Background: an optimization exercise with open tools, aiming at small area. Do not read the settings as production practice.
At most, simulation tests tie the RTL to the original design; equivalence was not proved.
The series may have gaps, and a smaller design here may also do less where the tests do not look.
Only the layout flow was run in run 7; the RTL was not checked for function there.

--- flow/design.v: outline only ---
// module calc_mvd_cost: 936 lines
module calc_mvd_cost (
    input                       ap_clk,
    input                       ap_rst,
    input                       ap_start,
    input                       ap_ce,
    output logic                ap_done,
    output logic                ap_ready,
    output logic                ap_idle,
    input        [31:0]         x,
    input        [31:0]         y,
    input        [31:0]         mv_shift,
    input        [15:0]         mv_cand_0,
    input        [15:0]         mv_cand_1,
    input        [15:0]         mv_cand_2,
    input        [15:0]         mv_cand_3,
    output logic [63:0]         bitcost,
    output logic                bitcost_ap_vld,
    input        [63:0]         lambda_sqrt_integer_int64,
    input        [63:0]         lambda_sqrt_decimal_int64,
    output logic [63:0]         mvd_cost_int64,
    output logic                mvd_cost_int64_ap_vld
);
  // ...
==> flow/flow/run.sh <==
#!/bin/bash
set -euo pipefail
work=$(pwd)
mkdir -p custom
# ORFS's synth.tcl, with the ABC script swapped after the preamble sets it
sed 's|^source \$::env(SCRIPTS_DIR)/synth_preamble.tcl$|&\nset abc_args [lreplace $abc_args 1 1 '"$work"'/flow/abc_area_timing.script]|' \
    "$FLOW_HOME/scripts/synth.tcl" > custom/synth.tcl
grep -q abc_area_timing custom/synth.tcl
sed 's|^source \$::env(SCRIPTS_DIR)/synth.tcl$|source '"$work"'/custom/synth.tcl|' synth_recipe.tcl > custom/synth_recipe.tcl
grep -q custom/synth.tcl custom/synth_recipe.tcl
bash standard.sh SYNTH_SCRIPT="$work/custom/synth_recipe.tcl" SYNTH_ARGS=-noabc \
    "BUFFER_PORTS_ARGS=-buffer_cell sky130_fd_sc_hd__buf_1" finish > standard_flow.log 2>&1
==> flow/flow/abc_area_timing.script <==
&get -n
&st
&dch
&nf -R 1000
&put
buffer -c
topo
stime -c
upsize -c
dnsize -c
==> flow/standard.sh <==
#!/bin/bash
# synth_recipe.tcl (not shown) runs the flow's synth.tcl, then flattens the netlist and writes it again
# the make line also repeats each setting of config.mk as NAME=value (left out here)
make -C /OpenROAD-flow-scripts/flow DESIGN_CONFIG=/design/flow/config.mk WORK_HOME=/design/flow/orfs CLKGATE_MAP_FILE= SYNTH_SCRIPT=/design/flow/synth_recipe.tcl "${@:-finish}"
==> flow/config.mk <==
export PLATFORM = sky130hd
export DESIGN_NAME = calc_mvd_cost
export DESIGN_NICKNAME = calc_mvd_cost
export VERILOG_FILES = /design/flow/design.v
export SDC_FILE = /design/flow/constraint.sdc
export NUM_CORES = 4
export LEC_CHECK = 0
export CAP_MARGIN = 20
export CORE_MARGIN = 2
export CORE_UTILIZATION = 50
export CTS_CLUSTER_DIAMETER = 100
export CTS_CLUSTER_SIZE = 24
export PLACE_DENSITY = 0.7
export SLEW_MARGIN = 20
==> flow/constraint.sdc <==
create_clock -name core_clock -period 9.0 [get_ports {ap_clk}]
set_input_delay 1.8000 -clock core_clock [delete_from_list [all_inputs] [get_ports {ap_clk}]]
set_output_delay 1.8000 -clock core_clock [all_outputs]
set_load 0.01 [all_outputs]
==> run_1/pinout.png <==
The bar under the picture is 50 µm long. Pins as bars across the die edge, other pins in grey.
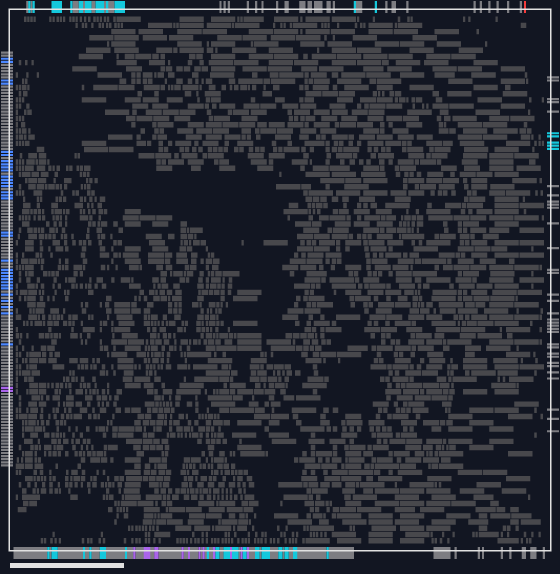
legend:
  red:
    port: `ap_ce`
    pins: 1
    direction: input
    edge: top
  blue:
    port: `y`
    pins: 32
    direction: input
    edge: left
  cyan:
    port: `bitcost`
    pins: 64
    direction: output
    edge: 34 bottom, 25 top, 5 right
  purple:
    port: `mv_cand_2`
    pins: 16
    direction: input
    edge: 14 bottom, 2 left
all pins by edge: 181 bottom, 134 left, 72 top, 38 right

==> run_1/congestion_map.png <==
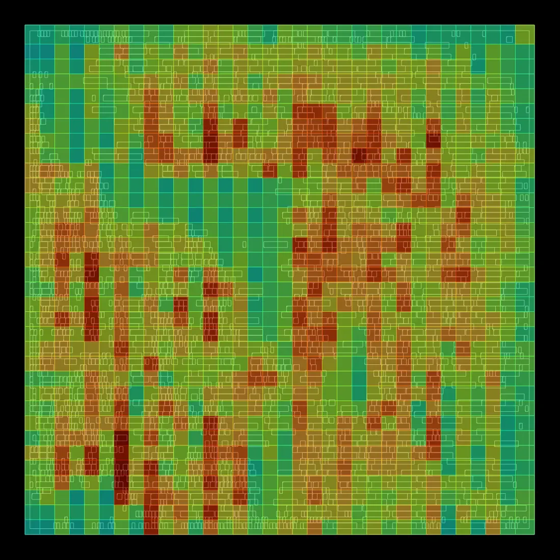
met3 Use GR: 0.0198
met2 Use GR: 0.375
Avg WL per Cell: 17.2 µm
gr usage total: 0.205
most used routing layer: met2

==> run_1/util_map.png <==
24 x 24 tiles, from black (low) to pale yellow (high), 0 to 100% covered.
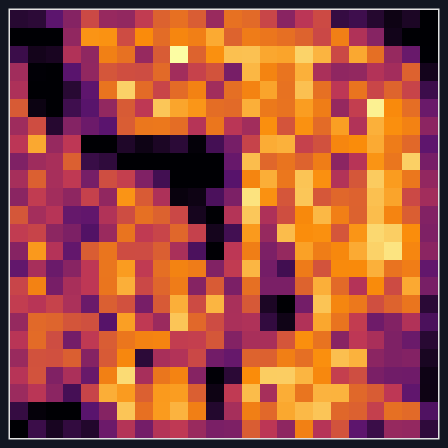
tiles over 75% full: 17%
emptiest ninth of the die: upper left
mean over tiles: 51%

==> run_1/cts.png <==
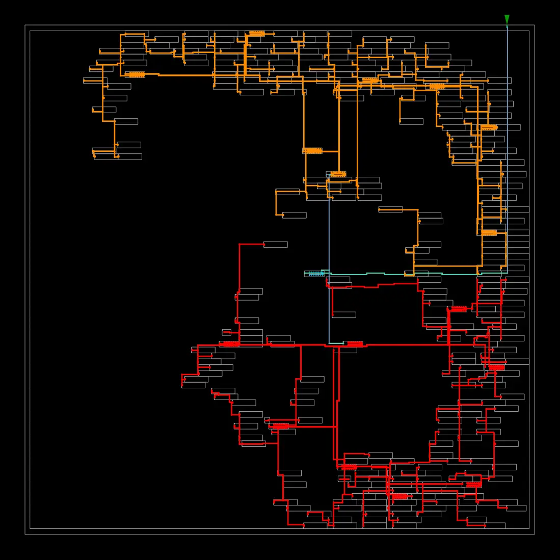
cts bufs inserted: 17
Root Buffer: clkbuf_16
total number of sequential cells: 303
clock sinks: 303

==> metrics.yaml, run 1 <==
die_w_um: 237
drt-pass1-iter-count: 6
totalWireLength_mm: 56.7
synth_top_area_cell: "edfxtp_1"
critPathKind: "primary input to flip-flop"
gp_congestion: 0.946
finalNetCount: 3339
dp_hpwl_mm: 45.8
fin_crit_ns: 8.53
finalWorstSetupSlack_ns: 0.473
ys_ff_latch: 303
placedCellCount: 3276
postLayoutCoreUtil: 0.544
hold_class: "flip-flop to flip-flop"
yosysMostFrequentCell: "fa_1"
post_cts_resized: 0
cts_setup_buffers: 0
crit_path_frequent_cell: "fa_1"
nFillCells: 4654
setup_viol: 0
clkTransAtPathRegs_ns: 0.09
skew_ns: 0.0153
synthTopCellsByArea: "edfxtp_1 (33%), fa_1 (26%), and2_1 (5.1%)"
first_global_vias: 18700
synth_top_family_by_area: "adder cells"
synth-compound-area-share: 0.0578
slowest_stage: "fa_1"
yosys_warnings: 1
synth-main-ff-cell: "edfxtp_1"
outcome: "no timing/DRC/antenna violations"
crit_required_ns: 9.26
io_pins: 425
end_kind: "flip-flop"
fmax_mhz: 117
hold_depth: 0
holdBufCountCts: 0
cts_tree: "yes"
finalCritPeriodShare: 0.947
finalSetupTns_ns: 0
yosys.area.top_type_share: 0.329
max_stage_delay_ns: 0.44
io_buffers: 278
core-area_um2: 53600
synth-edff-count: 296
worst_pin_slew_ns: 0.927
routed-via-count: 17600
grt_pass1_wl_mm: 93.0
initial_core_util: 0.505
drt_iter0_markers: 794
area_delta_synth_final_pct: 7.86
drive_above_1_share: 0.0599
drv_cap: 0
drc: 0
fp-row-count: 85
die_h_um: 237
synth-xor-area-share: 0.0498
vias_per_cell: 5.32
hold_violations: 0
clk_latency_ns: 0.51
critPathMaxFanout: 11
post_synth_instance_area_um2: 27000
critical_path_arrival_ns: 8.79
syn_area_per_cell_um2: 11.6
antenna_found_initial: 6
ys_seq_area_frac: 0.335
htree_levels: 1
holdWs_ns: 0.415
grt_overflow_total: 0
grt_max_degree: 74
r2r_cells: 29
synthMuxAreaShare: 0.0405
clk_path_buf_depth: 3
start_kind: "primary input"
yosys.area_share.simple: 0.166
reg2reg_slack_ns: 0.57
async_reset_ff_frac: 0.0231
ys_types: 73
rsz0062_at_grt: "no"
netlist_top_cells_count: "fa_1 (352), edfxtp_1 (296), and2_1 (219)"
place_ws_ns: -0.108
placed_area_um2: 28700
report.final.slew_viol_count: 0
final_cell_area_um2: 29200
synthCells: 2332
slew_headroom: 0.382
stdcell_count: 3305
## run 1: layout by cell type (no fill, tap or decap), types with 43 or more instances in the layout
cell type	n
a21oi_1	100
and2_1	219
buf_1	273
buf_4	58
conb_1	78
edfxtp_1	296
fa_1	352
ha_1	96
inv_1	43
mux2i_1	46
nand2_1	179
nor2_1	155
nor2b_1	120
o21ai_0	59
o21ai_1	46
xnor2_1	99
xor2_1	53
## run 1: worst max-delay path: cells and delay by family
| family | cells | cell delay, ns |
|---|---|---|
| AOI/OAI and AO/OA | 5 | 0.48 |
| xor gates and xnor gates | 2 | 0.43 |
| adders and majority gates | 8 | 3.04 |
| buffers and inverters | 3 | 0.49 |
| and+or+nand+nor | 14 | 2.51 |
## run 1: final cells by class
| type | count | area, µm² | area share |
|---|---|---|---|
| Clock buffer | 20 | 437 | 0.0150 |
| Clock inverter | 4 | 38.8 | 0.00133 |
| Timing Repair Buffer | 336 | 1490 | 0.0511 |
| Antenna cell | 5 | 12.5 | 0.000429 |
| Inverter | 45 | 169 | 0.00579 |
| Multi-Input combinational cell | 1896 | 17100 | 0.586 |
| Sequential cell | 303 | 9060 | 0.311 |
| Tap cell | 696 | 871 | 0.0298 |
## run 1: per-layer routing
| layer | vias to the layer above | part of all wire | GRT usage |
|---|---|---|---|
| met4 | 4 | 0.020 | 0.0527 |
| met3 | 76 | 0.044 | 0.0198 |
| met2 | 408 | 0.52 | 0.375 |
| met1 | 8778 | 0.42 | 0.262 |
| li1 | 8306 | - | - |
| met5 | - | 0.00041 | 0 |
## run 1: logic make-up (layout without fill, tap and decap cells)
family | after synthesis | in the layout
AO/OA/AOI/OAI | 275 | 275
XOR/XNOR | 153 | 153
adder cells (fa/ha/maj) | 448 | 448
buffers and inverters | 209 | 405
flip-flops | 303 | 303
multiplexers | 101 | 101
other | 2 | 83
AND/OR/NAND/NOR | 841 | 841
==> run_1/layers.png <==
The bar under the picture is 50 µm long. Two of the layers only.
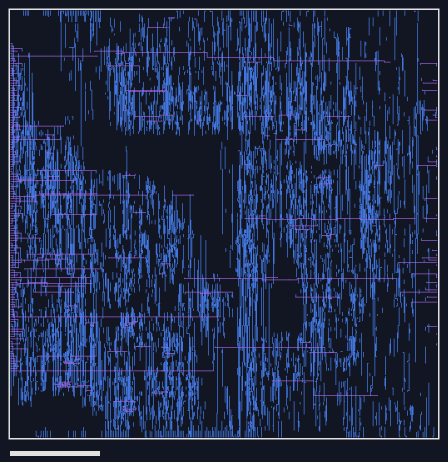

==> run 2, diff against run 1 <==
--- a/flow/flow/run.sh
+++ b/flow/flow/run.sh
@@ -9,4 +9,4 @@
 sed 's|^source \$::env(SCRIPTS_DIR)/synth.tcl$|source '"$work"'/custom/synth.tcl|' synth_recipe.tcl > custom/synth_recipe.tcl
 grep -q custom/synth.tcl custom/synth_recipe.tcl
-bash standard.sh SYNTH_SCRIPT="$work/custom/synth_recipe.tcl" SYNTH_ARGS=-noabc \
+bash standard.sh SYNTH_SCRIPT="$work/custom/synth_recipe.tcl" SYNTH_ARGS=-noabc SYNTH_INSBUF=0 \
     "BUFFER_PORTS_ARGS=-buffer_cell sky130_fd_sc_hd__buf_1" finish > standard_flow.log 2>&1
--- a/flow/config.mk
+++ b/flow/config.mk
@@ -8,7 +8,5 @@
 export CAP_MARGIN = 20
 export CORE_MARGIN = 2
-export CORE_UTILIZATION = 50
-export CTS_CLUSTER_DIAMETER = 100
-export CTS_CLUSTER_SIZE = 24
-export PLACE_DENSITY = 0.7
+export CORE_UTILIZATION = 40
+export GPL_TIMING_DRIVEN = 0
 export SLEW_MARGIN = 20
==> run_2/layers.png <==
The bar under the picture is 100 µm long. Two of the layers only.
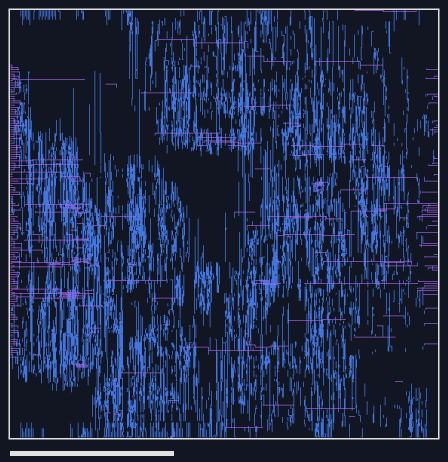
legend:
  blue:
    layer: M2
    wire_length: 32.6 mm
  purple:
    layer: M3
    wire_length: 2800 µm

==> run_2/cts.png <==
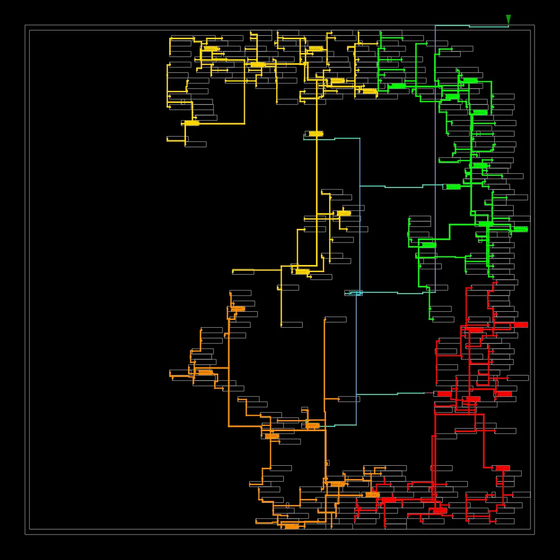
H-tree Lvls: 2
cts bufs inserted: 34

==> run_2/ff_map.png <==
The bar under the picture is 100 µm long. Other sequential cells in the stronger grey, the rest of the logic in the fainter grey.
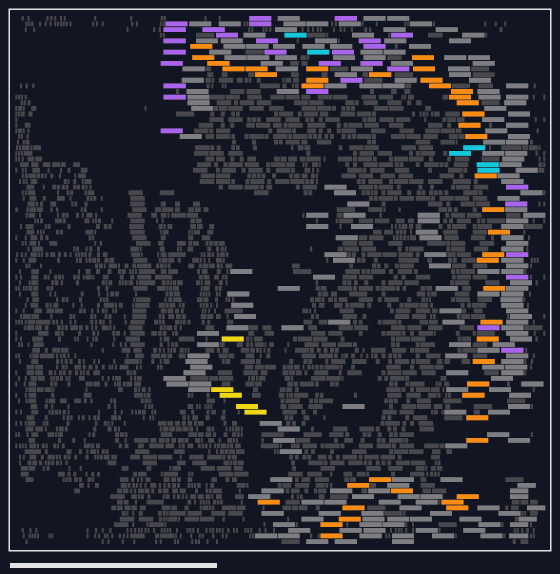
legend:
  cyan:
    netlist_name: `m3`
    flops: 6
    where: upper right
  yellow:
    netlist_name: `cb_h1`
    flops: 5
  purple:
    netlist_name: `li1`
    flops: 30
  orange:
    netlist_name: `r3`
    flops: 44
not coloured: 218

==> run 2 against run 1 <==
Net effect:
- still clean
- clock-buffer cell count increased by 17
- die area increased by 22%
- final cell count increased by 7.4%
- core utilization decreased by 8.2 points
- flip-flop and latch count unchanged
- first-iteration DRC count increased by 8.8%
- critical endpoint is now r3[43]
==> metrics.yaml, run 2 <==
busiest_layer: "met2"
finalNetCount: 3400  # +1.8%
yosys_warnings: 1  # unchanged
r2r_cells: 22  # -24%
mostFrequentLayoutCell: "fa_1"
grt_usage: 0.186  # -0.0195
ant_nets: 0
layout_common_cells: "fa_1 (349), edfxtp_1 (296), buf_1 (284)"
finalSetupTns_ns: 0  # unchanged
globalRouteMet3Util: 0.0257  # +0.00593
dieArea_um2: 68200
setup_viol: 0  # unchanged
ys_seq_area_frac: 0.343  # +0.00780
slew_headroom: 0.464  # +0.0818
drv_cap: 0  # unchanged
cts_tree: "yes"
synthMuxAreaShare: 0.0415  # +0.000944
worst_pin_slew_ns: 0.799  # -0.128 ns
routed-via-count: 18000  # +2.6%
async_reset_ff_frac: 0.0231  # unchanged
end_kind: "flip-flop"
placedCellCount: 3475  # +6.1%
hold_violations: 0  # unchanged
ys_ff_latch: 303  # unchanged
crit_required_ns: 9.28  # +0.02 ns
reg2reg_slack_ns: 0.43  # -0.14 ns
synth_top_area_cell: "edfxtp_1"
synthTopCellsByArea: "edfxtp_1 (34%), fa_1 (27%), and2_1 (5.2%)"
die_w_um: 261  # +10%
vias_per_cell: 5.08  # -4.4%
initial_core_util: 0.403  # -0.102
syn_area_per_cell_um2: 11.7  # +1.3%
drc: 0  # unchanged
drt-pass1-iter-count: 7  # +1
rsz0062_at_grt: "no"
gp_congestion: 0.934  # -1.3%
critPathKind: "flip-flop to flip-flop"
yosys.area_share.simple: 0.170  # +0.00387
crit_path_cell_trace: "clkbuf_1 > clkbuf_1 > and2_1 > fa_1 > fa_1 > fa_1 > fa_1 > ha_1 > fa_1 > fa_1 > fa_1 > fa_1 > fa_1 > fa_1 > fa_1 > fa_1 > fa_1 > a31o_2 > nand4_1 > nor2_1 > nand3_1 > xnor2_1"
area_delta_synth_final_pct: 14.8
stdcell_count: 3549  # +7.4%
drive_above_1_share: 0.0738  # +0.0139
multi_input_area_um2: 17200  # +0.38%
yosys.area.top_type_share: 0.336  # +0.00765
synth-xor-area-share: 0.0510  # +0.00116
grt_util_met2: 0.344  # -0.0310
report.final.slew_viol_count: 0  # unchanged
drt_iter0_markers: 864  # +8.8%
synth-edff-count: 296  # unchanged
wl_per_cell_um: 17.6  # +2.7%
outcome: "no timing/DRC/antenna violations"
root_buffer: "clkbuf_16"
critical_path_arrival_ns: 8.85  # +0.06 ns
antenna_found_initial: 7  # +1
clk_path_buf_depth: 3  # unchanged
clkTransAtPathRegs_ns: 0.06  # -0.03 ns
holdBufCountCts: 0  # unchanged
io_buffers: 275  # -1.1%
synthCells: 2250  # -3.5%
io_pins: 425  # unchanged
clk_latency_ns: 0.54  # +0.03 ns
grt_overflow_total: 0  # unchanged
grt_pass1_wl_mm: 100  # +7.8%
fmax_mhz: 117  # -0.47%
fp-row-count: 94  # +11%
totalWireLength_mm: 62.5  # +10%
clock-sinks: 303  # unchanged
dp_hpwl_mm: 51.5  # +13%
hold_depth: 0  # unchanged
nFillCells: 6132  # +32%
synth_top_family_by_area: "adder cells"
first_global_vias: 19200  # +2.7%
synth-compound-area-share: 0.0592  # +0.00135
skew_ns: 0.0228  # +0.00753 ns
netlist_top_cells_count: "fa_1 (352), edfxtp_1 (296), and2_1 (219)"
synth-main-ff-cell: "edfxtp_1"
ys_types: 73  # unchanged
slowest_stage: "fa_1"
finalCritPeriodShare: 0.952  # +0.00443
grt_max_degree: 38  # -49%
post_synth_instance_area_um2: 26400  # -2.3%
synth_adder_area_share: 0.312
max_stage_delay_ns: 0.54  # +0.10 ns
yosysMostFrequentCell: "fa_1"
crit_path_frequent_cell: "fa_1"
hold_class: "flip-flop to flip-flop"
use_met1: 0.229  # -0.0329
fin_crit_ns: 8.57  # +0.0399 ns
seq_area_um2: 9060  # unchanged
critPathMaxFanout: 10  # -1
core-area_um2: 65600  # +22%
die_h_um: 261  # +10%
start_kind: "flip-flop"
[run 2: what timing repair did]
item / CTS / global route
setup endpoints to repair: 25 / 35
setup buffers: 2 / 12
gates resized for setup: 6 / 32
pin swaps: 0 / 5
[run 2: worst max-delay path: cells and delay by family, from the launching register on]
kind / cells / cell delay, ns
compound gates: 1 / 0.28
simple gates: 4 / 0.75
xor+xnor: 1 / 0.14
fa+ha+maj: 14 / 5.75
flops: 1 / 0.44
buf+inv: 2 / 0.93
[run 2: final cells by class]
type | instances | share of cell area
multi-input combinational | 1896 | 0.565
sequential | 303 | 0.299
timing repair buffer | 299 | 0.0446
tap | 864 | 0.0356
clock buffer | 37 | 0.0291
buffer | 81 | 0.0147
clock inverter | 23 | 0.00627
inverter | 45 | 0.00557
antenna | 1 | 0.0000825
[run 2: logic make-up after synthesis]
group,after synthesis
simple gates,841
fa+ha+maj,448
flops,303
compound gates,275
xor+xnor,153
buf+inv,127
mux,101
other cells,2
[run 2: per-stage QoR]
| stage | hold WS, ns | instance area (µm²) | setup slack (ns) | util |
|---|---|---|---|---|
| finish | 0.408 | 30300 | 0.433 | 0.462 |
| global placement | 0.401 | 28800 | -6.72 | 0.439 |
| detailed placement | 0.405 | 29000 | -1.44 | 0.443 |
| floorplan | 0.400 | 26700 | 0.266 | - |
| global route | 0.420 | 30300 | 0.0203 | 0.462 |
| CTS | 0.410 | 30200 | -0.0433 | 0.460 |
[run 2: layer usage]
layer  wire [µm]  vias up  share of wire
met1       25900     9054           0.41
li1            -     8443              -
met2       32600      444           0.52
met5          54        -        0.00086
met4        1190        8          0.019
met3        2800       85          0.045
==> run_2/congestion_map.png <==
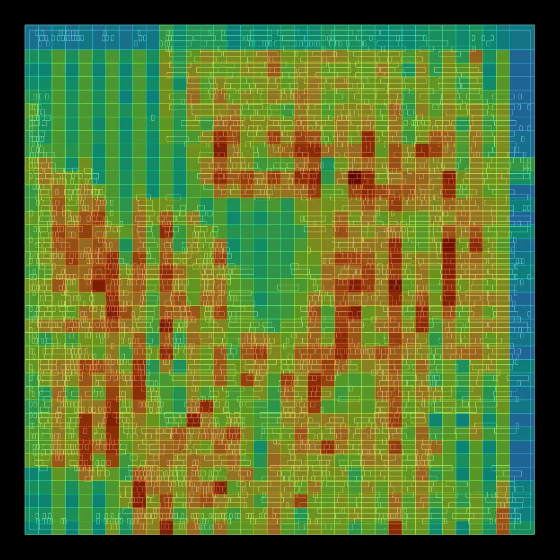

==> run 3: too many edits to list; what changed since run 2 <==
flow/design.v: 936 -> 748 lines; modules unchanged: 0
  calc_mvd_cost: edited, 936 -> 748 lines
--- a/flow/flow/run.sh
+++ b/flow/flow/run.sh
@@ -9,4 +9,4 @@
 sed 's|^source \$::env(SCRIPTS_DIR)/synth.tcl$|source '"$work"'/custom/synth.tcl|' synth_recipe.tcl > custom/synth_recipe.tcl
 grep -q custom/synth.tcl custom/synth_recipe.tcl
-bash standard.sh SYNTH_SCRIPT="$work/custom/synth_recipe.tcl" SYNTH_ARGS=-noabc SYNTH_INSBUF=0 \
+bash standard.sh SYNTH_SCRIPT="$work/custom/synth_recipe.tcl" SYNTH_ARGS=-noabc \
     "BUFFER_PORTS_ARGS=-buffer_cell sky130_fd_sc_hd__buf_1" finish > standard_flow.log 2>&1
--- a/flow/config.mk
+++ b/flow/config.mk
@@ -8,5 +8,7 @@
 export CAP_MARGIN = 20
 export CORE_MARGIN = 2
-export CORE_UTILIZATION = 40
-export GPL_TIMING_DRIVEN = 0
+export CORE_UTILIZATION = 50
+export CTS_CLUSTER_DIAMETER = 100
+export CTS_CLUSTER_SIZE = 24
+export PLACE_DENSITY = 0.7
 export SLEW_MARGIN = 20
==> run_3/congestion_map.png <==
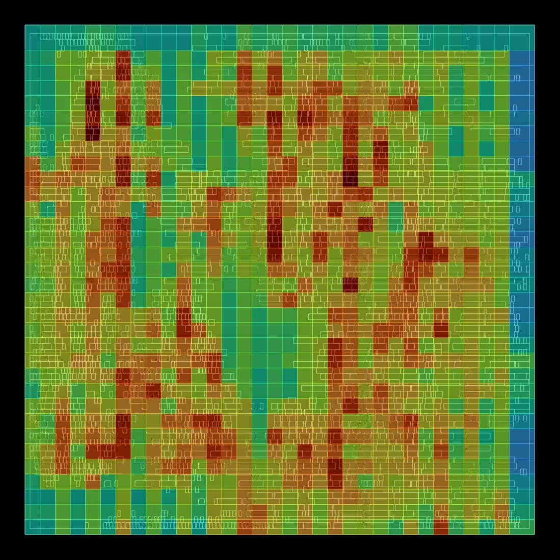
met3 Use GR: 0.0247
gr usage total: 0.208
met2 Use GR: 0.374
met1 usage in global routing: 0.259
Avg WL per Cell: 17.5 µm

==> run_3/util_map.png <==
23 x 23 tiles, from black (low) to pale yellow (high), 0 to 100% covered.
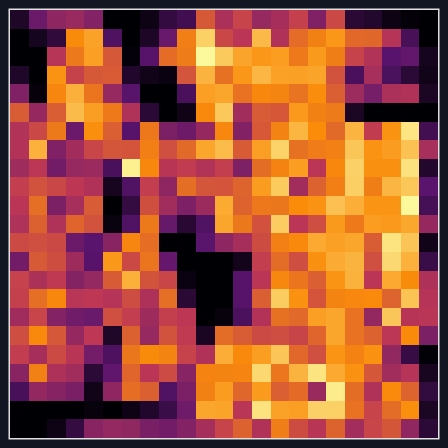
mean over tiles: 51%
fullest tile: 99%
nearly empty tiles: 7.2%
densest ninth of the die: middle right
tiles over 75% full: 20%

==> run 3 against run 2 <==
Net effect:
- first-iteration DRC count rose by 34%
- sequential share of layout area up 2.3 points
- flip-flop and latch count did not move
- core utilization increased by 8.6 points
- routed wire length decreased by 8.6%
- non-clock buffer count shrank 47
- die area decreased by 21%
- still clean on timing, DRC and antenna
- area after synthesis fell by 1.4%
- critical path depth rose by 10
- clock skew increased by 0.0087 ns
- register-to-register slack gained 0.12 ns
==> metrics.yaml, run 3 <==
netlist_top_cells_count: "edfxtp_1 (296), fa_1 (252), xnor2_1 (243)"
clkTransAtPathRegs_ns: 0.09  # +0.03 ns
nFillCells: 4411  # -28%
synth-main-ff-cell: "edfxtp_1"
placedCellCount: 3223  # -7.3%
drv_cap: 0  # unchanged
rsz0062_at_grt: "yes"
clock-sinks: 303  # unchanged
cts_made_buffers: 17  # -50%
r2r_cells: 32  # +45%
die_h_um: 232  # -11%
ant_nets: 0  # unchanged
yosysMostFrequentCell: "edfxtp_1"
grt_overflow_total: 0  # unchanged
post_synth_instance_area_um2: 26100  # -1.4%
start_kind: "flip-flop"
dp_hpwl_mm: 44.7  # -13%
reg2reg_slack_ns: 0.55  # +0.12 ns
area_delta_synth_final_pct: 8.15
crit_required_ns: 9.25  # -0.03 ns
syn_area_per_cell_um2: 11.2  # -4.5%
io_pins: 425  # unchanged
synth_top_area_cell: "edfxtp_1"
layout_common_cells: "edfxtp_1 (296), buf_1 (273), fa_1 (252)"
grt_pass1_wl_mm: 90.9  # -9.3%
first_global_vias: 18000  # -6.2%
critical_path_arrival_ns: 8.70  # -0.15 ns
antenna_found_initial: 8  # +1
async_reset_ff_frac: 0.0231  # unchanged
crit_path_frequent_cell: "fa_1"
vias_per_cell: 5.54  # +9.1%
busiest_layer: "met2"
drive_above_1_share: 0.0634  # -0.0104
setup_viol: 0  # unchanged
die_w_um: 232  # -11%
drc: 0  # unchanged
drt_iter0_markers: 1155  # +34%
end_kind: "flip-flop"
root_buffer: "clkbuf_16"
postLayoutCoreUtil: 0.548  # +0.0858
initial_core_util: 0.507  # +0.104
gp_congestion: 0.893  # -4.4%
synth-edff-count: 296  # unchanged
ys_seq_area_frac: 0.348  # +0.00494
totalWireLength_mm: 57.1  # -8.6%
ys_ff_latch: 303  # unchanged
stdcell_count: 3255  # -8.3%
mostFrequentLayoutCell: "edfxtp_1"
yosys.area.top_type_share: 0.341  # +0.00484
hold_class: "flip-flop to flip-flop"
core-area_um2: 51400  # -22%
report.final.slew_viol_count: 0  # unchanged
clk_path_buf_depth: 3  # unchanged
worst_pin_slew_ns: 0.980  # +0.180 ns
hold_depth: 0  # unchanged
hold_violations: 0  # unchanged
ys_types: 73  # unchanged
routed-via-count: 18000  # +0.033%
fmax_mhz: 118  # +1.4%
io_buffers: 278  # +1.1%
cts_tree: "yes"
htree_levels: 1  # -1
skew_ns: 0.0316  # +0.00872 ns
dieArea_um2: 54000  # -21%
finalNetCount: 3210  # -5.6%
slew_headroom: 0.347  # -0.117
critPathKind: "flip-flop to flip-flop"
clk_latency_ns: 0.53  # about the same
finalCritPeriodShare: 0.939  # -0.0132
max_stage_delay_ns: 0.53  # about the same
grt_max_degree: 88  # +130%
fin_crit_ns: 8.45  # -0.119 ns
yosys_warnings: 1  # unchanged
critPathMaxFanout: 13  # +3
slowest_stage: "fa_1"
fp-row-count: 83  # -12%
synthCells: 2322  # +3.2%
drt-pass1-iter-count: 5  # -2
synthTopCellsByArea: "edfxtp_1 (34%), fa_1 (19%), xnor2_1 (8.2%)"
outcome: "no timing/DRC/antenna violations"
==> run_3/layers.png <==
The bar under the picture is 50 µm long. Two of the layers only.
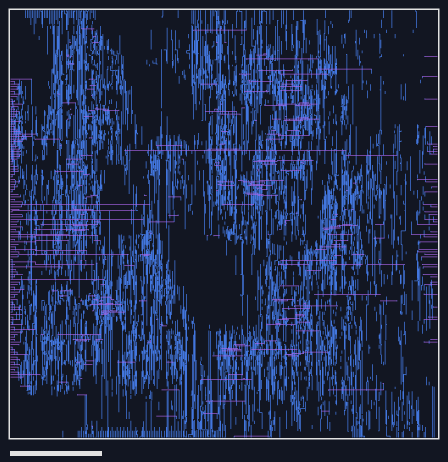
legend:
  blue:
    layer: M2
    wire_length: 29.5 mm
  purple:
    layer: M3
    wire_length: 3080 µm

-- run 3: changes by cell type after synthesis, moves of 10 or more --
cell and delta:
nor2_1 +14, nor3_1 +11, xnor2_1 +144, xor2_1 +19
buf_4 +79, mux2_1 -10, fa_1 -100, clkbuf_1 +14
and2_1 -164, o21ai_1 -23, o21ai_0 +16, nor2b_1 -112
buf_1 +11, a22oi_1 +162
-- run 3: final cells by class --
type	count	area (µm²)	area share
clock buffers	21	450	0.0160
well taps	680	851	0.0302
inverters	47	176	0.00626
repair buffers	333	1480	0.0524
clock inverters	5	68.8	0.00244
multi-input cells	1864	16100	0.571
flip-flops and latches	303	9060	0.322
diodes	2	5.00	0.000178
-- run 3: worst max-delay path: cells and delay by family, from the launching register on --
family | cells | cell delay, ns
DFF | 1 | 0.40
buffers and inverters | 3 | 0.53
adders and majority gates | 8 | 3.15
and+or+nand+nor | 4 | 0.48
xor gates and xnor gates | 2 | 0.39
AOI/OAI and AO/OA | 15 | 3.22
-- run 3: what timing repair did --
action,CTS,global route
endpoints found under the setup margin,0,14
gates resized for setup,0,4
hold buffers,0,0
buffers inserted,0,4
-- run 3: kinds of logic after synthesis --
logic type	synth area share
AO/OA/AOI/OAI	0.108
multiplexers	0.0410
adder cells (fa/ha/maj)	0.242
buffers and inverters	0.0489
flip-flops	0.348
XOR/XNOR	0.106
AND/OR/NAND/NOR	0.107
other	0.000288
-- run 3: metrics by stage --
stage	hold WS, ns	setup WS [ns]	instance area [µm²]	setup TNS, ns
6_report	0.421	0.552	28200	0
3_5_place_dp	0.405	-0.0157	27600	-0.0157
5_1_grt	0.420	-0.0279	28200	-0.0279
2_1_floorplan	0.400	0.283	26300	0
3_3_place_gp	0.400	0.126	27600	0
4_1_cts	0.419	0.135	28100	0
-- run 3: per-layer routing --
| layer | wire [µm] | up-vias | part of all wire |
|---|---|---|---|
| li1 | - | 8540 | - |
| met1 | 22800 | 8802 | 0.40 |
| met4 | 1690 | 12 | 0.030 |
| met2 | 29500 | 570 | 0.52 |
| met3 | 3080 | 116 | 0.054 |
| met5 | 76 | - | 0.0013 |
==> run_3/pinout.png <==
The bar under the picture is 50 µm long. Pins as bars across the die edge, other pins in grey.
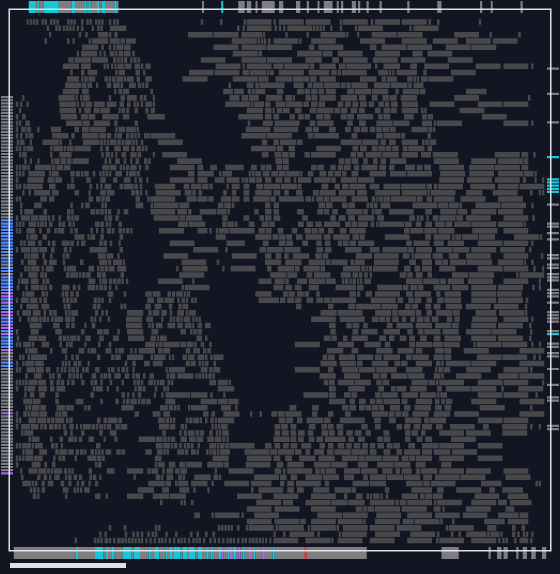

--- run 4: outline of the changes from run 3 ---
flow/design.v: 748 -> 640 lines; modules unchanged: 0
  calc_mvd_cost: edited, 748 -> 640 lines
--- a/flow/config.mk
+++ b/flow/config.mk
@@ -8,7 +8,7 @@
 export CAP_MARGIN = 20
 export CORE_MARGIN = 2
-export CORE_UTILIZATION = 50
+export CORE_UTILIZATION = 58
 export CTS_CLUSTER_DIAMETER = 100
 export CTS_CLUSTER_SIZE = 24
-export PLACE_DENSITY = 0.7
+export PLACE_DENSITY = 0.78
 export SLEW_MARGIN = 20
==> run_4/pinout.png <==
The bar under the picture is 50 µm long. Pins as bars across the die edge, other pins in grey.
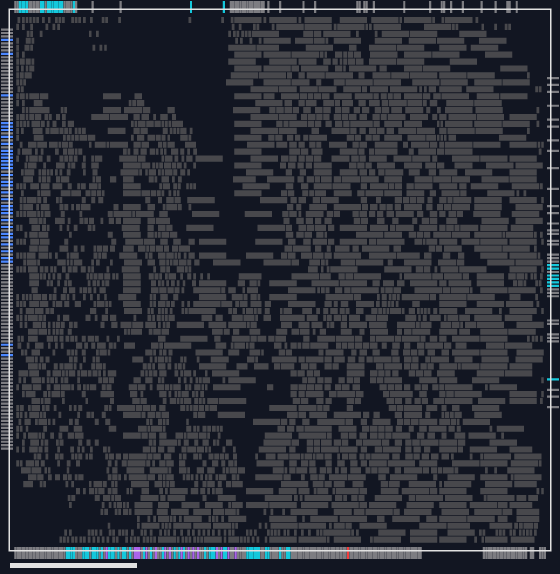
legend:
  purple:
    port: `mv_cand_2`
    pins: 16
    direction: input
    edge: bottom
  blue:
    port: `y`
    pins: 32
    direction: input
    edge: left
  cyan:
    port: `bitcost`
    pins: 64
    direction: output
    edge: 41 bottom, 16 top, 7 right
  red:
    port: `ap_ce`
    pins: 1
    direction: input
    edge: bottom

==> run_4/layers.png <==
The bar under the picture is 50 µm long. Two of the layers only.
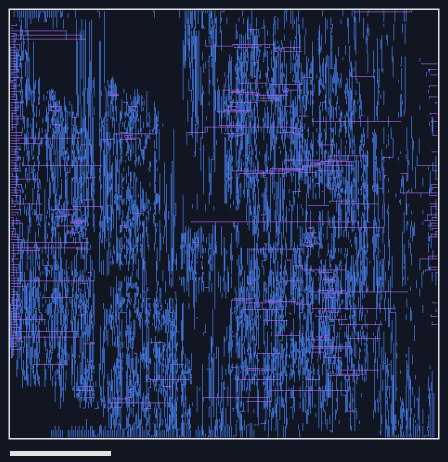
legend:
  purple:
    layer: M3
    wire_length: 2800 µm
  blue:
    layer: M2
    wire_length: 29.7 mm

==> run 4 against run 3 <==
Net effect:
- area after synthesis fell by 3.7%
- worst hold slack lost 0.025 ns
- non-clock buffer count is 11 lower
- synthesized cell count down 1.4%
- worst setup slack got worse by 0.13 ns
- clock skew down 0.0059 ns
- sequential share of layout area rose by 1.4 points
- via count fell by 0.94%
- maximum frequency down 1.5%
- critical endpoint is now r3[43]
- highest routed layer unchanged
==> metrics.yaml, run 4 <==
outcome: "no timing/DRC/antenna violations"
yosysMostFrequentCell: "edfxtp_1"
synth-edff-count: 296  # unchanged
finalCritPeriodShare: 0.953  # +0.0144
skew_ns: 0.0256  # -0.00592 ns
finalWorstSetupSlack_ns: 0.422  # -0.130 ns
dieArea_um2: 44900  # -17%
die_w_um: 212  # -8.7%
critPathMaxFanout: 25  # +12
clk_path_buf_depth: 3  # unchanged
first_global_vias: 17900  # -0.63%
drive_above_1_share: 0.0601  # -0.00322
mostFrequentLayoutCell: "edfxtp_1"
rsz0062_at_grt: "no"
final_cell_area_um2: 27000  # -4.3%
fmax_mhz: 117  # -1.5%
cts_made_buffers: 16  # -1
die_h_um: 212  # -8.7%
grt_pass1_wl_mm: 88.1  # -3.1%
grt_overflow_total: 0  # unchanged
critical_path_arrival_ns: 8.85  # +0.15 ns
routed-via-count: 17900  # -0.94%
reg2reg_slack_ns: 0.42  # -0.13 ns
fp-row-count: 76  # -8.4%
ys_types: 72  # -1.4%
drc: 0  # unchanged
nFillCells: 3469  # -21%
io_buffers: 278  # unchanged
gp_congestion: 0.918  # +2.8%
synth-main-ff-cell: "edfxtp_1"
synthTopCellsByArea: "edfxtp_1 (35%), fa_1 (16%), xnor2_1 (8.6%)"
grt_max_degree: 195  # +120%
end_kind: "flip-flop"
io_pins: 425  # unchanged
ys_ff_latch: 303  # unchanged
cts_tree: "yes"
finalSetupTns_ns: 0  # unchanged
slew_headroom: 0.372  # +0.0248
grt_usage: 0.245  # +0.0367
htree_levels: 1  # unchanged
holdBufCountCts: 0  # unchanged
wl_per_cell_um: 17.8  # +1.4%
start_kind: "flip-flop"
ant_nets: 0  # unchanged
setup_viol: 0  # unchanged
clkTransAtPathRegs_ns: 0.11  # +0.02 ns
fin_crit_ns: 8.58  # +0.130 ns
area_delta_synth_final_pct: 7.48
placed_area_um2: 26500  # -4.0%
post_synth_instance_area_um2: 25100  # -3.7%
critPathKind: "flip-flop to flip-flop"
r2r_cells: 26  # -19%
yosys_warnings: 1  # unchanged
worst_pin_slew_ns: 0.943  # -0.0372 ns
drt-pass1-iter-count: 5  # unchanged
antenna_found_initial: 1  # -7
place_ws_ns: 0.0102  # +0.0259 ns
placedCellCount: 3090  # -4.1%
root_buffer: "clkbuf_16"
report.final.slew_viol_count: 0  # unchanged
hold_violations: 0  # unchanged
core-area_um2: 42900  # -17%
drv_cap: 0  # unchanged
hold_class: "flip-flop to flip-flop"
drt_iter0_markers: 1106  # -4.2%
synth_top_area_cell: "edfxtp_1"
async_reset_ff_frac: 0.0231  # unchanged
syn_area_per_cell_um2: 11.0  # -2.3%
crit_required_ns: 9.27  # +0.02 ns
netlist_top_cells_count: "edfxtp_1 (296), xnor2_1 (245), fa_1 (200)"
dp_hpwl_mm: 43.0  # -3.9%
initial_core_util: 0.585  # +0.0783
clk_latency_ns: 0.54  # about the same
clock-sinks: 303  # unchanged
yosys.area.top_type_share: 0.354  # +0.0131
synthCells: 2290  # -1.4%
stdcell_count: 3113  # -4.4%
vias_per_cell: 5.74  # +3.6%
layout_common_cells: "edfxtp_1 (296), buf_1 (273), xnor2_1 (242)"
ys_seq_area_frac: 0.361  # +0.0133
antenna_cells: 0  # -2
totalWireLength_mm: 55.4  # -3.1%
finalNetCount: 3119  # -2.8%
hold_depth: 0  # unchanged
==> run_4/congestion_map.png <==
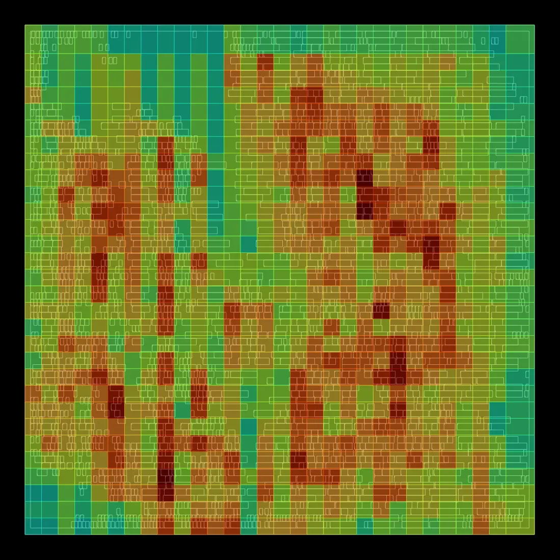
met3 Use GR: 0.0239
Util after Layout: 0.629
met1 usage in global routing: 0.292
met2 Use GR: 0.462

[run 4: changes by cell type after synthesis, moves of 7 or more]
cell | before | now
fa_1 | 252 | 200
and2_1 | 55 | 31
nor2b_1 | 8 | 29
mux2_2 | 36 | 49
o21ai_1 | 23 | 10
buf_2 | 20 | 9
nor2_1 | 170 | 179
buf_4 | 82 | 90
inv_1 | 40 | 47
nand3_1 | 27 | 34
[run 4: metal layers]
metal	wire (µm)	vias to the layer above	track usage	part of all wire
met2	29700	607	0.462	0.54
met3	2800	94	0.0239	0.050
met4	1480	2	0.0811	0.027
met5	11	-	0	0.00020
met1	21400	8762	0.292	0.39
li1	-	8405	-	-
[run 4: worst max-delay path, stage by stage (launching register included)]
cell	delay, ns
edfxtp_1	0.52
ha_1	0.30
xnor2_2	0.25
o21ai_0	0.15
a21oi_1	0.13
buf_4	0.31
a22oi_1	0.14
xnor2_1	0.22
fa_1	0.47
fa_1	0.43
fa_1	0.50
ha_1	0.21
fa_1	0.38
fa_1	0.38
fa_1	0.40
fa_1	0.40
fa_1	0.39
fa_1	0.39
fa_1	0.39
fa_1	0.39
fa_1	0.58
a21oi_4	0.11
nor2_1	0.18
and3_1	0.21
and3_1	0.20
nand3_1	0.10
xnor2_1	0.14
[run 4: what timing repair did]
item / in CTS / in global routing
setup endpoints to repair: 0 / 4
buffers inserted: 0 / 0
gates resized for setup: 0 / 3
[run 4: final cells by class]
class	count	area [µm²]	share of cell area
repair buffers	322	1400	0.0517
clock buffers	22	444	0.0165
flip-flops and latches	303	9060	0.336
inverters	55	206	0.00765
multi-input cells	1825	15100	0.561
clock inverters	1	11.3	0.000417
well taps	585	732	0.0271
[run 4: cells by family after synthesis]
family	after synthesis	synth area share
compound gates	419	0.107
xor+xnor	316	0.112
fa+ha+maj	304	0.211
buf+inv	238	0.0495
flops	303	0.361
mux	104	0.0446
other cells	2	0.000299
simple gates	604	0.114
[run 4: stage by stage]
stage                     hold WS, ns
after floorplan                 0.400
after global placement          0.400
after detailed placement        0.405
after CTS                       0.403
after global routing            0.408
final                           0.396
==> run_4/ff_map.png <==
The bar under the picture is 50 µm long. Other sequential cells in the stronger grey, the rest of the logic in the fainter grey.
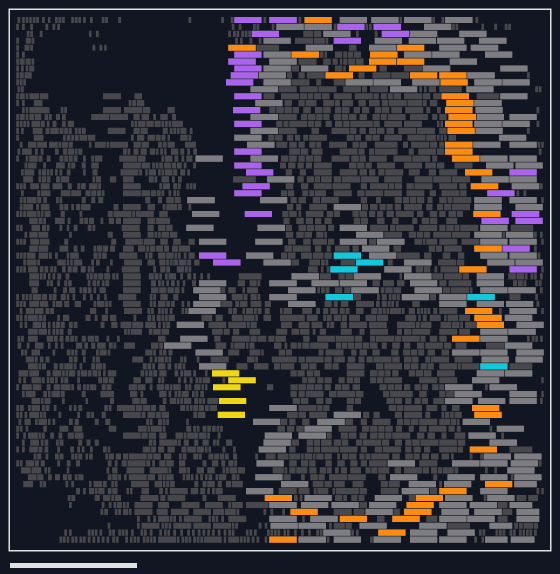

==> run 5, diff against run 4 <==
--- a/flow/config.mk
+++ b/flow/config.mk
@@ -8,7 +8,7 @@
 export CAP_MARGIN = 20
 export CORE_MARGIN = 2
-export CORE_UTILIZATION = 58
+export CORE_UTILIZATION = 50
 export CTS_CLUSTER_DIAMETER = 100
 export CTS_CLUSTER_SIZE = 24
-export PLACE_DENSITY = 0.78
+export PLACE_DENSITY = 0.7
 export SLEW_MARGIN = 20
==> run_5/ff_map.png <==
The bar under the picture is 50 µm long. Other sequential cells in the stronger grey, the rest of the logic in the fainter grey.
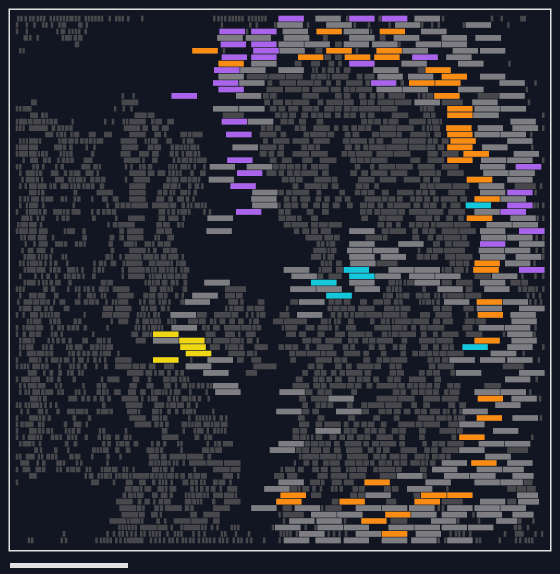
legend:
  yellow:
    netlist_name: `cb_h1`
    flops: 5
  cyan:
    netlist_name: `m3`
    flops: 6
  orange:
    netlist_name: `r3`
    flops: 44
  purple:
    netlist_name: `li1`
    flops: 30

==> run_5/congestion_map.png <==
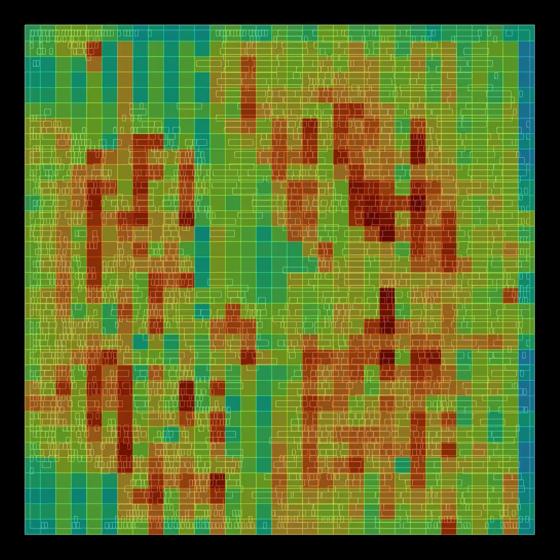
Util after Layout: 0.544
met1 usage in global routing: 0.258
met2 Use GR: 0.394

==> run 5 against run 4 <==
Net effect:
- global-route usage is 3.1 points lower
- register-to-register slack better by 0.11 ns
- non-clock buffer count is 3 higher
- core utilization decreased by 8.5 points
- worst hold slack better by 0.014 ns
- synthesized cell count unchanged
- critical endpoint is now p2[27]
- largest cell class unchanged
- highest routed layer unchanged
==> metrics.yaml, run 5 <==
outcome: "no timing/DRC/antenna violations"
critPathKind: "flip-flop to flip-flop"
crit_cells: 34  # +31%
finalCritPeriodShare: 0.941  # -0.0124
finalWorstSetupSlack_ns: 0.534  # +0.112 ns
hold_class: "flip-flop to flip-flop"
vias_per_cell: 5.55  # -3.3%
hold_violations: 0  # unchanged
totalWireLength_mm: 56.6  # +2.2%
place_ws_ns: 0.0742  # +0.0640 ns
slowest_stage: "fa_1"
drive_above_1_share: 0.0625  # +0.00232
core-area_um2: 49900  # +16%
synth_top_area_cell: "edfxtp_1"
area_delta_synth_final_pct: 8.07
synthMuxAreaShare: 0.0446  # unchanged
drt_iter0_markers: 1142  # +3.3%
die_h_um: 228  # +7.6%
clkTransAtPathRegs_ns: 0.10  # about the same
cts_made_buffers: 16  # unchanged
synth_adder_area_share: 0.211  # unchanged
report.final.slew_viol_count: 0  # unchanged
htree_levels: 1  # unchanged
clk_latency_ns: 0.53  # about the same
r2r_cells: 34  # +31%
synth-compound-area-share: 0.107  # unchanged
skew_ns: 0.0275  # +0.00189 ns
drv_cap: 0  # unchanged
gp_congestion: 0.911  # -0.82%
start_kind: "flip-flop"
critical-path-top-delay-family: "adder cells"
grt_max_degree: 184  # -5.6%
placedCellCount: 3179  # +2.9%
worst_pin_slew_ns: 0.922  # -0.0208 ns
grt_overflow_total: 0  # unchanged
holdWs_ns: 0.409  # +0.0136 ns
netlist_top_cells_count: "edfxtp_1 (296), xnor2_1 (245), fa_1 (200)"
yosys.area.top_type_share: 0.354  # unchanged
final_cell_area_um2: 27100  # +0.55%
synth_top_family_by_area: "adder cells"
yosys_warnings: 1  # unchanged
clk_path_buf_depth: 3  # unchanged
fp-row-count: 82  # +7.9%
ys_ff_latch: 303  # unchanged
io_pins: 425  # unchanged
drc: 0  # unchanged
drt-pass1-iter-count: 6  # +1
yosysMostFrequentCell: "edfxtp_1"
multi_input_area_um2: 15100  # about the same
root_buffer: "clkbuf_16"
wl_per_cell_um: 17.7  # -0.71%
fmax_mhz: 118  # +1.3%
initial_core_util: 0.503  # -0.0819
die_w_um: 228  # +7.6%
end_kind: "flip-flop"
setup_viol: 0  # unchanged
fin_crit_ns: 8.47  # -0.112 ns
first_global_vias: 18200  # +1.5%
reg2reg_slack_ns: 0.53  # +0.11 ns
synth-main-ff-cell: "edfxtp_1"
synth-edff-count: 296  # unchanged
syn_area_per_cell_um2: 11.0  # unchanged
grt_pass1_wl_mm: 91.2  # +3.5%
clock-sinks: 303  # unchanged
ys_types: 72  # unchanged
mostFrequentLayoutCell: "edfxtp_1"
crit_required_ns: 9.26  # about the same
dp_hpwl_mm: 43.9  # +2.2%
finalNetCount: 3122  # +0.096%
async_reset_ff_frac: 0.0231  # unchanged
critPathMaxFanout: 25  # unchanged
post_synth_instance_area_um2: 25100  # unchanged
crit_buf_inv: 3  # +2
synthCells: 2290  # unchanged
hold_depth: 0  # unchanged
max_stage_delay_ns: 0.55  # -0.03 ns
grt_usage: 0.214  # -0.0310
critical_path_arrival_ns: 8.72  # -0.13 ns
yosys.area_share.simple: 0.114  # unchanged
io_buffers: 278  # unchanged
ys_seq_area_frac: 0.361  # unchanged
stdcell_count: 3203  # +2.9%
antenna_found_initial: 4  # +3
slew_headroom: 0.386  # +0.0139
nFillCells: 4405  # +27%
ant_nets: 0  # unchanged
dieArea_um2: 52000  # +16%
layout_common_cells: "edfxtp_1 (296), buf_1 (273), xnor2_1 (242)"
placed_area_um2: 26600  # +0.47%
synth-xor-area-share: 0.112  # unchanged
synthTopCellsByArea: "edfxtp_1 (35%), fa_1 (16%), xnor2_1 (8.6%)"
routed-via-count: 17800  # -0.49%
seq_area_um2: 9060  # unchanged
cts_tree: "yes"
==> run_5/layers.png <==
The bar under the picture is 50 µm long. Two of the layers only.
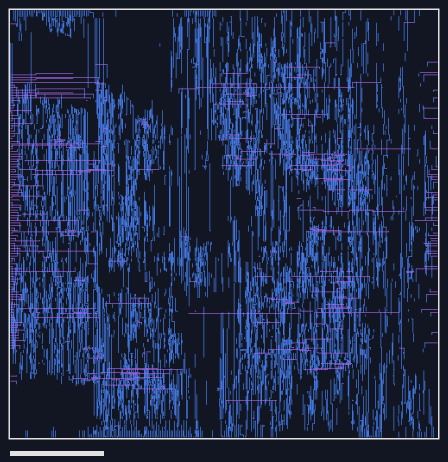
legend:
  blue:
    layer: M2
    wire_length: 29.7 mm
  purple:
    layer: M3
    wire_length: 3070 µm

-- run 5: changes by cell type in the layout (fill, tap and decap cells not counted), sizes merged --
cell    before  now
clkbuf      26   25
buf        318  321
diode        0    1
-- run 5: area by class of cell --
type / instances / area share
multi-input combinational: 1825 / 0.558
sequential: 303 / 0.334
timing repair buffer: 325 / 0.0525
tap: 672 / 0.0310
clock buffer: 21 / 0.0162
inverter: 55 / 0.00761
clock inverter: 1 / 0.000415
antenna: 1 / 0.0000923
-- run 5: cell families after synthesis --
| family | after synthesis |
|---|---|
| DFF | 303 |
| buffers and inverters | 238 |
| xor gates and xnor gates | 316 |
| adders and majority gates | 304 |
| other | 2 |
| AOI/OAI and AO/OA | 419 |
| and+or+nand+nor | 604 |
| muxes | 104 |
-- run 5: worst register-to-register path, delay by kind of cell (launching register included) --
kind / cells / cell delay (ns)
adders and majority gates: 8 / 3.04
AOI/OAI and AO/OA: 11 / 2.08
and+or+nand+nor: 8 / 1.25
xor gates and xnor gates: 3 / 0.51
buffers and inverters: 3 / 0.45
muxes: 1 / 0.44
DFF: 1 / 0.41
-- run 5: what timing repair did --
item                       4_1_cts  5_1_grt
resized for setup                0        7
hold buffers                     0        0
setup endpoints to repair        0       12
setup buffers                    0        1
-- run 5: through the flow --
stage | setup TNS [ns] | utilization
5_1_grt | -0.0726 | 0.544
3_3_place_gp | 0 | 0.534
6_report | 0 | 0.544
2_1_floorplan | 0 | -
4_1_cts | 0 | 0.543
3_5_place_dp | 0 | 0.534
-- run 5: layer usage --
metal  GRT usage  share of wire  vias up
met1       0.258           0.39     8701
li1            -              -     8421
met5           0        0.00083        -
met3      0.0273          0.054      106
met4      0.0711          0.031        8
met2       0.394           0.52      546
==> run_5/cts.png <==
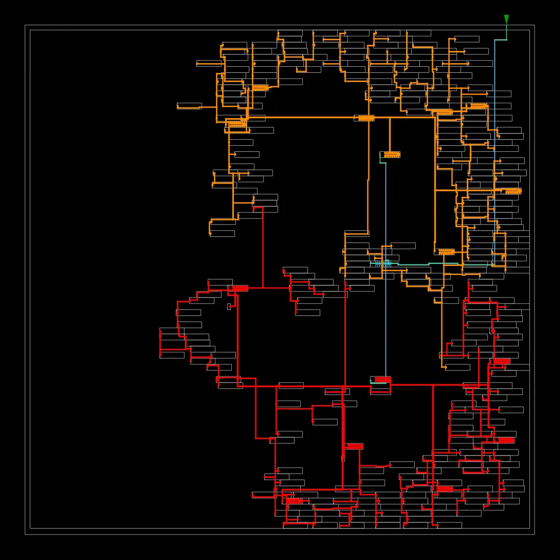

==> run 6, diff against run 5 <==
--- a/flow/config.mk
+++ b/flow/config.mk
@@ -9,6 +9,6 @@
 export CORE_MARGIN = 2
 export CORE_UTILIZATION = 50
-export CTS_CLUSTER_DIAMETER = 100
-export CTS_CLUSTER_SIZE = 24
+export CTS_CLUSTER_DIAMETER = 120
+export CTS_CLUSTER_SIZE = 28
 export PLACE_DENSITY = 0.7
 export SLEW_MARGIN = 20
==> run_6/cts.png <==
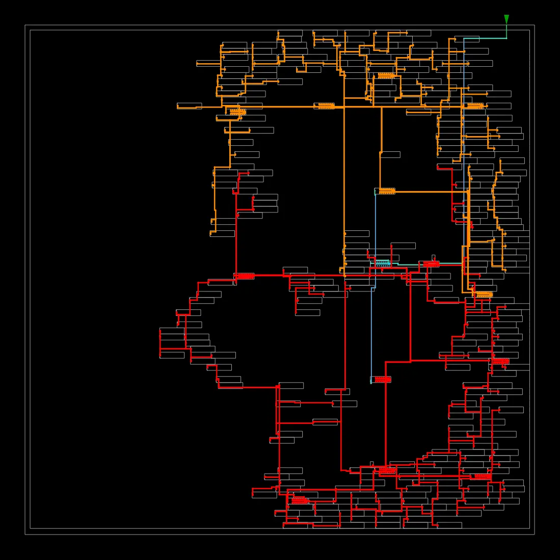
H-tree Lvls: 1
cts bufs inserted: 14

==> run_6/util_map.png <==
23 x 23 tiles, from black (low) to pale yellow (high), 0 to 100% covered.
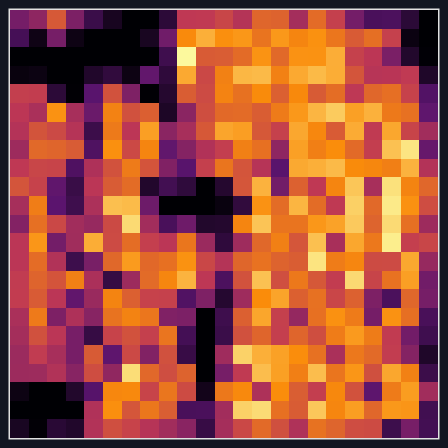
densest ninth of the die: middle right
fullest tile: 99%
nearly empty tiles: 6.6%
mean over tiles: 50%
emptiest ninth of the die: upper left

==> run_6/congestion_map.png <==
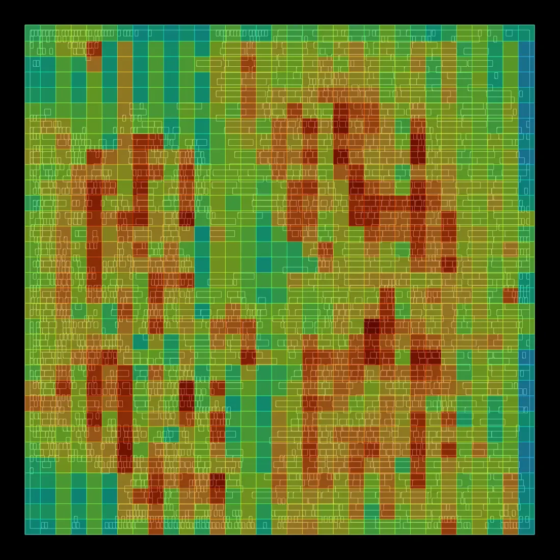
gr usage total: 0.214
Util after Layout: 0.543

==> run 6 against run 5 <==
Net effect:
- still clean
- flip-flop and latch count did not move
- non-clock buffer count did not move
- die area did not move
- first-iteration DRC count fell by 2.9%
- maximum frequency rose by 0.13%
- critical endpoint unchanged
- highest routed layer unchanged
==> metrics.yaml, run 6 <==
die_w_um: 228  # unchanged
worst_pin_slew_ns: 0.933  # +0.0114 ns
met2_wirelength_mm: 29.5  # -0.62%
initial_core_util: 0.503  # unchanged
antenna_found_initial: 4  # unchanged
io_pins: 425  # unchanged
nFillCells: 4409  # +0.091%
netlist_top_cells_count: "edfxtp_1 (296), xnor2_1 (245), fa_1 (200)"
ys_ff_latch: 303  # unchanged
crit_cells: 34  # unchanged
drv_cap: 0  # unchanged
core-area_um2: 49900  # unchanged
ys_seq_area_frac: 0.361  # unchanged
wl_met3_mm: 3.33  # +8.3%
crit_required_ns: 9.26  # about the same
fmax_mhz: 118  # +0.13%
drive_above_1_share: 0.0617  # -0.000742
grt_overflow_total: 0  # unchanged
finalCritPeriodShare: 0.939  # -0.00124
setup_viol: 0  # unchanged
report.final.slew_viol_count: 0  # unchanged
critical-path-top-delay-family: "adder cells"
drt-pass1-iter-count: 8  # +2
cts_tree: "yes"
grt_pass1_wl_mm: 91.1  # -0.14%
io_buffers: 278  # unchanged
yosys.area.top_type_share: 0.354  # unchanged
hold_violations: 0  # unchanged
first_global_vias: 18200  # -0.22%
root_buffer: "clkbuf_16"
mostFrequentLayoutCell: "edfxtp_1"
syn_area_per_cell_um2: 11.0  # unchanged
finalSetupTns_ns: 0  # unchanged
crit_buf_inv: 3  # unchanged
wl_met1_mm: 22.1  # +0.41%
highest_layer: "met5"
die_h_um: 228  # unchanged
area_delta_synth_final_pct: 7.85
vias_per_cell: 5.56  # +0.14%
critPathKind: "flip-flop to flip-flop"
synthCells: 2290  # unchanged
wl_per_cell_um: 17.7  # +0.14%
async_reset_ff_frac: 0.0231  # unchanged
slowest_stage: "fa_1"
synth-edff-count: 296  # unchanged
end_kind: "flip-flop"
drt_iter0_markers: 1109  # -2.9%
dieArea_um2: 52000  # unchanged
reg2reg_slack_ns: 0.55  # about the same
seq_area_um2: 9060  # unchanged
holdWs_ns: 0.417  # +0.00825 ns
post_synth_instance_area_um2: 25100  # unchanged
fin_crit_ns: 8.45  # -0.0112 ns
yosys_warnings: 1  # unchanged
totalWireLength_mm: 56.6  # about the same
ant_nets: 0  # unchanged
synthTopCellsByArea: "edfxtp_1 (35%), fa_1 (16%), xnor2_1 (8.6%)"
max_stage_delay_ns: 0.55  # about the same
fp-row-count: 82  # unchanged
skew_ns: 0.0262  # -0.00132 ns
clock-sinks: 303  # unchanged
hold_depth: 0  # unchanged
layout_common_cells: "edfxtp_1 (296), buf_1 (273), xnor2_1 (242)"
gp_congestion: 0.911  # unchanged
ys_types: 72  # unchanged
critPathMaxFanout: 25  # unchanged
slew_headroom: 0.378  # -0.00761
dp_hpwl_mm: 43.9  # unchanged
r2r_cells: 34  # unchanged
multi_input_area_um2: 15100  # unchanged
yosysMostFrequentCell: "edfxtp_1"
critical_path_arrival_ns: 8.72  # about the same
outcome: "no timing/DRC/antenna violations"
finalNetCount: 3120  # -0.064%
synth-main-ff-cell: "edfxtp_1"
drc: 0  # unchanged
grt_max_degree: 184  # unchanged
hold_class: "flip-flop to flip-flop"
clkTransAtPathRegs_ns: 0.10  # about the same
clk_path_buf_depth: 3  # unchanged
synth_top_area_cell: "edfxtp_1"
start_kind: "flip-flop"
clk_latency_ns: 0.52  # about the same
routed-via-count: 17800  # +0.073%
## run 6: kinds of logic after synthesis
kind of cell	after synthesis	synth area share
mux	104	0.0446
other cells	2	0.000299
fa+ha+maj	304	0.211
flops	303	0.361
buf+inv	238	0.0495
simple gates	604	0.114
xor+xnor	316	0.112
compound gates	419	0.107
## run 6: stage by stage
| stage | cell area, µm² | std cells | util | setup WS (ns) |
|---|---|---|---|---|
| detailed placement | 26600 | 3179 | 0.534 | 0.0742 |
| global placement | 26600 | 3179 | 0.534 | 0.150 |
| finish | 27100 | 3201 | 0.543 | 0.545 |
| CTS | 27000 | 3199 | 0.542 | 0.244 |
| global route | 27100 | 3200 | 0.543 | -0.0573 |
| floorplan | 25400 | 2366 | - | 0.291 |
## run 6: final cells by class
class | instances | share of cell area
antenna | 1 | 0.0000925
clock buffer | 19 | 0.0144
clock inverter | 1 | 0.000231
inverter | 55 | 0.00763
multi-input combinational | 1825 | 0.559
sequential | 303 | 0.335
tap | 672 | 0.0311
timing repair buffer | 325 | 0.0527
## run 6: timing repair
action / in CTS / in global routing
setup buffers: 0 / 1
hold endpoints to repair: 0 / 0
hold buffers: 0 / 0
endpoints found under the setup margin: 0 / 12
gates resized for setup: 0 / 7
## run 6: routing by layer
metal	up-vias	track usage
li1	8419	-
met5	-	0
met2	588	0.393
met3	100	0.0278
met1	8680	0.260
met4	8	0.0664
## run 6: worst reg2reg max path, delay by kind of cell (launching register included)
kind                       cells  cell delay [ns]
DFF                            1             0.43
xor gates and xnor gates       3             0.51
adders and majority gates      8             3.04
buffers and inverters          3             0.45
AOI/OAI and AO/OA             11             2.08
muxes                          1             0.44
and+or+nand+nor                8             1.24
==> run_6/ff_map.png <==
The bar under the picture is 50 µm long. Other sequential cells in the stronger grey, the rest of the logic in the fainter grey.
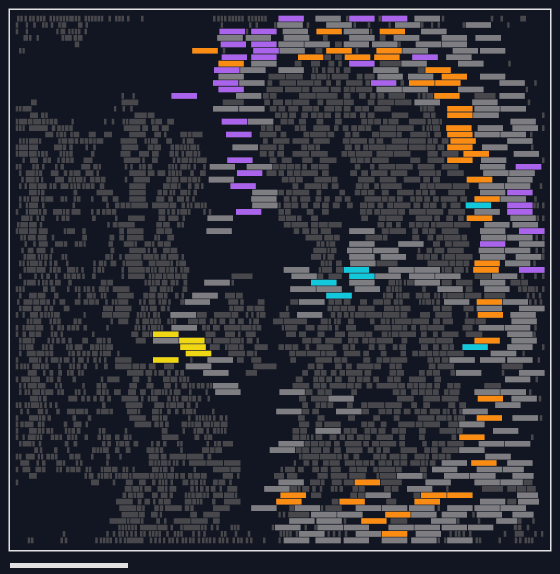

==> run 7, diff against run 6 <==
--- a/flow/design.v
+++ b/flow/design.v
@@ -73,10 +73,10 @@
     assign cb_h = comp_class(xa, mv_cand_2);
     assign cb_v = comp_class(ya, mv_cand_3);
+    logic [5:0]  ma, mb;
+    assign ma = {{1'b0, ca_h[3:0]} + {1'b0, ca_v[3:0]} + {4'd0, ca_h[4] & ca_v[4]}, ca_h[4] ^ ca_v[4]};
+    assign mb = {{1'b0, cb_h[3:0]} + {1'b0, cb_v[3:0]} + {4'd0, cb_h[4] & cb_v[4]}, cb_h[4] ^ cb_v[4]};
     logic [4:0]  vld;
     logic        ap_idle_r, ap_done_r;
-    logic [4:0]  ca_h1, ca_v1, cb_h1, cb_v1;
     logic [5:0]  ma1, mb1, m1, m2, m3, m4, m5;
-    assign ma1 = {{1'b0, ca_h1[3:0]} + {1'b0, ca_v1[3:0]} + {4'd0, ca_h1[4] & ca_v1[4]}, ca_h1[4] ^ ca_v1[4]};
-    assign mb1 = {{1'b0, cb_h1[3:0]} + {1'b0, cb_v1[3:0]} + {4'd0, cb_h1[4] & cb_v1[4]}, cb_h1[4] ^ cb_v1[4]};
     assign m1 = (mb1 < ma1) ? mb1 : ma1;
     logic [29:0] li1, ld1, li2, p2;
@@ -606,8 +606,6 @@
     always_ff @(posedge ap_clk) begin
         if (ap_ce) begin
-            ca_h1 <= ca_h;
-            ca_v1 <= ca_v;
-            cb_h1 <= cb_h;
-            cb_v1 <= cb_v;
+            ma1 <= ma;
+            mb1 <= mb;
             li1 <= lambda_sqrt_integer_int64[29:0];
             ld1 <= lambda_sqrt_decimal_int64[29:0];
--- a/flow/config.mk
+++ b/flow/config.mk
@@ -9,6 +9,6 @@
 export CORE_MARGIN = 2
 export CORE_UTILIZATION = 50
-export CTS_CLUSTER_DIAMETER = 120
-export CTS_CLUSTER_SIZE = 28
+export CTS_CLUSTER_DIAMETER = 100
+export CTS_CLUSTER_SIZE = 24
 export PLACE_DENSITY = 0.7
 export SLEW_MARGIN = 20
==> run_7/ff_map.png <==
The bar under the picture is 50 µm long. Other sequential cells in the stronger grey, the rest of the logic in the fainter grey.
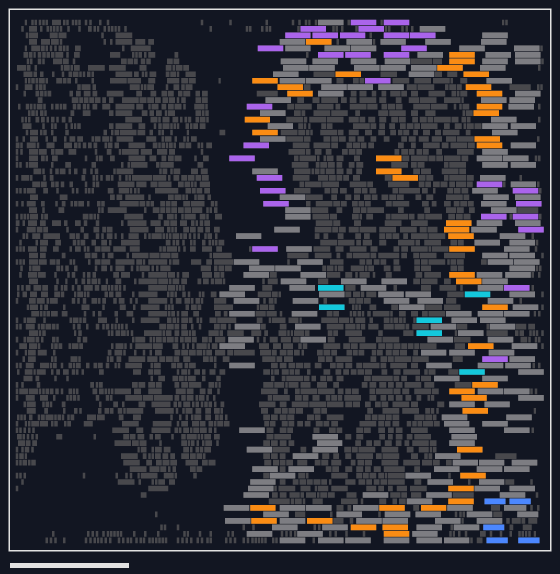
legend:
  orange:
    netlist_name: `r3`
    flops: 44
  cyan:
    netlist_name: `m3`
    flops: 6
    where: middle right
  blue:
    netlist_name: `vld`
    flops: 5
    where: lower right
  purple:
    netlist_name: `li1`
    flops: 30

==> run_7/layers.png <==
The bar under the picture is 50 µm long. Two of the layers only.
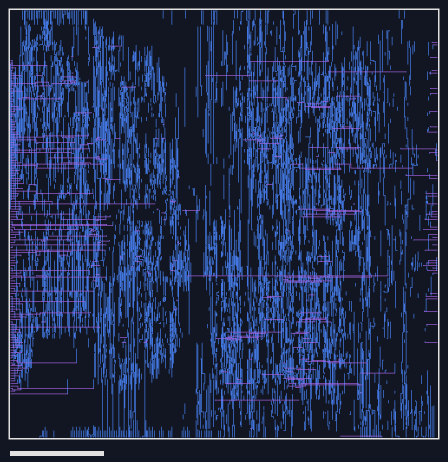
legend:
  purple:
    layer: M3
    wire_length: 3220 µm
  blue:
    layer: M2
    wire_length: 30.6 mm

==> run 7 against run 6 <==
Net effect:
- clock-buffer cell count increased by 3
- worst hold slack got worse by 0.013 ns
- still clean on timing, DRC and antenna
- final cell count grew 3.9%
- register-to-register slack got worse by 0.17 ns
- worst setup slack lost 0.21 ns
- synthesized cell count about the same
- design area grew 4.0%
- sequential share of layout area decreased by 2.1 points
- clock skew rose by 0.0094 ns
- maximum frequency decreased by 2.5%
==> metrics.yaml, run 7 <==
outcome: "no timing/DRC/antenna violations"
io_pins: 425  # unchanged
worst_pin_slew_ns: 1.08  # +0.146 ns
synth_top_family_by_area: "adder cells"
highest_layer: "met5"
multi_input_area_um2: 15400  # +1.7%
cts_made_buffers: 16  # +2
clock-sinks: 295  # -2.6%
met2_wirelength_mm: 30.6  # +3.9%
synth_top_area_cell: "edfxtp_1"
yosys.area.top_type_share: 0.348  # -0.00614
netlist_top_cells_count: "edfxtp_1 (288), xnor2_1 (250), fa_1 (200)"
cts_tree: "yes"
ant_nets: 0  # unchanged
synth-xor-area-share: 0.112  # +0.000312
async_reset_ff_frac: 0.0237  # +0.000627
dp_hpwl_mm: 45.8  # +4.3%
area_delta_synth_final_pct: 13.3
mostFrequentLayoutCell: "edfxtp_1"
hold_depth: 0  # unchanged
finalNetCount: 3249  # +4.1%
yosysMostFrequentCell: "edfxtp_1"
reg2reg_slack_ns: 0.38  # -0.17 ns
setup_viol: 0  # unchanged
fin_crit_ns: 8.67  # +0.214 ns
post_synth_instance_area_um2: 24800  # -0.99%
synth-main-ff-cell: "edfxtp_1"
wl_met1_mm: 22.2  # +0.51%
synth-compound-area-share: 0.108  # +0.000814
fp-row-count: 81  # -1.2%
critical_path_arrival_ns: 8.93  # +0.21 ns
ys_ff_latch: 295  # -2.6%
stdcell_count: 3327  # +3.9%
synthMuxAreaShare: 0.0437  # -0.000915
ys_types: 68  # -5.6%
yosys_warnings: 1  # unchanged
io_buffers: 278  # unchanged
htree_levels: 1  # unchanged
hold_class: "flip-flop to flip-flop"
finalCritPeriodShare: 0.963  # +0.0237
synth-edff-count: 288  # -2.7%
critPathMaxFanout: 5  # -80%
yosys.area_share.simple: 0.117  # +0.00265
drt_iter0_markers: 1047  # -5.6%
grt_overflow_total: 0  # unchanged
dieArea_um2: 51500  # -0.97%
clkTransAtPathRegs_ns: 0.09  # about the same
antenna_found_initial: 12  # +8
finalSetupTns_ns: 0  # unchanged
synthTopCellsByArea: "edfxtp_1 (35%), fa_1 (16%), xnor2_1 (8.8%)"
vias_per_cell: 5.45  # -2.0%
clk_path_buf_depth: 3  # unchanged
crit_path_frequent_cell: "fa_2"
drc: 0  # unchanged
wl_met3_mm: 3.22  # -3.2%
report.final.slew_viol_count: 0  # unchanged
r2r_cells: 24  # -29%
first_global_vias: 18400  # +1.1%
root_buffer: "clkbuf_16"
seq_area_um2: 8820  # -2.7%
totalWireLength_mm: 57.6  # +1.8%
drt-pass1-iter-count: 8  # unchanged
core-area_um2: 49000  # -1.8%
initial_core_util: 0.508  # +0.00432
grt_pass1_wl_mm: 91.0  # about the same
die_h_um: 227  # -0.48%
slowest_stage: "fa_2"
clk_latency_ns: 0.53  # about the same
routed-via-count: 18100  # +1.9%
synth_adder_area_share: 0.214  # +0.00211
placedCellCount: 3294  # +3.6%
end_kind: "flip-flop"
holdBufCountCts: 0  # unchanged
drive_above_1_share: 0.129  # +0.0673
placed_area_um2: 27500  # +3.1%
final_cell_area_um2: 28100  # +4.0%
drv_cap: 0  # unchanged
ys_seq_area_frac: 0.355  # -0.00607
grt_max_degree: 84  # -54%
gp_congestion: 0.914  # +0.42%
layout_common_cells: "edfxtp_1 (288), buf_1 (273), xnor2_1 (246)"
max_stage_delay_ns: 0.43  # -0.12 ns
start_kind: "primary input"
syn_area_per_cell_um2: 10.9  # -0.90%
skew_ns: 0.0356  # +0.00942 ns
synthCells: 2288  # -0.087%
crit_required_ns: 9.26  # about the same
hold_violations: 0  # unchanged
fmax_mhz: 115  # -2.5%
nFillCells: 4204  # -4.6%
slew_headroom: 0.279  # -0.0994
critPathKind: "primary input to flip-flop"
die_w_um: 227  # -0.48%
==> run_7/congestion_map.png <==
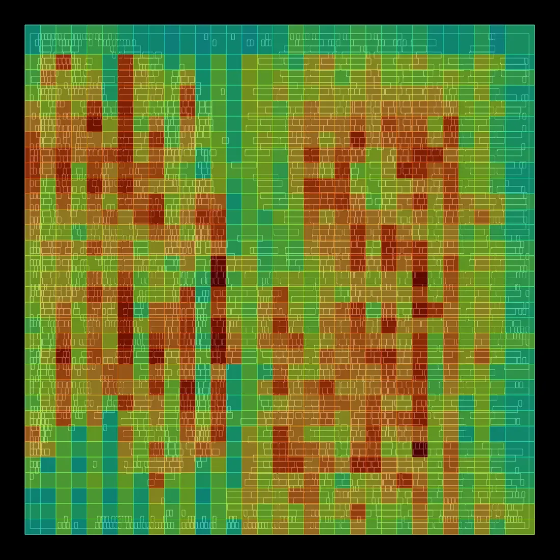
Util after Layout: 0.575
Avg WL per Cell: 17.3 µm
gr usage total: 0.221
met3 Use GR: 0.0356
met2 Use GR: 0.419

-- run 7: cell count changes after synthesis, sizes merged, moves of 5 or more --
cell    change
xnor2       +5
o31ai       +6
edfxtp      -8
o41ai       +5
and3        +7
buf         +5
or3         +9
a21oi       -7
o21ai       +6
-- run 7: cells by family (layout without fill, tap and decap cells) --
logic type	Yosys count	in the layout
compound gates	419	419
xor+xnor	318	318
fa+ha+maj	304	304
buf+inv	239	533
flops	295	295
mux	102	102
other cells	2	83
simple gates	609	609
-- run 7: repair_timing --
| item | 4_1_cts | 5_1_grt |
|---|---|---|
| resized for setup | 4 | 35 |
| setup endpoints to repair | 4 | 11 |
| pin swaps | 1 | 11 |
| buffers inserted | 0 | 5 |
-- run 7: per-layer routing --
layer / global-route usage / vias to the layer above
met1: 0.254 / 8872
met5: 0 / -
li1: - / 8655
met3: 0.0356 / 101
met4: 0.0628 / 14
met2: 0.419 / 487
-- run 7: worst max-delay path: cells and delay by family --
kind            cells  cell delay [ns]
buf+inv             4             0.47
xor+xnor            3             0.59
compound gates      1             0.30
simple gates       10             1.90
fa+ha+maj          10             3.56
mux                 1             0.31
-- run 7: cell type report --
cell class | instances | share of cell area
multi-input combinational | 1830 | 0.547
clock buffer | 22 | 0.0158
antenna | 5 | 0.000445
timing repair buffer | 455 | 0.0858
sequential | 295 | 0.314
tap | 664 | 0.0295
clock inverter | 1 | 0.000711
inverter | 55 | 0.00738
-- run 7: per-stage QoR --
step	setup slack (ns)	hold WS, ns
6_report	0.332	0.405
3_3_place_gp	-0.367	0.400
3_5_place_dp	-0.634	0.405
2_1_floorplan	0.00102	0.400
4_1_cts	0.0110	0.409
5_1_grt	-0.00631	0.413
==> run_7/util_map.png <==
23 x 23 tiles, from black (low) to pale yellow (high), 0 to 100% covered.
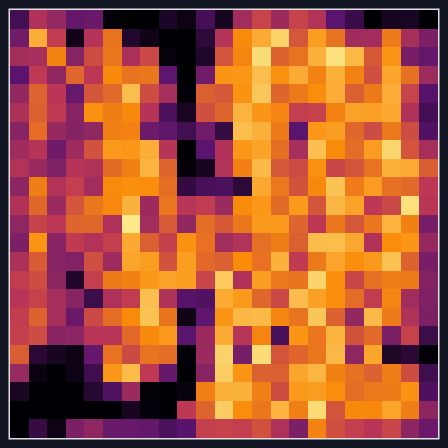

==> run 8, diff against run 7 <==
--- a/flow/design.v
+++ b/flow/design.v
@@ -25,8 +25,16 @@
     function automatic logic [17:0] shift_axis(input logic [31:0] v, input logic [4:0] s,
                                                input logic big);
-        logic [31:0] u;
+        logic [31:0] u, w;
+        logic [3:0]  a, b;
         logic [15:0] lo;
         logic        f0, f1;
-        u  = v << s[3:0];
+        a = 4'b0001 << s[1:0];
+        b = 4'b0001 << s[3:2];
+        for (int i = 0; i < 32; i++)
+            w[i] = (a[0] & v[i]) | (a[1] & (i >= 1 ? v[i - 1] : 1'b0)) |
+                   (a[2] & (i >= 2 ? v[i - 2] : 1'b0)) | (a[3] & (i >= 3 ? v[i - 3] : 1'b0));
+        for (int i = 0; i < 32; i++)
+            u[i] = (b[0] & w[i]) | (b[1] & (i >= 4 ? w[i - 4] : 1'b0)) |
+                   (b[2] & (i >= 8 ? w[i - 8] : 1'b0)) | (b[3] & (i >= 12 ? w[i - 12] : 1'b0));
         lo = (s[4] | big) ? 16'd0 : u[15:0];
         f0 = big | (s[4] ? (u[15:0] == 16'h0000) : (u[31:16] == 16'h0000));
@@ -73,10 +81,10 @@
     assign cb_h = comp_class(xa, mv_cand_2);
     assign cb_v = comp_class(ya, mv_cand_3);
-    logic [5:0]  ma, mb;
-    assign ma = {{1'b0, ca_h[3:0]} + {1'b0, ca_v[3:0]} + {4'd0, ca_h[4] & ca_v[4]}, ca_h[4] ^ ca_v[4]};
-    assign mb = {{1'b0, cb_h[3:0]} + {1'b0, cb_v[3:0]} + {4'd0, cb_h[4] & cb_v[4]}, cb_h[4] ^ cb_v[4]};
     logic [4:0]  vld;
     logic        ap_idle_r, ap_done_r;
+    logic [4:0]  ca_h1, ca_v1, cb_h1, cb_v1;
     logic [5:0]  ma1, mb1, m1, m2, m3, m4, m5;
+    assign ma1 = {{1'b0, ca_h1[3:0]} + {1'b0, ca_v1[3:0]} + {4'd0, ca_h1[4] & ca_v1[4]}, ca_h1[4] ^ ca_v1[4]};
+    assign mb1 = {{1'b0, cb_h1[3:0]} + {1'b0, cb_v1[3:0]} + {4'd0, cb_h1[4] & cb_v1[4]}, cb_h1[4] ^ cb_v1[4]};
     assign m1 = (mb1 < ma1) ? mb1 : ma1;
     logic [29:0] li1, ld1, li2, p2;
@@ -606,6 +614,8 @@
     always_ff @(posedge ap_clk) begin
         if (ap_ce) begin
-            ma1 <= ma;
-            mb1 <= mb;
+            ca_h1 <= ca_h;
+            ca_v1 <= ca_v;
+            cb_h1 <= cb_h;
+            cb_v1 <= cb_v;
             li1 <= lambda_sqrt_integer_int64[29:0];
             ld1 <= lambda_sqrt_decimal_int64[29:0];
--- a/flow/config.mk
+++ b/flow/config.mk
@@ -8,7 +8,7 @@
 export CAP_MARGIN = 20
 export CORE_MARGIN = 2
-export CORE_UTILIZATION = 50
+export CORE_UTILIZATION = 45
 export CTS_CLUSTER_DIAMETER = 100
 export CTS_CLUSTER_SIZE = 24
-export PLACE_DENSITY = 0.7
+export PLACE_DENSITY = 0.65
 export SLEW_MARGIN = 20
==> run_8/util_map.png <==
24 x 24 tiles, from black (low) to pale yellow (high), 0 to 100% covered.
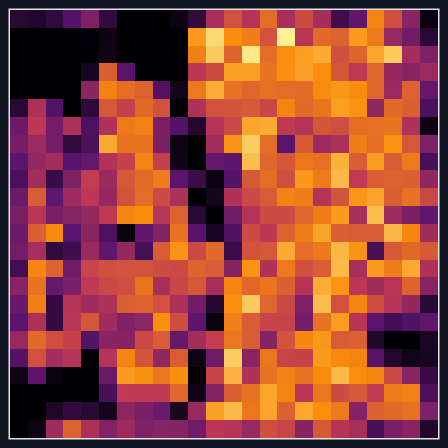
densest ninth of the die: middle right
nearly empty tiles: 9.0%
fullest tile: 97%
tiles over 75% full: 12%

==> run_8/congestion_map.png <==
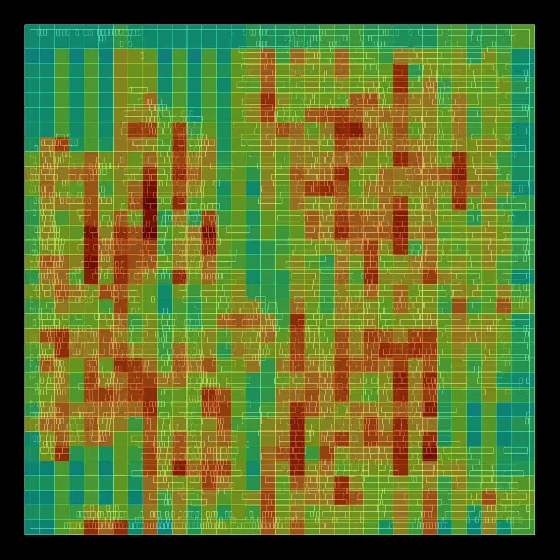
met1 usage in global routing: 0.250
met2 Use GR: 0.365

==> run 8 against run 7 <==
Net effect:
- area after synthesis decreased by 0.23%
- global-route usage shrank 2.0 points
- critical endpoint is now r3[42]
- non-clock buffer count decreased by 119
- clock skew decreased by 0.013 ns
- via count decreased by 0.44%
- worst setup slack improved by 0.18 ns
- design area down 4.2%
==> metrics.yaml, run 8 <==
outcome: "no timing/DRC/antenna violations"
skew_ns: 0.0225  # -0.0132 ns
synthCells: 2238  # -2.2%
drt-pass1-iter-count: 10  # +2
drc: 0  # unchanged
start_kind: "flip-flop"
end_kind: "flip-flop"
holdWs_ns: 0.418  # +0.0138 ns
critical_path_arrival_ns: 8.76  # -0.17 ns
clk_path_buf_depth: 3  # unchanged
finalSetupTns_ns: 0  # unchanged
yosys.area.top_type_share: 0.359  # +0.0105
synthTopCellsByArea: "edfxtp_1 (36%), fa_1 (16%), xnor2_1 (8.9%)"
gp_congestion: 0.924  # +1.0%
io_pins: 425  # unchanged
drv_cap: 0  # unchanged
reg2reg_slack_ns: 0.51  # +0.13 ns
hold_depth: 0  # unchanged
cts_setup_buffers: 0  # unchanged
crit_cells: 24  # -17%
yosys_warnings: 1  # unchanged
critPathMaxFanout: 8  # +3
antenna_cells: 0  # -5
crit_buf_inv: 0  # -4
drt_iter0_markers: 1509  # +44%
dp_hpwl_mm: 44.7  # -2.4%
crit_path_frequent_cell: "fa_1"
vias_per_cell: 5.66  # +3.9%
grt_usage: 0.200  # -0.0201
setup_viol: 0  # unchanged
synth_top_area_cell: "edfxtp_1"
post_synth_instance_area_um2: 24800  # -0.23%
routed-via-count: 18100  # -0.44%
synth-edff-count: 296  # +2.8%
dieArea_um2: 57000  # +11%
layout_common_cells: "nand2_1 (311), edfxtp_1 (296), buf_1 (277)"
hold_violations: 0  # unchanged
finalCritPeriodShare: 0.943  # -0.0201
yosysMostFrequentCell: "nand2_1"
max_stage_delay_ns: 0.54  # +0.11 ns
r2r_cells: 24  # unchanged
wl_per_cell_um: 18.1  # +4.5%
io_buffers: 278  # unchanged
cts_made_buffers: 16  # unchanged
clock-sinks: 303  # +2.7%
fp-row-count: 86  # +6.2%
syn_area_per_cell_um2: 11.1  # +2.0%
fmax_mhz: 118  # +2.1%
first_global_vias: 17900  # -2.8%
drive_above_1_share: 0.0515  # -0.0775
netlist_top_cells_count: "nand2_1 (311), edfxtp_1 (296), xnor2_1 (252)"
postLayoutCoreUtil: 0.492  # -0.0826
finalNetCount: 3075  # -5.4%
fin_crit_ns: 8.49  # -0.181 ns
area_delta_synth_final_pct: 8.79
==> run_8/ff_map.png <==
The bar under the picture is 50 µm long. Other sequential cells in the stronger grey, the rest of the logic in the fainter grey.
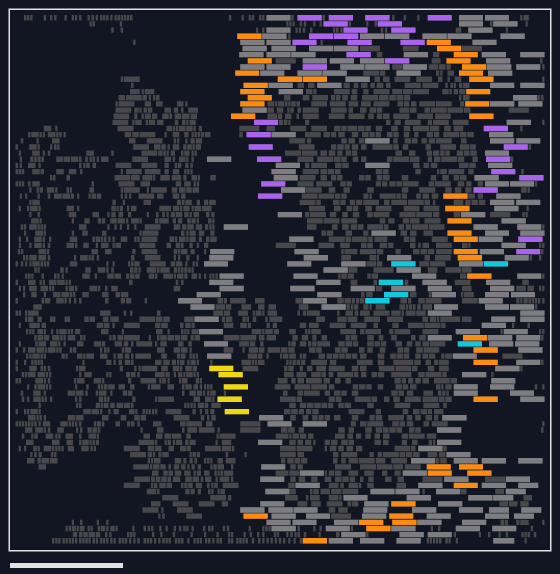
legend:
  yellow:
    netlist_name: `cb_h1`
    flops: 5
  cyan:
    netlist_name: `m3`
    flops: 6
    where: middle right
  orange:
    netlist_name: `r3`
    flops: 44
  purple:
    netlist_name: `li1`
    flops: 30
not coloured: 218

[run 8: kinds of logic after synthesis]
family	share of synthesized area
adder cells (fa/ha/maj)	0.214
XOR/XNOR	0.113
multiplexers	0.00747
buffers and inverters	0.0492
other	0.000303
flip-flops	0.366
AND/OR/NAND/NOR	0.118
AO/OA/AOI/OAI	0.132
[run 8: through the flow]
step | cells | setup WS, ns | area, µm²
after detailed placement | 3165 | 0.177 | 26500
after global routing | 3188 | 0.0297 | 27000
after CTS | 3188 | 0.176 | 27000
final | 3188 | 0.513 | 27000
after global placement | 3165 | 0.262 | 26500
after floorplan | 2314 | 0.371 | 25100
[run 8: cell type report]
type | count | area [µm²]
tap | 704 | 881
timing repair buffer | 336 | 1480
multi-input combinational | 1772 | 14900
clock inverter | 1 | 5.00
fill | 4978 | 27800
inverter | 50 | 188
sequential | 303 | 9060
clock buffer | 22 | 475
[run 8: per-layer routing]
metal	global-route usage	wire length (µm)	up-vias
li1	-	-	8478
met1	0.250	23000	8848
met2	0.365	29900	619
met3	0.0219	3270	91
met4	0.0595	1470	14
met5	0	88	-
[run 8: repair_timing]
item	in CTS	in global routing
hold buffers	0	0
setup endpoints to repair	0	7
resized for setup	0	3
==> run_8/cts.png <==
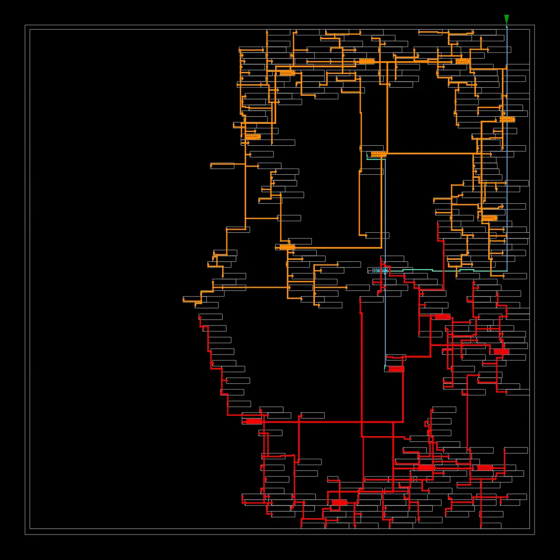

==> run 9, diff against run 8 <==
--- a/flow/config.mk
+++ b/flow/config.mk
@@ -8,7 +8,7 @@
 export CAP_MARGIN = 20
 export CORE_MARGIN = 2
-export CORE_UTILIZATION = 45
+export CORE_UTILIZATION = 50
 export CTS_CLUSTER_DIAMETER = 100
 export CTS_CLUSTER_SIZE = 24
-export PLACE_DENSITY = 0.65
+export PLACE_DENSITY = 0.7
 export SLEW_MARGIN = 20
==> run_9/cts.png <==
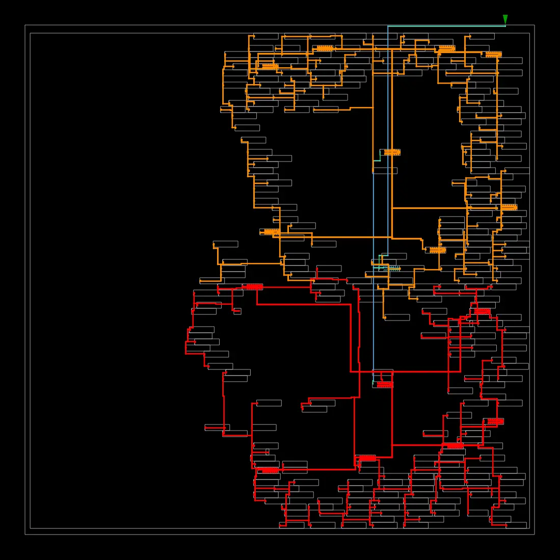
cts bufs inserted: 16

==> run_9/layers.png <==
The bar under the picture is 50 µm long. Two of the layers only.
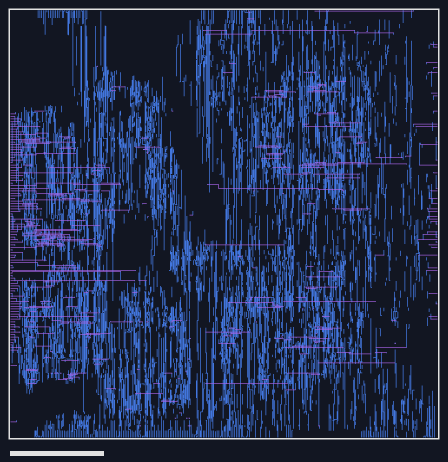
legend:
  purple:
    layer: M3
    wire_length: 3230 µm
  blue:
    layer: M2
    wire_length: 29.4 mm

==> run_9/ff_map.png <==
The bar under the picture is 50 µm long. Other sequential cells in the stronger grey, the rest of the logic in the fainter grey.
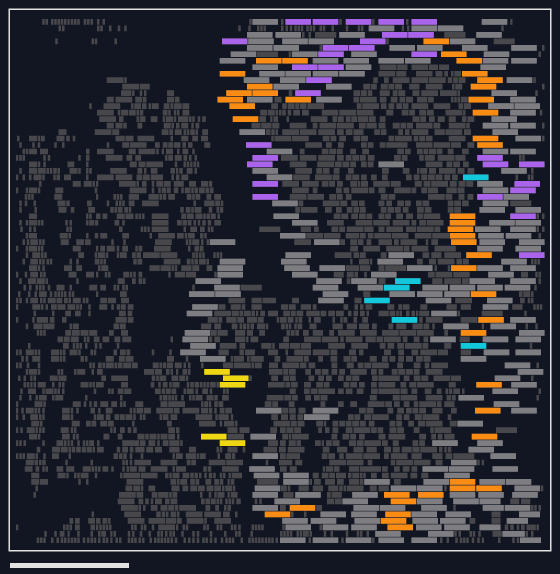
legend:
  cyan:
    netlist_name: `m3`
    flops: 6
    where: middle right
  purple:
    netlist_name: `li1`
    flops: 30
  orange:
    netlist_name: `r3`
    flops: 44
  yellow:
    netlist_name: `cb_h1`
    flops: 5

==> run 9 against run 8 <==
Net effect:
- still clean on timing, DRC and antenna
- sequential share of layout area up 0.078 points
- worst setup slack better by 0.042 ns
- clock-buffer cell count down 1
- routed wire length down 2.1%
- synthesized cell count unchanged
- highest routed layer unchanged
==> metrics.yaml, run 9 <==
outcome: "no timing/DRC/antenna violations"
fin_crit_ns: 8.45  # -0.0419 ns
crit_path_cell_trace: "ha_1 > xnor2_2 > mux2i_1 > a21oi_2 > buf_4 > a22oi_1 > xnor2_1 > fa_1 > fa_1 > fa_1 > fa_1 > fa_1 > fa_1 > fa_1 > fa_1 > fa_1 > fa_1 > fa_1 > fa_1 > a31o_2 > nand4_1 > nor2_1 > nand3_1 > xnor2_1"
layout_common_cells: "nand2_1 (311), edfxtp_1 (296), buf_1 (277)"
grt_usage: 0.219  # +0.0185
synth-main-ff-cell: "edfxtp_1"
hold_depth: 0  # unchanged
fmax_mhz: 118  # +0.50%
synth-edff-count: 296  # unchanged
die_w_um: 227
synthCells: 2238  # unchanged
critPathMaxFanout: 11  # +3
slew_headroom: 0.290
end_kind: "flip-flop"
drv_cap: 0  # unchanged
dp_hpwl_mm: 43.9  # -1.9%
crit_buf_inv: 1  # +1
skew_ns: 0.0185  # -0.00399 ns
seq_area_um2: 9060  # unchanged
netlist_top_cells_count: "nand2_1 (311), edfxtp_1 (296), xnor2_1 (252)"
reg2reg_slack_ns: 0.55  # +0.04 ns
start_kind: "flip-flop"
crit_required_ns: 9.27
critPathKind: "flip-flop to flip-flop"
final_cell_area_um2: 26900  # -0.23%
grt_pass1_wl_mm: 90.8
nFillCells: 4285  # -14%
cts_setup_buffers: 0  # unchanged
clk_path_buf_depth: 3  # unchanged
area_delta_synth_final_pct: 8.53
crit_cells: 24  # unchanged
ant_nets: 0
drt-pass1-iter-count: 9  # -1
first_global_vias: 17900  # -0.011%
placed_area_um2: 26400  # -0.17%
drc: 0  # unchanged
r2r_cells: 24  # unchanged
yosysMostFrequentCell: "nand2_1"
finalSetupTns_ns: 0  # unchanged
critical_path_arrival_ns: 8.72  # -0.04 ns
slowest_stage: "fa_1"
synth_top_area_cell: "edfxtp_1"
cts_tree: "yes"
post_synth_instance_area_um2: 24800  # unchanged
routed-via-count: 18100  # +0.017%
rsz0062_at_grt: "no"
async_reset_ff_frac: 0.0231
dieArea_um2: 51400  # -9.8%
yosys.area.top_type_share: 0.359  # unchanged
io_buffers: 278  # unchanged
syn_area_per_cell_um2: 11.1  # unchanged
synthTopCellsByArea: "edfxtp_1 (36%), fa_1 (16%), xnor2_1 (8.9%)"
drt_iter0_markers: 1488  # -1.4%
io_pins: 425  # unchanged
drive_above_1_share: 0.0504  # -0.00117
max_stage_delay_ns: 0.56  # +0.02 ns
finalNetCount: 3074  # -0.033%
clock-sinks: 303  # unchanged
totalWireLength_mm: 56.5
gp_congestion: 0.881  # -4.6%
holdWs_ns: 0.421  # +0.00208 ns
finalCritPeriodShare: 0.938  # -0.00465
ys_types: 73
critical-path-top-delay-family: "adder cells"
wl_per_cell_um: 17.9  # -0.89%
multi_input_area_um2: 14900  # about the same
fp-row-count: 81  # -5.8%
clk_latency_ns: 0.53
holdBufCountCts: 0  # unchanged
postLayoutCoreUtil: 0.550  # +0.0573
setup_viol: 0  # unchanged
vias_per_cell: 5.73  # +1.2%
report.final.slew_viol_count: 0
crit_path_frequent_cell: "fa_1"
initial_core_util: 0.506
die_h_um: 227
yosys_warnings: 1  # unchanged
hold_violations: 0  # unchanged
==> run 9: cell counts after synthesis <==
No cell type changed its count.
==> run 9: cell type report <==
class | instances | area share
multi-input combinational | 1772 | 0.553
sequential | 303 | 0.337
timing repair buffer | 335 | 0.0553
tap | 664 | 0.0309
clock buffer | 21 | 0.0164
inverter | 50 | 0.00698
antenna | 4 | 0.000372
clock inverter | 1 | 0.000326
==> run 9: what timing repair did <==
action,CTS,global route
hold endpoints to repair,0,0
gates resized for setup,0,3
endpoints found under the setup margin,0,6
==> run 9: cell families (layout without fill, tap and decap cells) <==
group | Yosys count | count (layout) | synth area share
and+or+nand+nor | 630 | 630 | 0.118
AOI/OAI and AO/OA | 427 | 427 | 0.132
xor gates and xnor gates | 316 | 316 | 0.113
adders and majority gates | 304 | 304 | 0.214
DFF | 303 | 303 | 0.366
buffers and inverters | 239 | 407 | 0.0492
muxes | 17 | 17 | 0.00747
other | 2 | 82 | 0.000303
==> run 9: through the flow <==
stage               setup slack, ns  std cells
floorplan                     0.371       2314
global placement              0.219       3124
detailed placement            0.121       3124
CTS                           0.325       3146
global route                 0.0964       3147
finish                        0.555       3150
==> run 9: layer usage <==
metal	wire (µm)	up-vias	track usage
met4	1420	10	0.0643
met2	29400	621	0.401
met5	64	-	0
met3	3230	95	0.0255
li1	-	8475	-
met1	22400	8852	0.270

==> afterwards: timing with drivers on the ports <==
No port has a modelled driver above. Below, the same layouts with a new extraction and two added sets of constraints. Step 1, drivers: a clkbuf_16 drives ap_clk and a buf_2 each remaining input, both assumed. Step 2 adds t to the input delays and takes it off the output delays; t is the mean of the earliest and latest rising clock arrival at the registers after step 1. Input paths then give back, and output paths get back, about the clock's delay inside the block. Slacks: no drivers / after step 1 / after step 2; pairs: no drivers / after step 1.
run	shift t [ns]	slack for setup (ns)	hold WS [ns]	cell pins on the clock port's net
run 1	0.566	0.473 / 0.512 / -0.053	0.415 / 0.415 / 0.415	1
run 2	0.591	0.433 / 0.433 / -0.051	0.408 / 0.408 / 0.408	1
run 3	0.565	0.552 / 0.552 / 0.087	0.421 / 0.421 / 0.421	1
run 4	0.568	0.422 / 0.422 / 0.037	0.396 / 0.396 / 0.396	1
run 5	0.563	0.534 / 0.534 / 0.069	0.409 / 0.409 / 0.409	1
run 6	0.556	0.545 / 0.545 / 0.040	0.417 / 0.417 / 0.417	1
run 7	0.562	0.332 / 0.361 / -0.201	0.405 / 0.405 / 0.405	1
run 8	0.568	0.513 / 0.513 / 0.204	0.418 / 0.418 / 0.418	1
run 9	0.567	0.555 / 0.555 / 0.114	0.421 / 0.421 / 0.421	1
With both steps, setup timing fails in run 1, run 2 and run 7, where it was met with ideal ports. The setup slack of run 7, which loses most, moves by +0.029 ns with the drivers and by -0.533 ns with both steps.
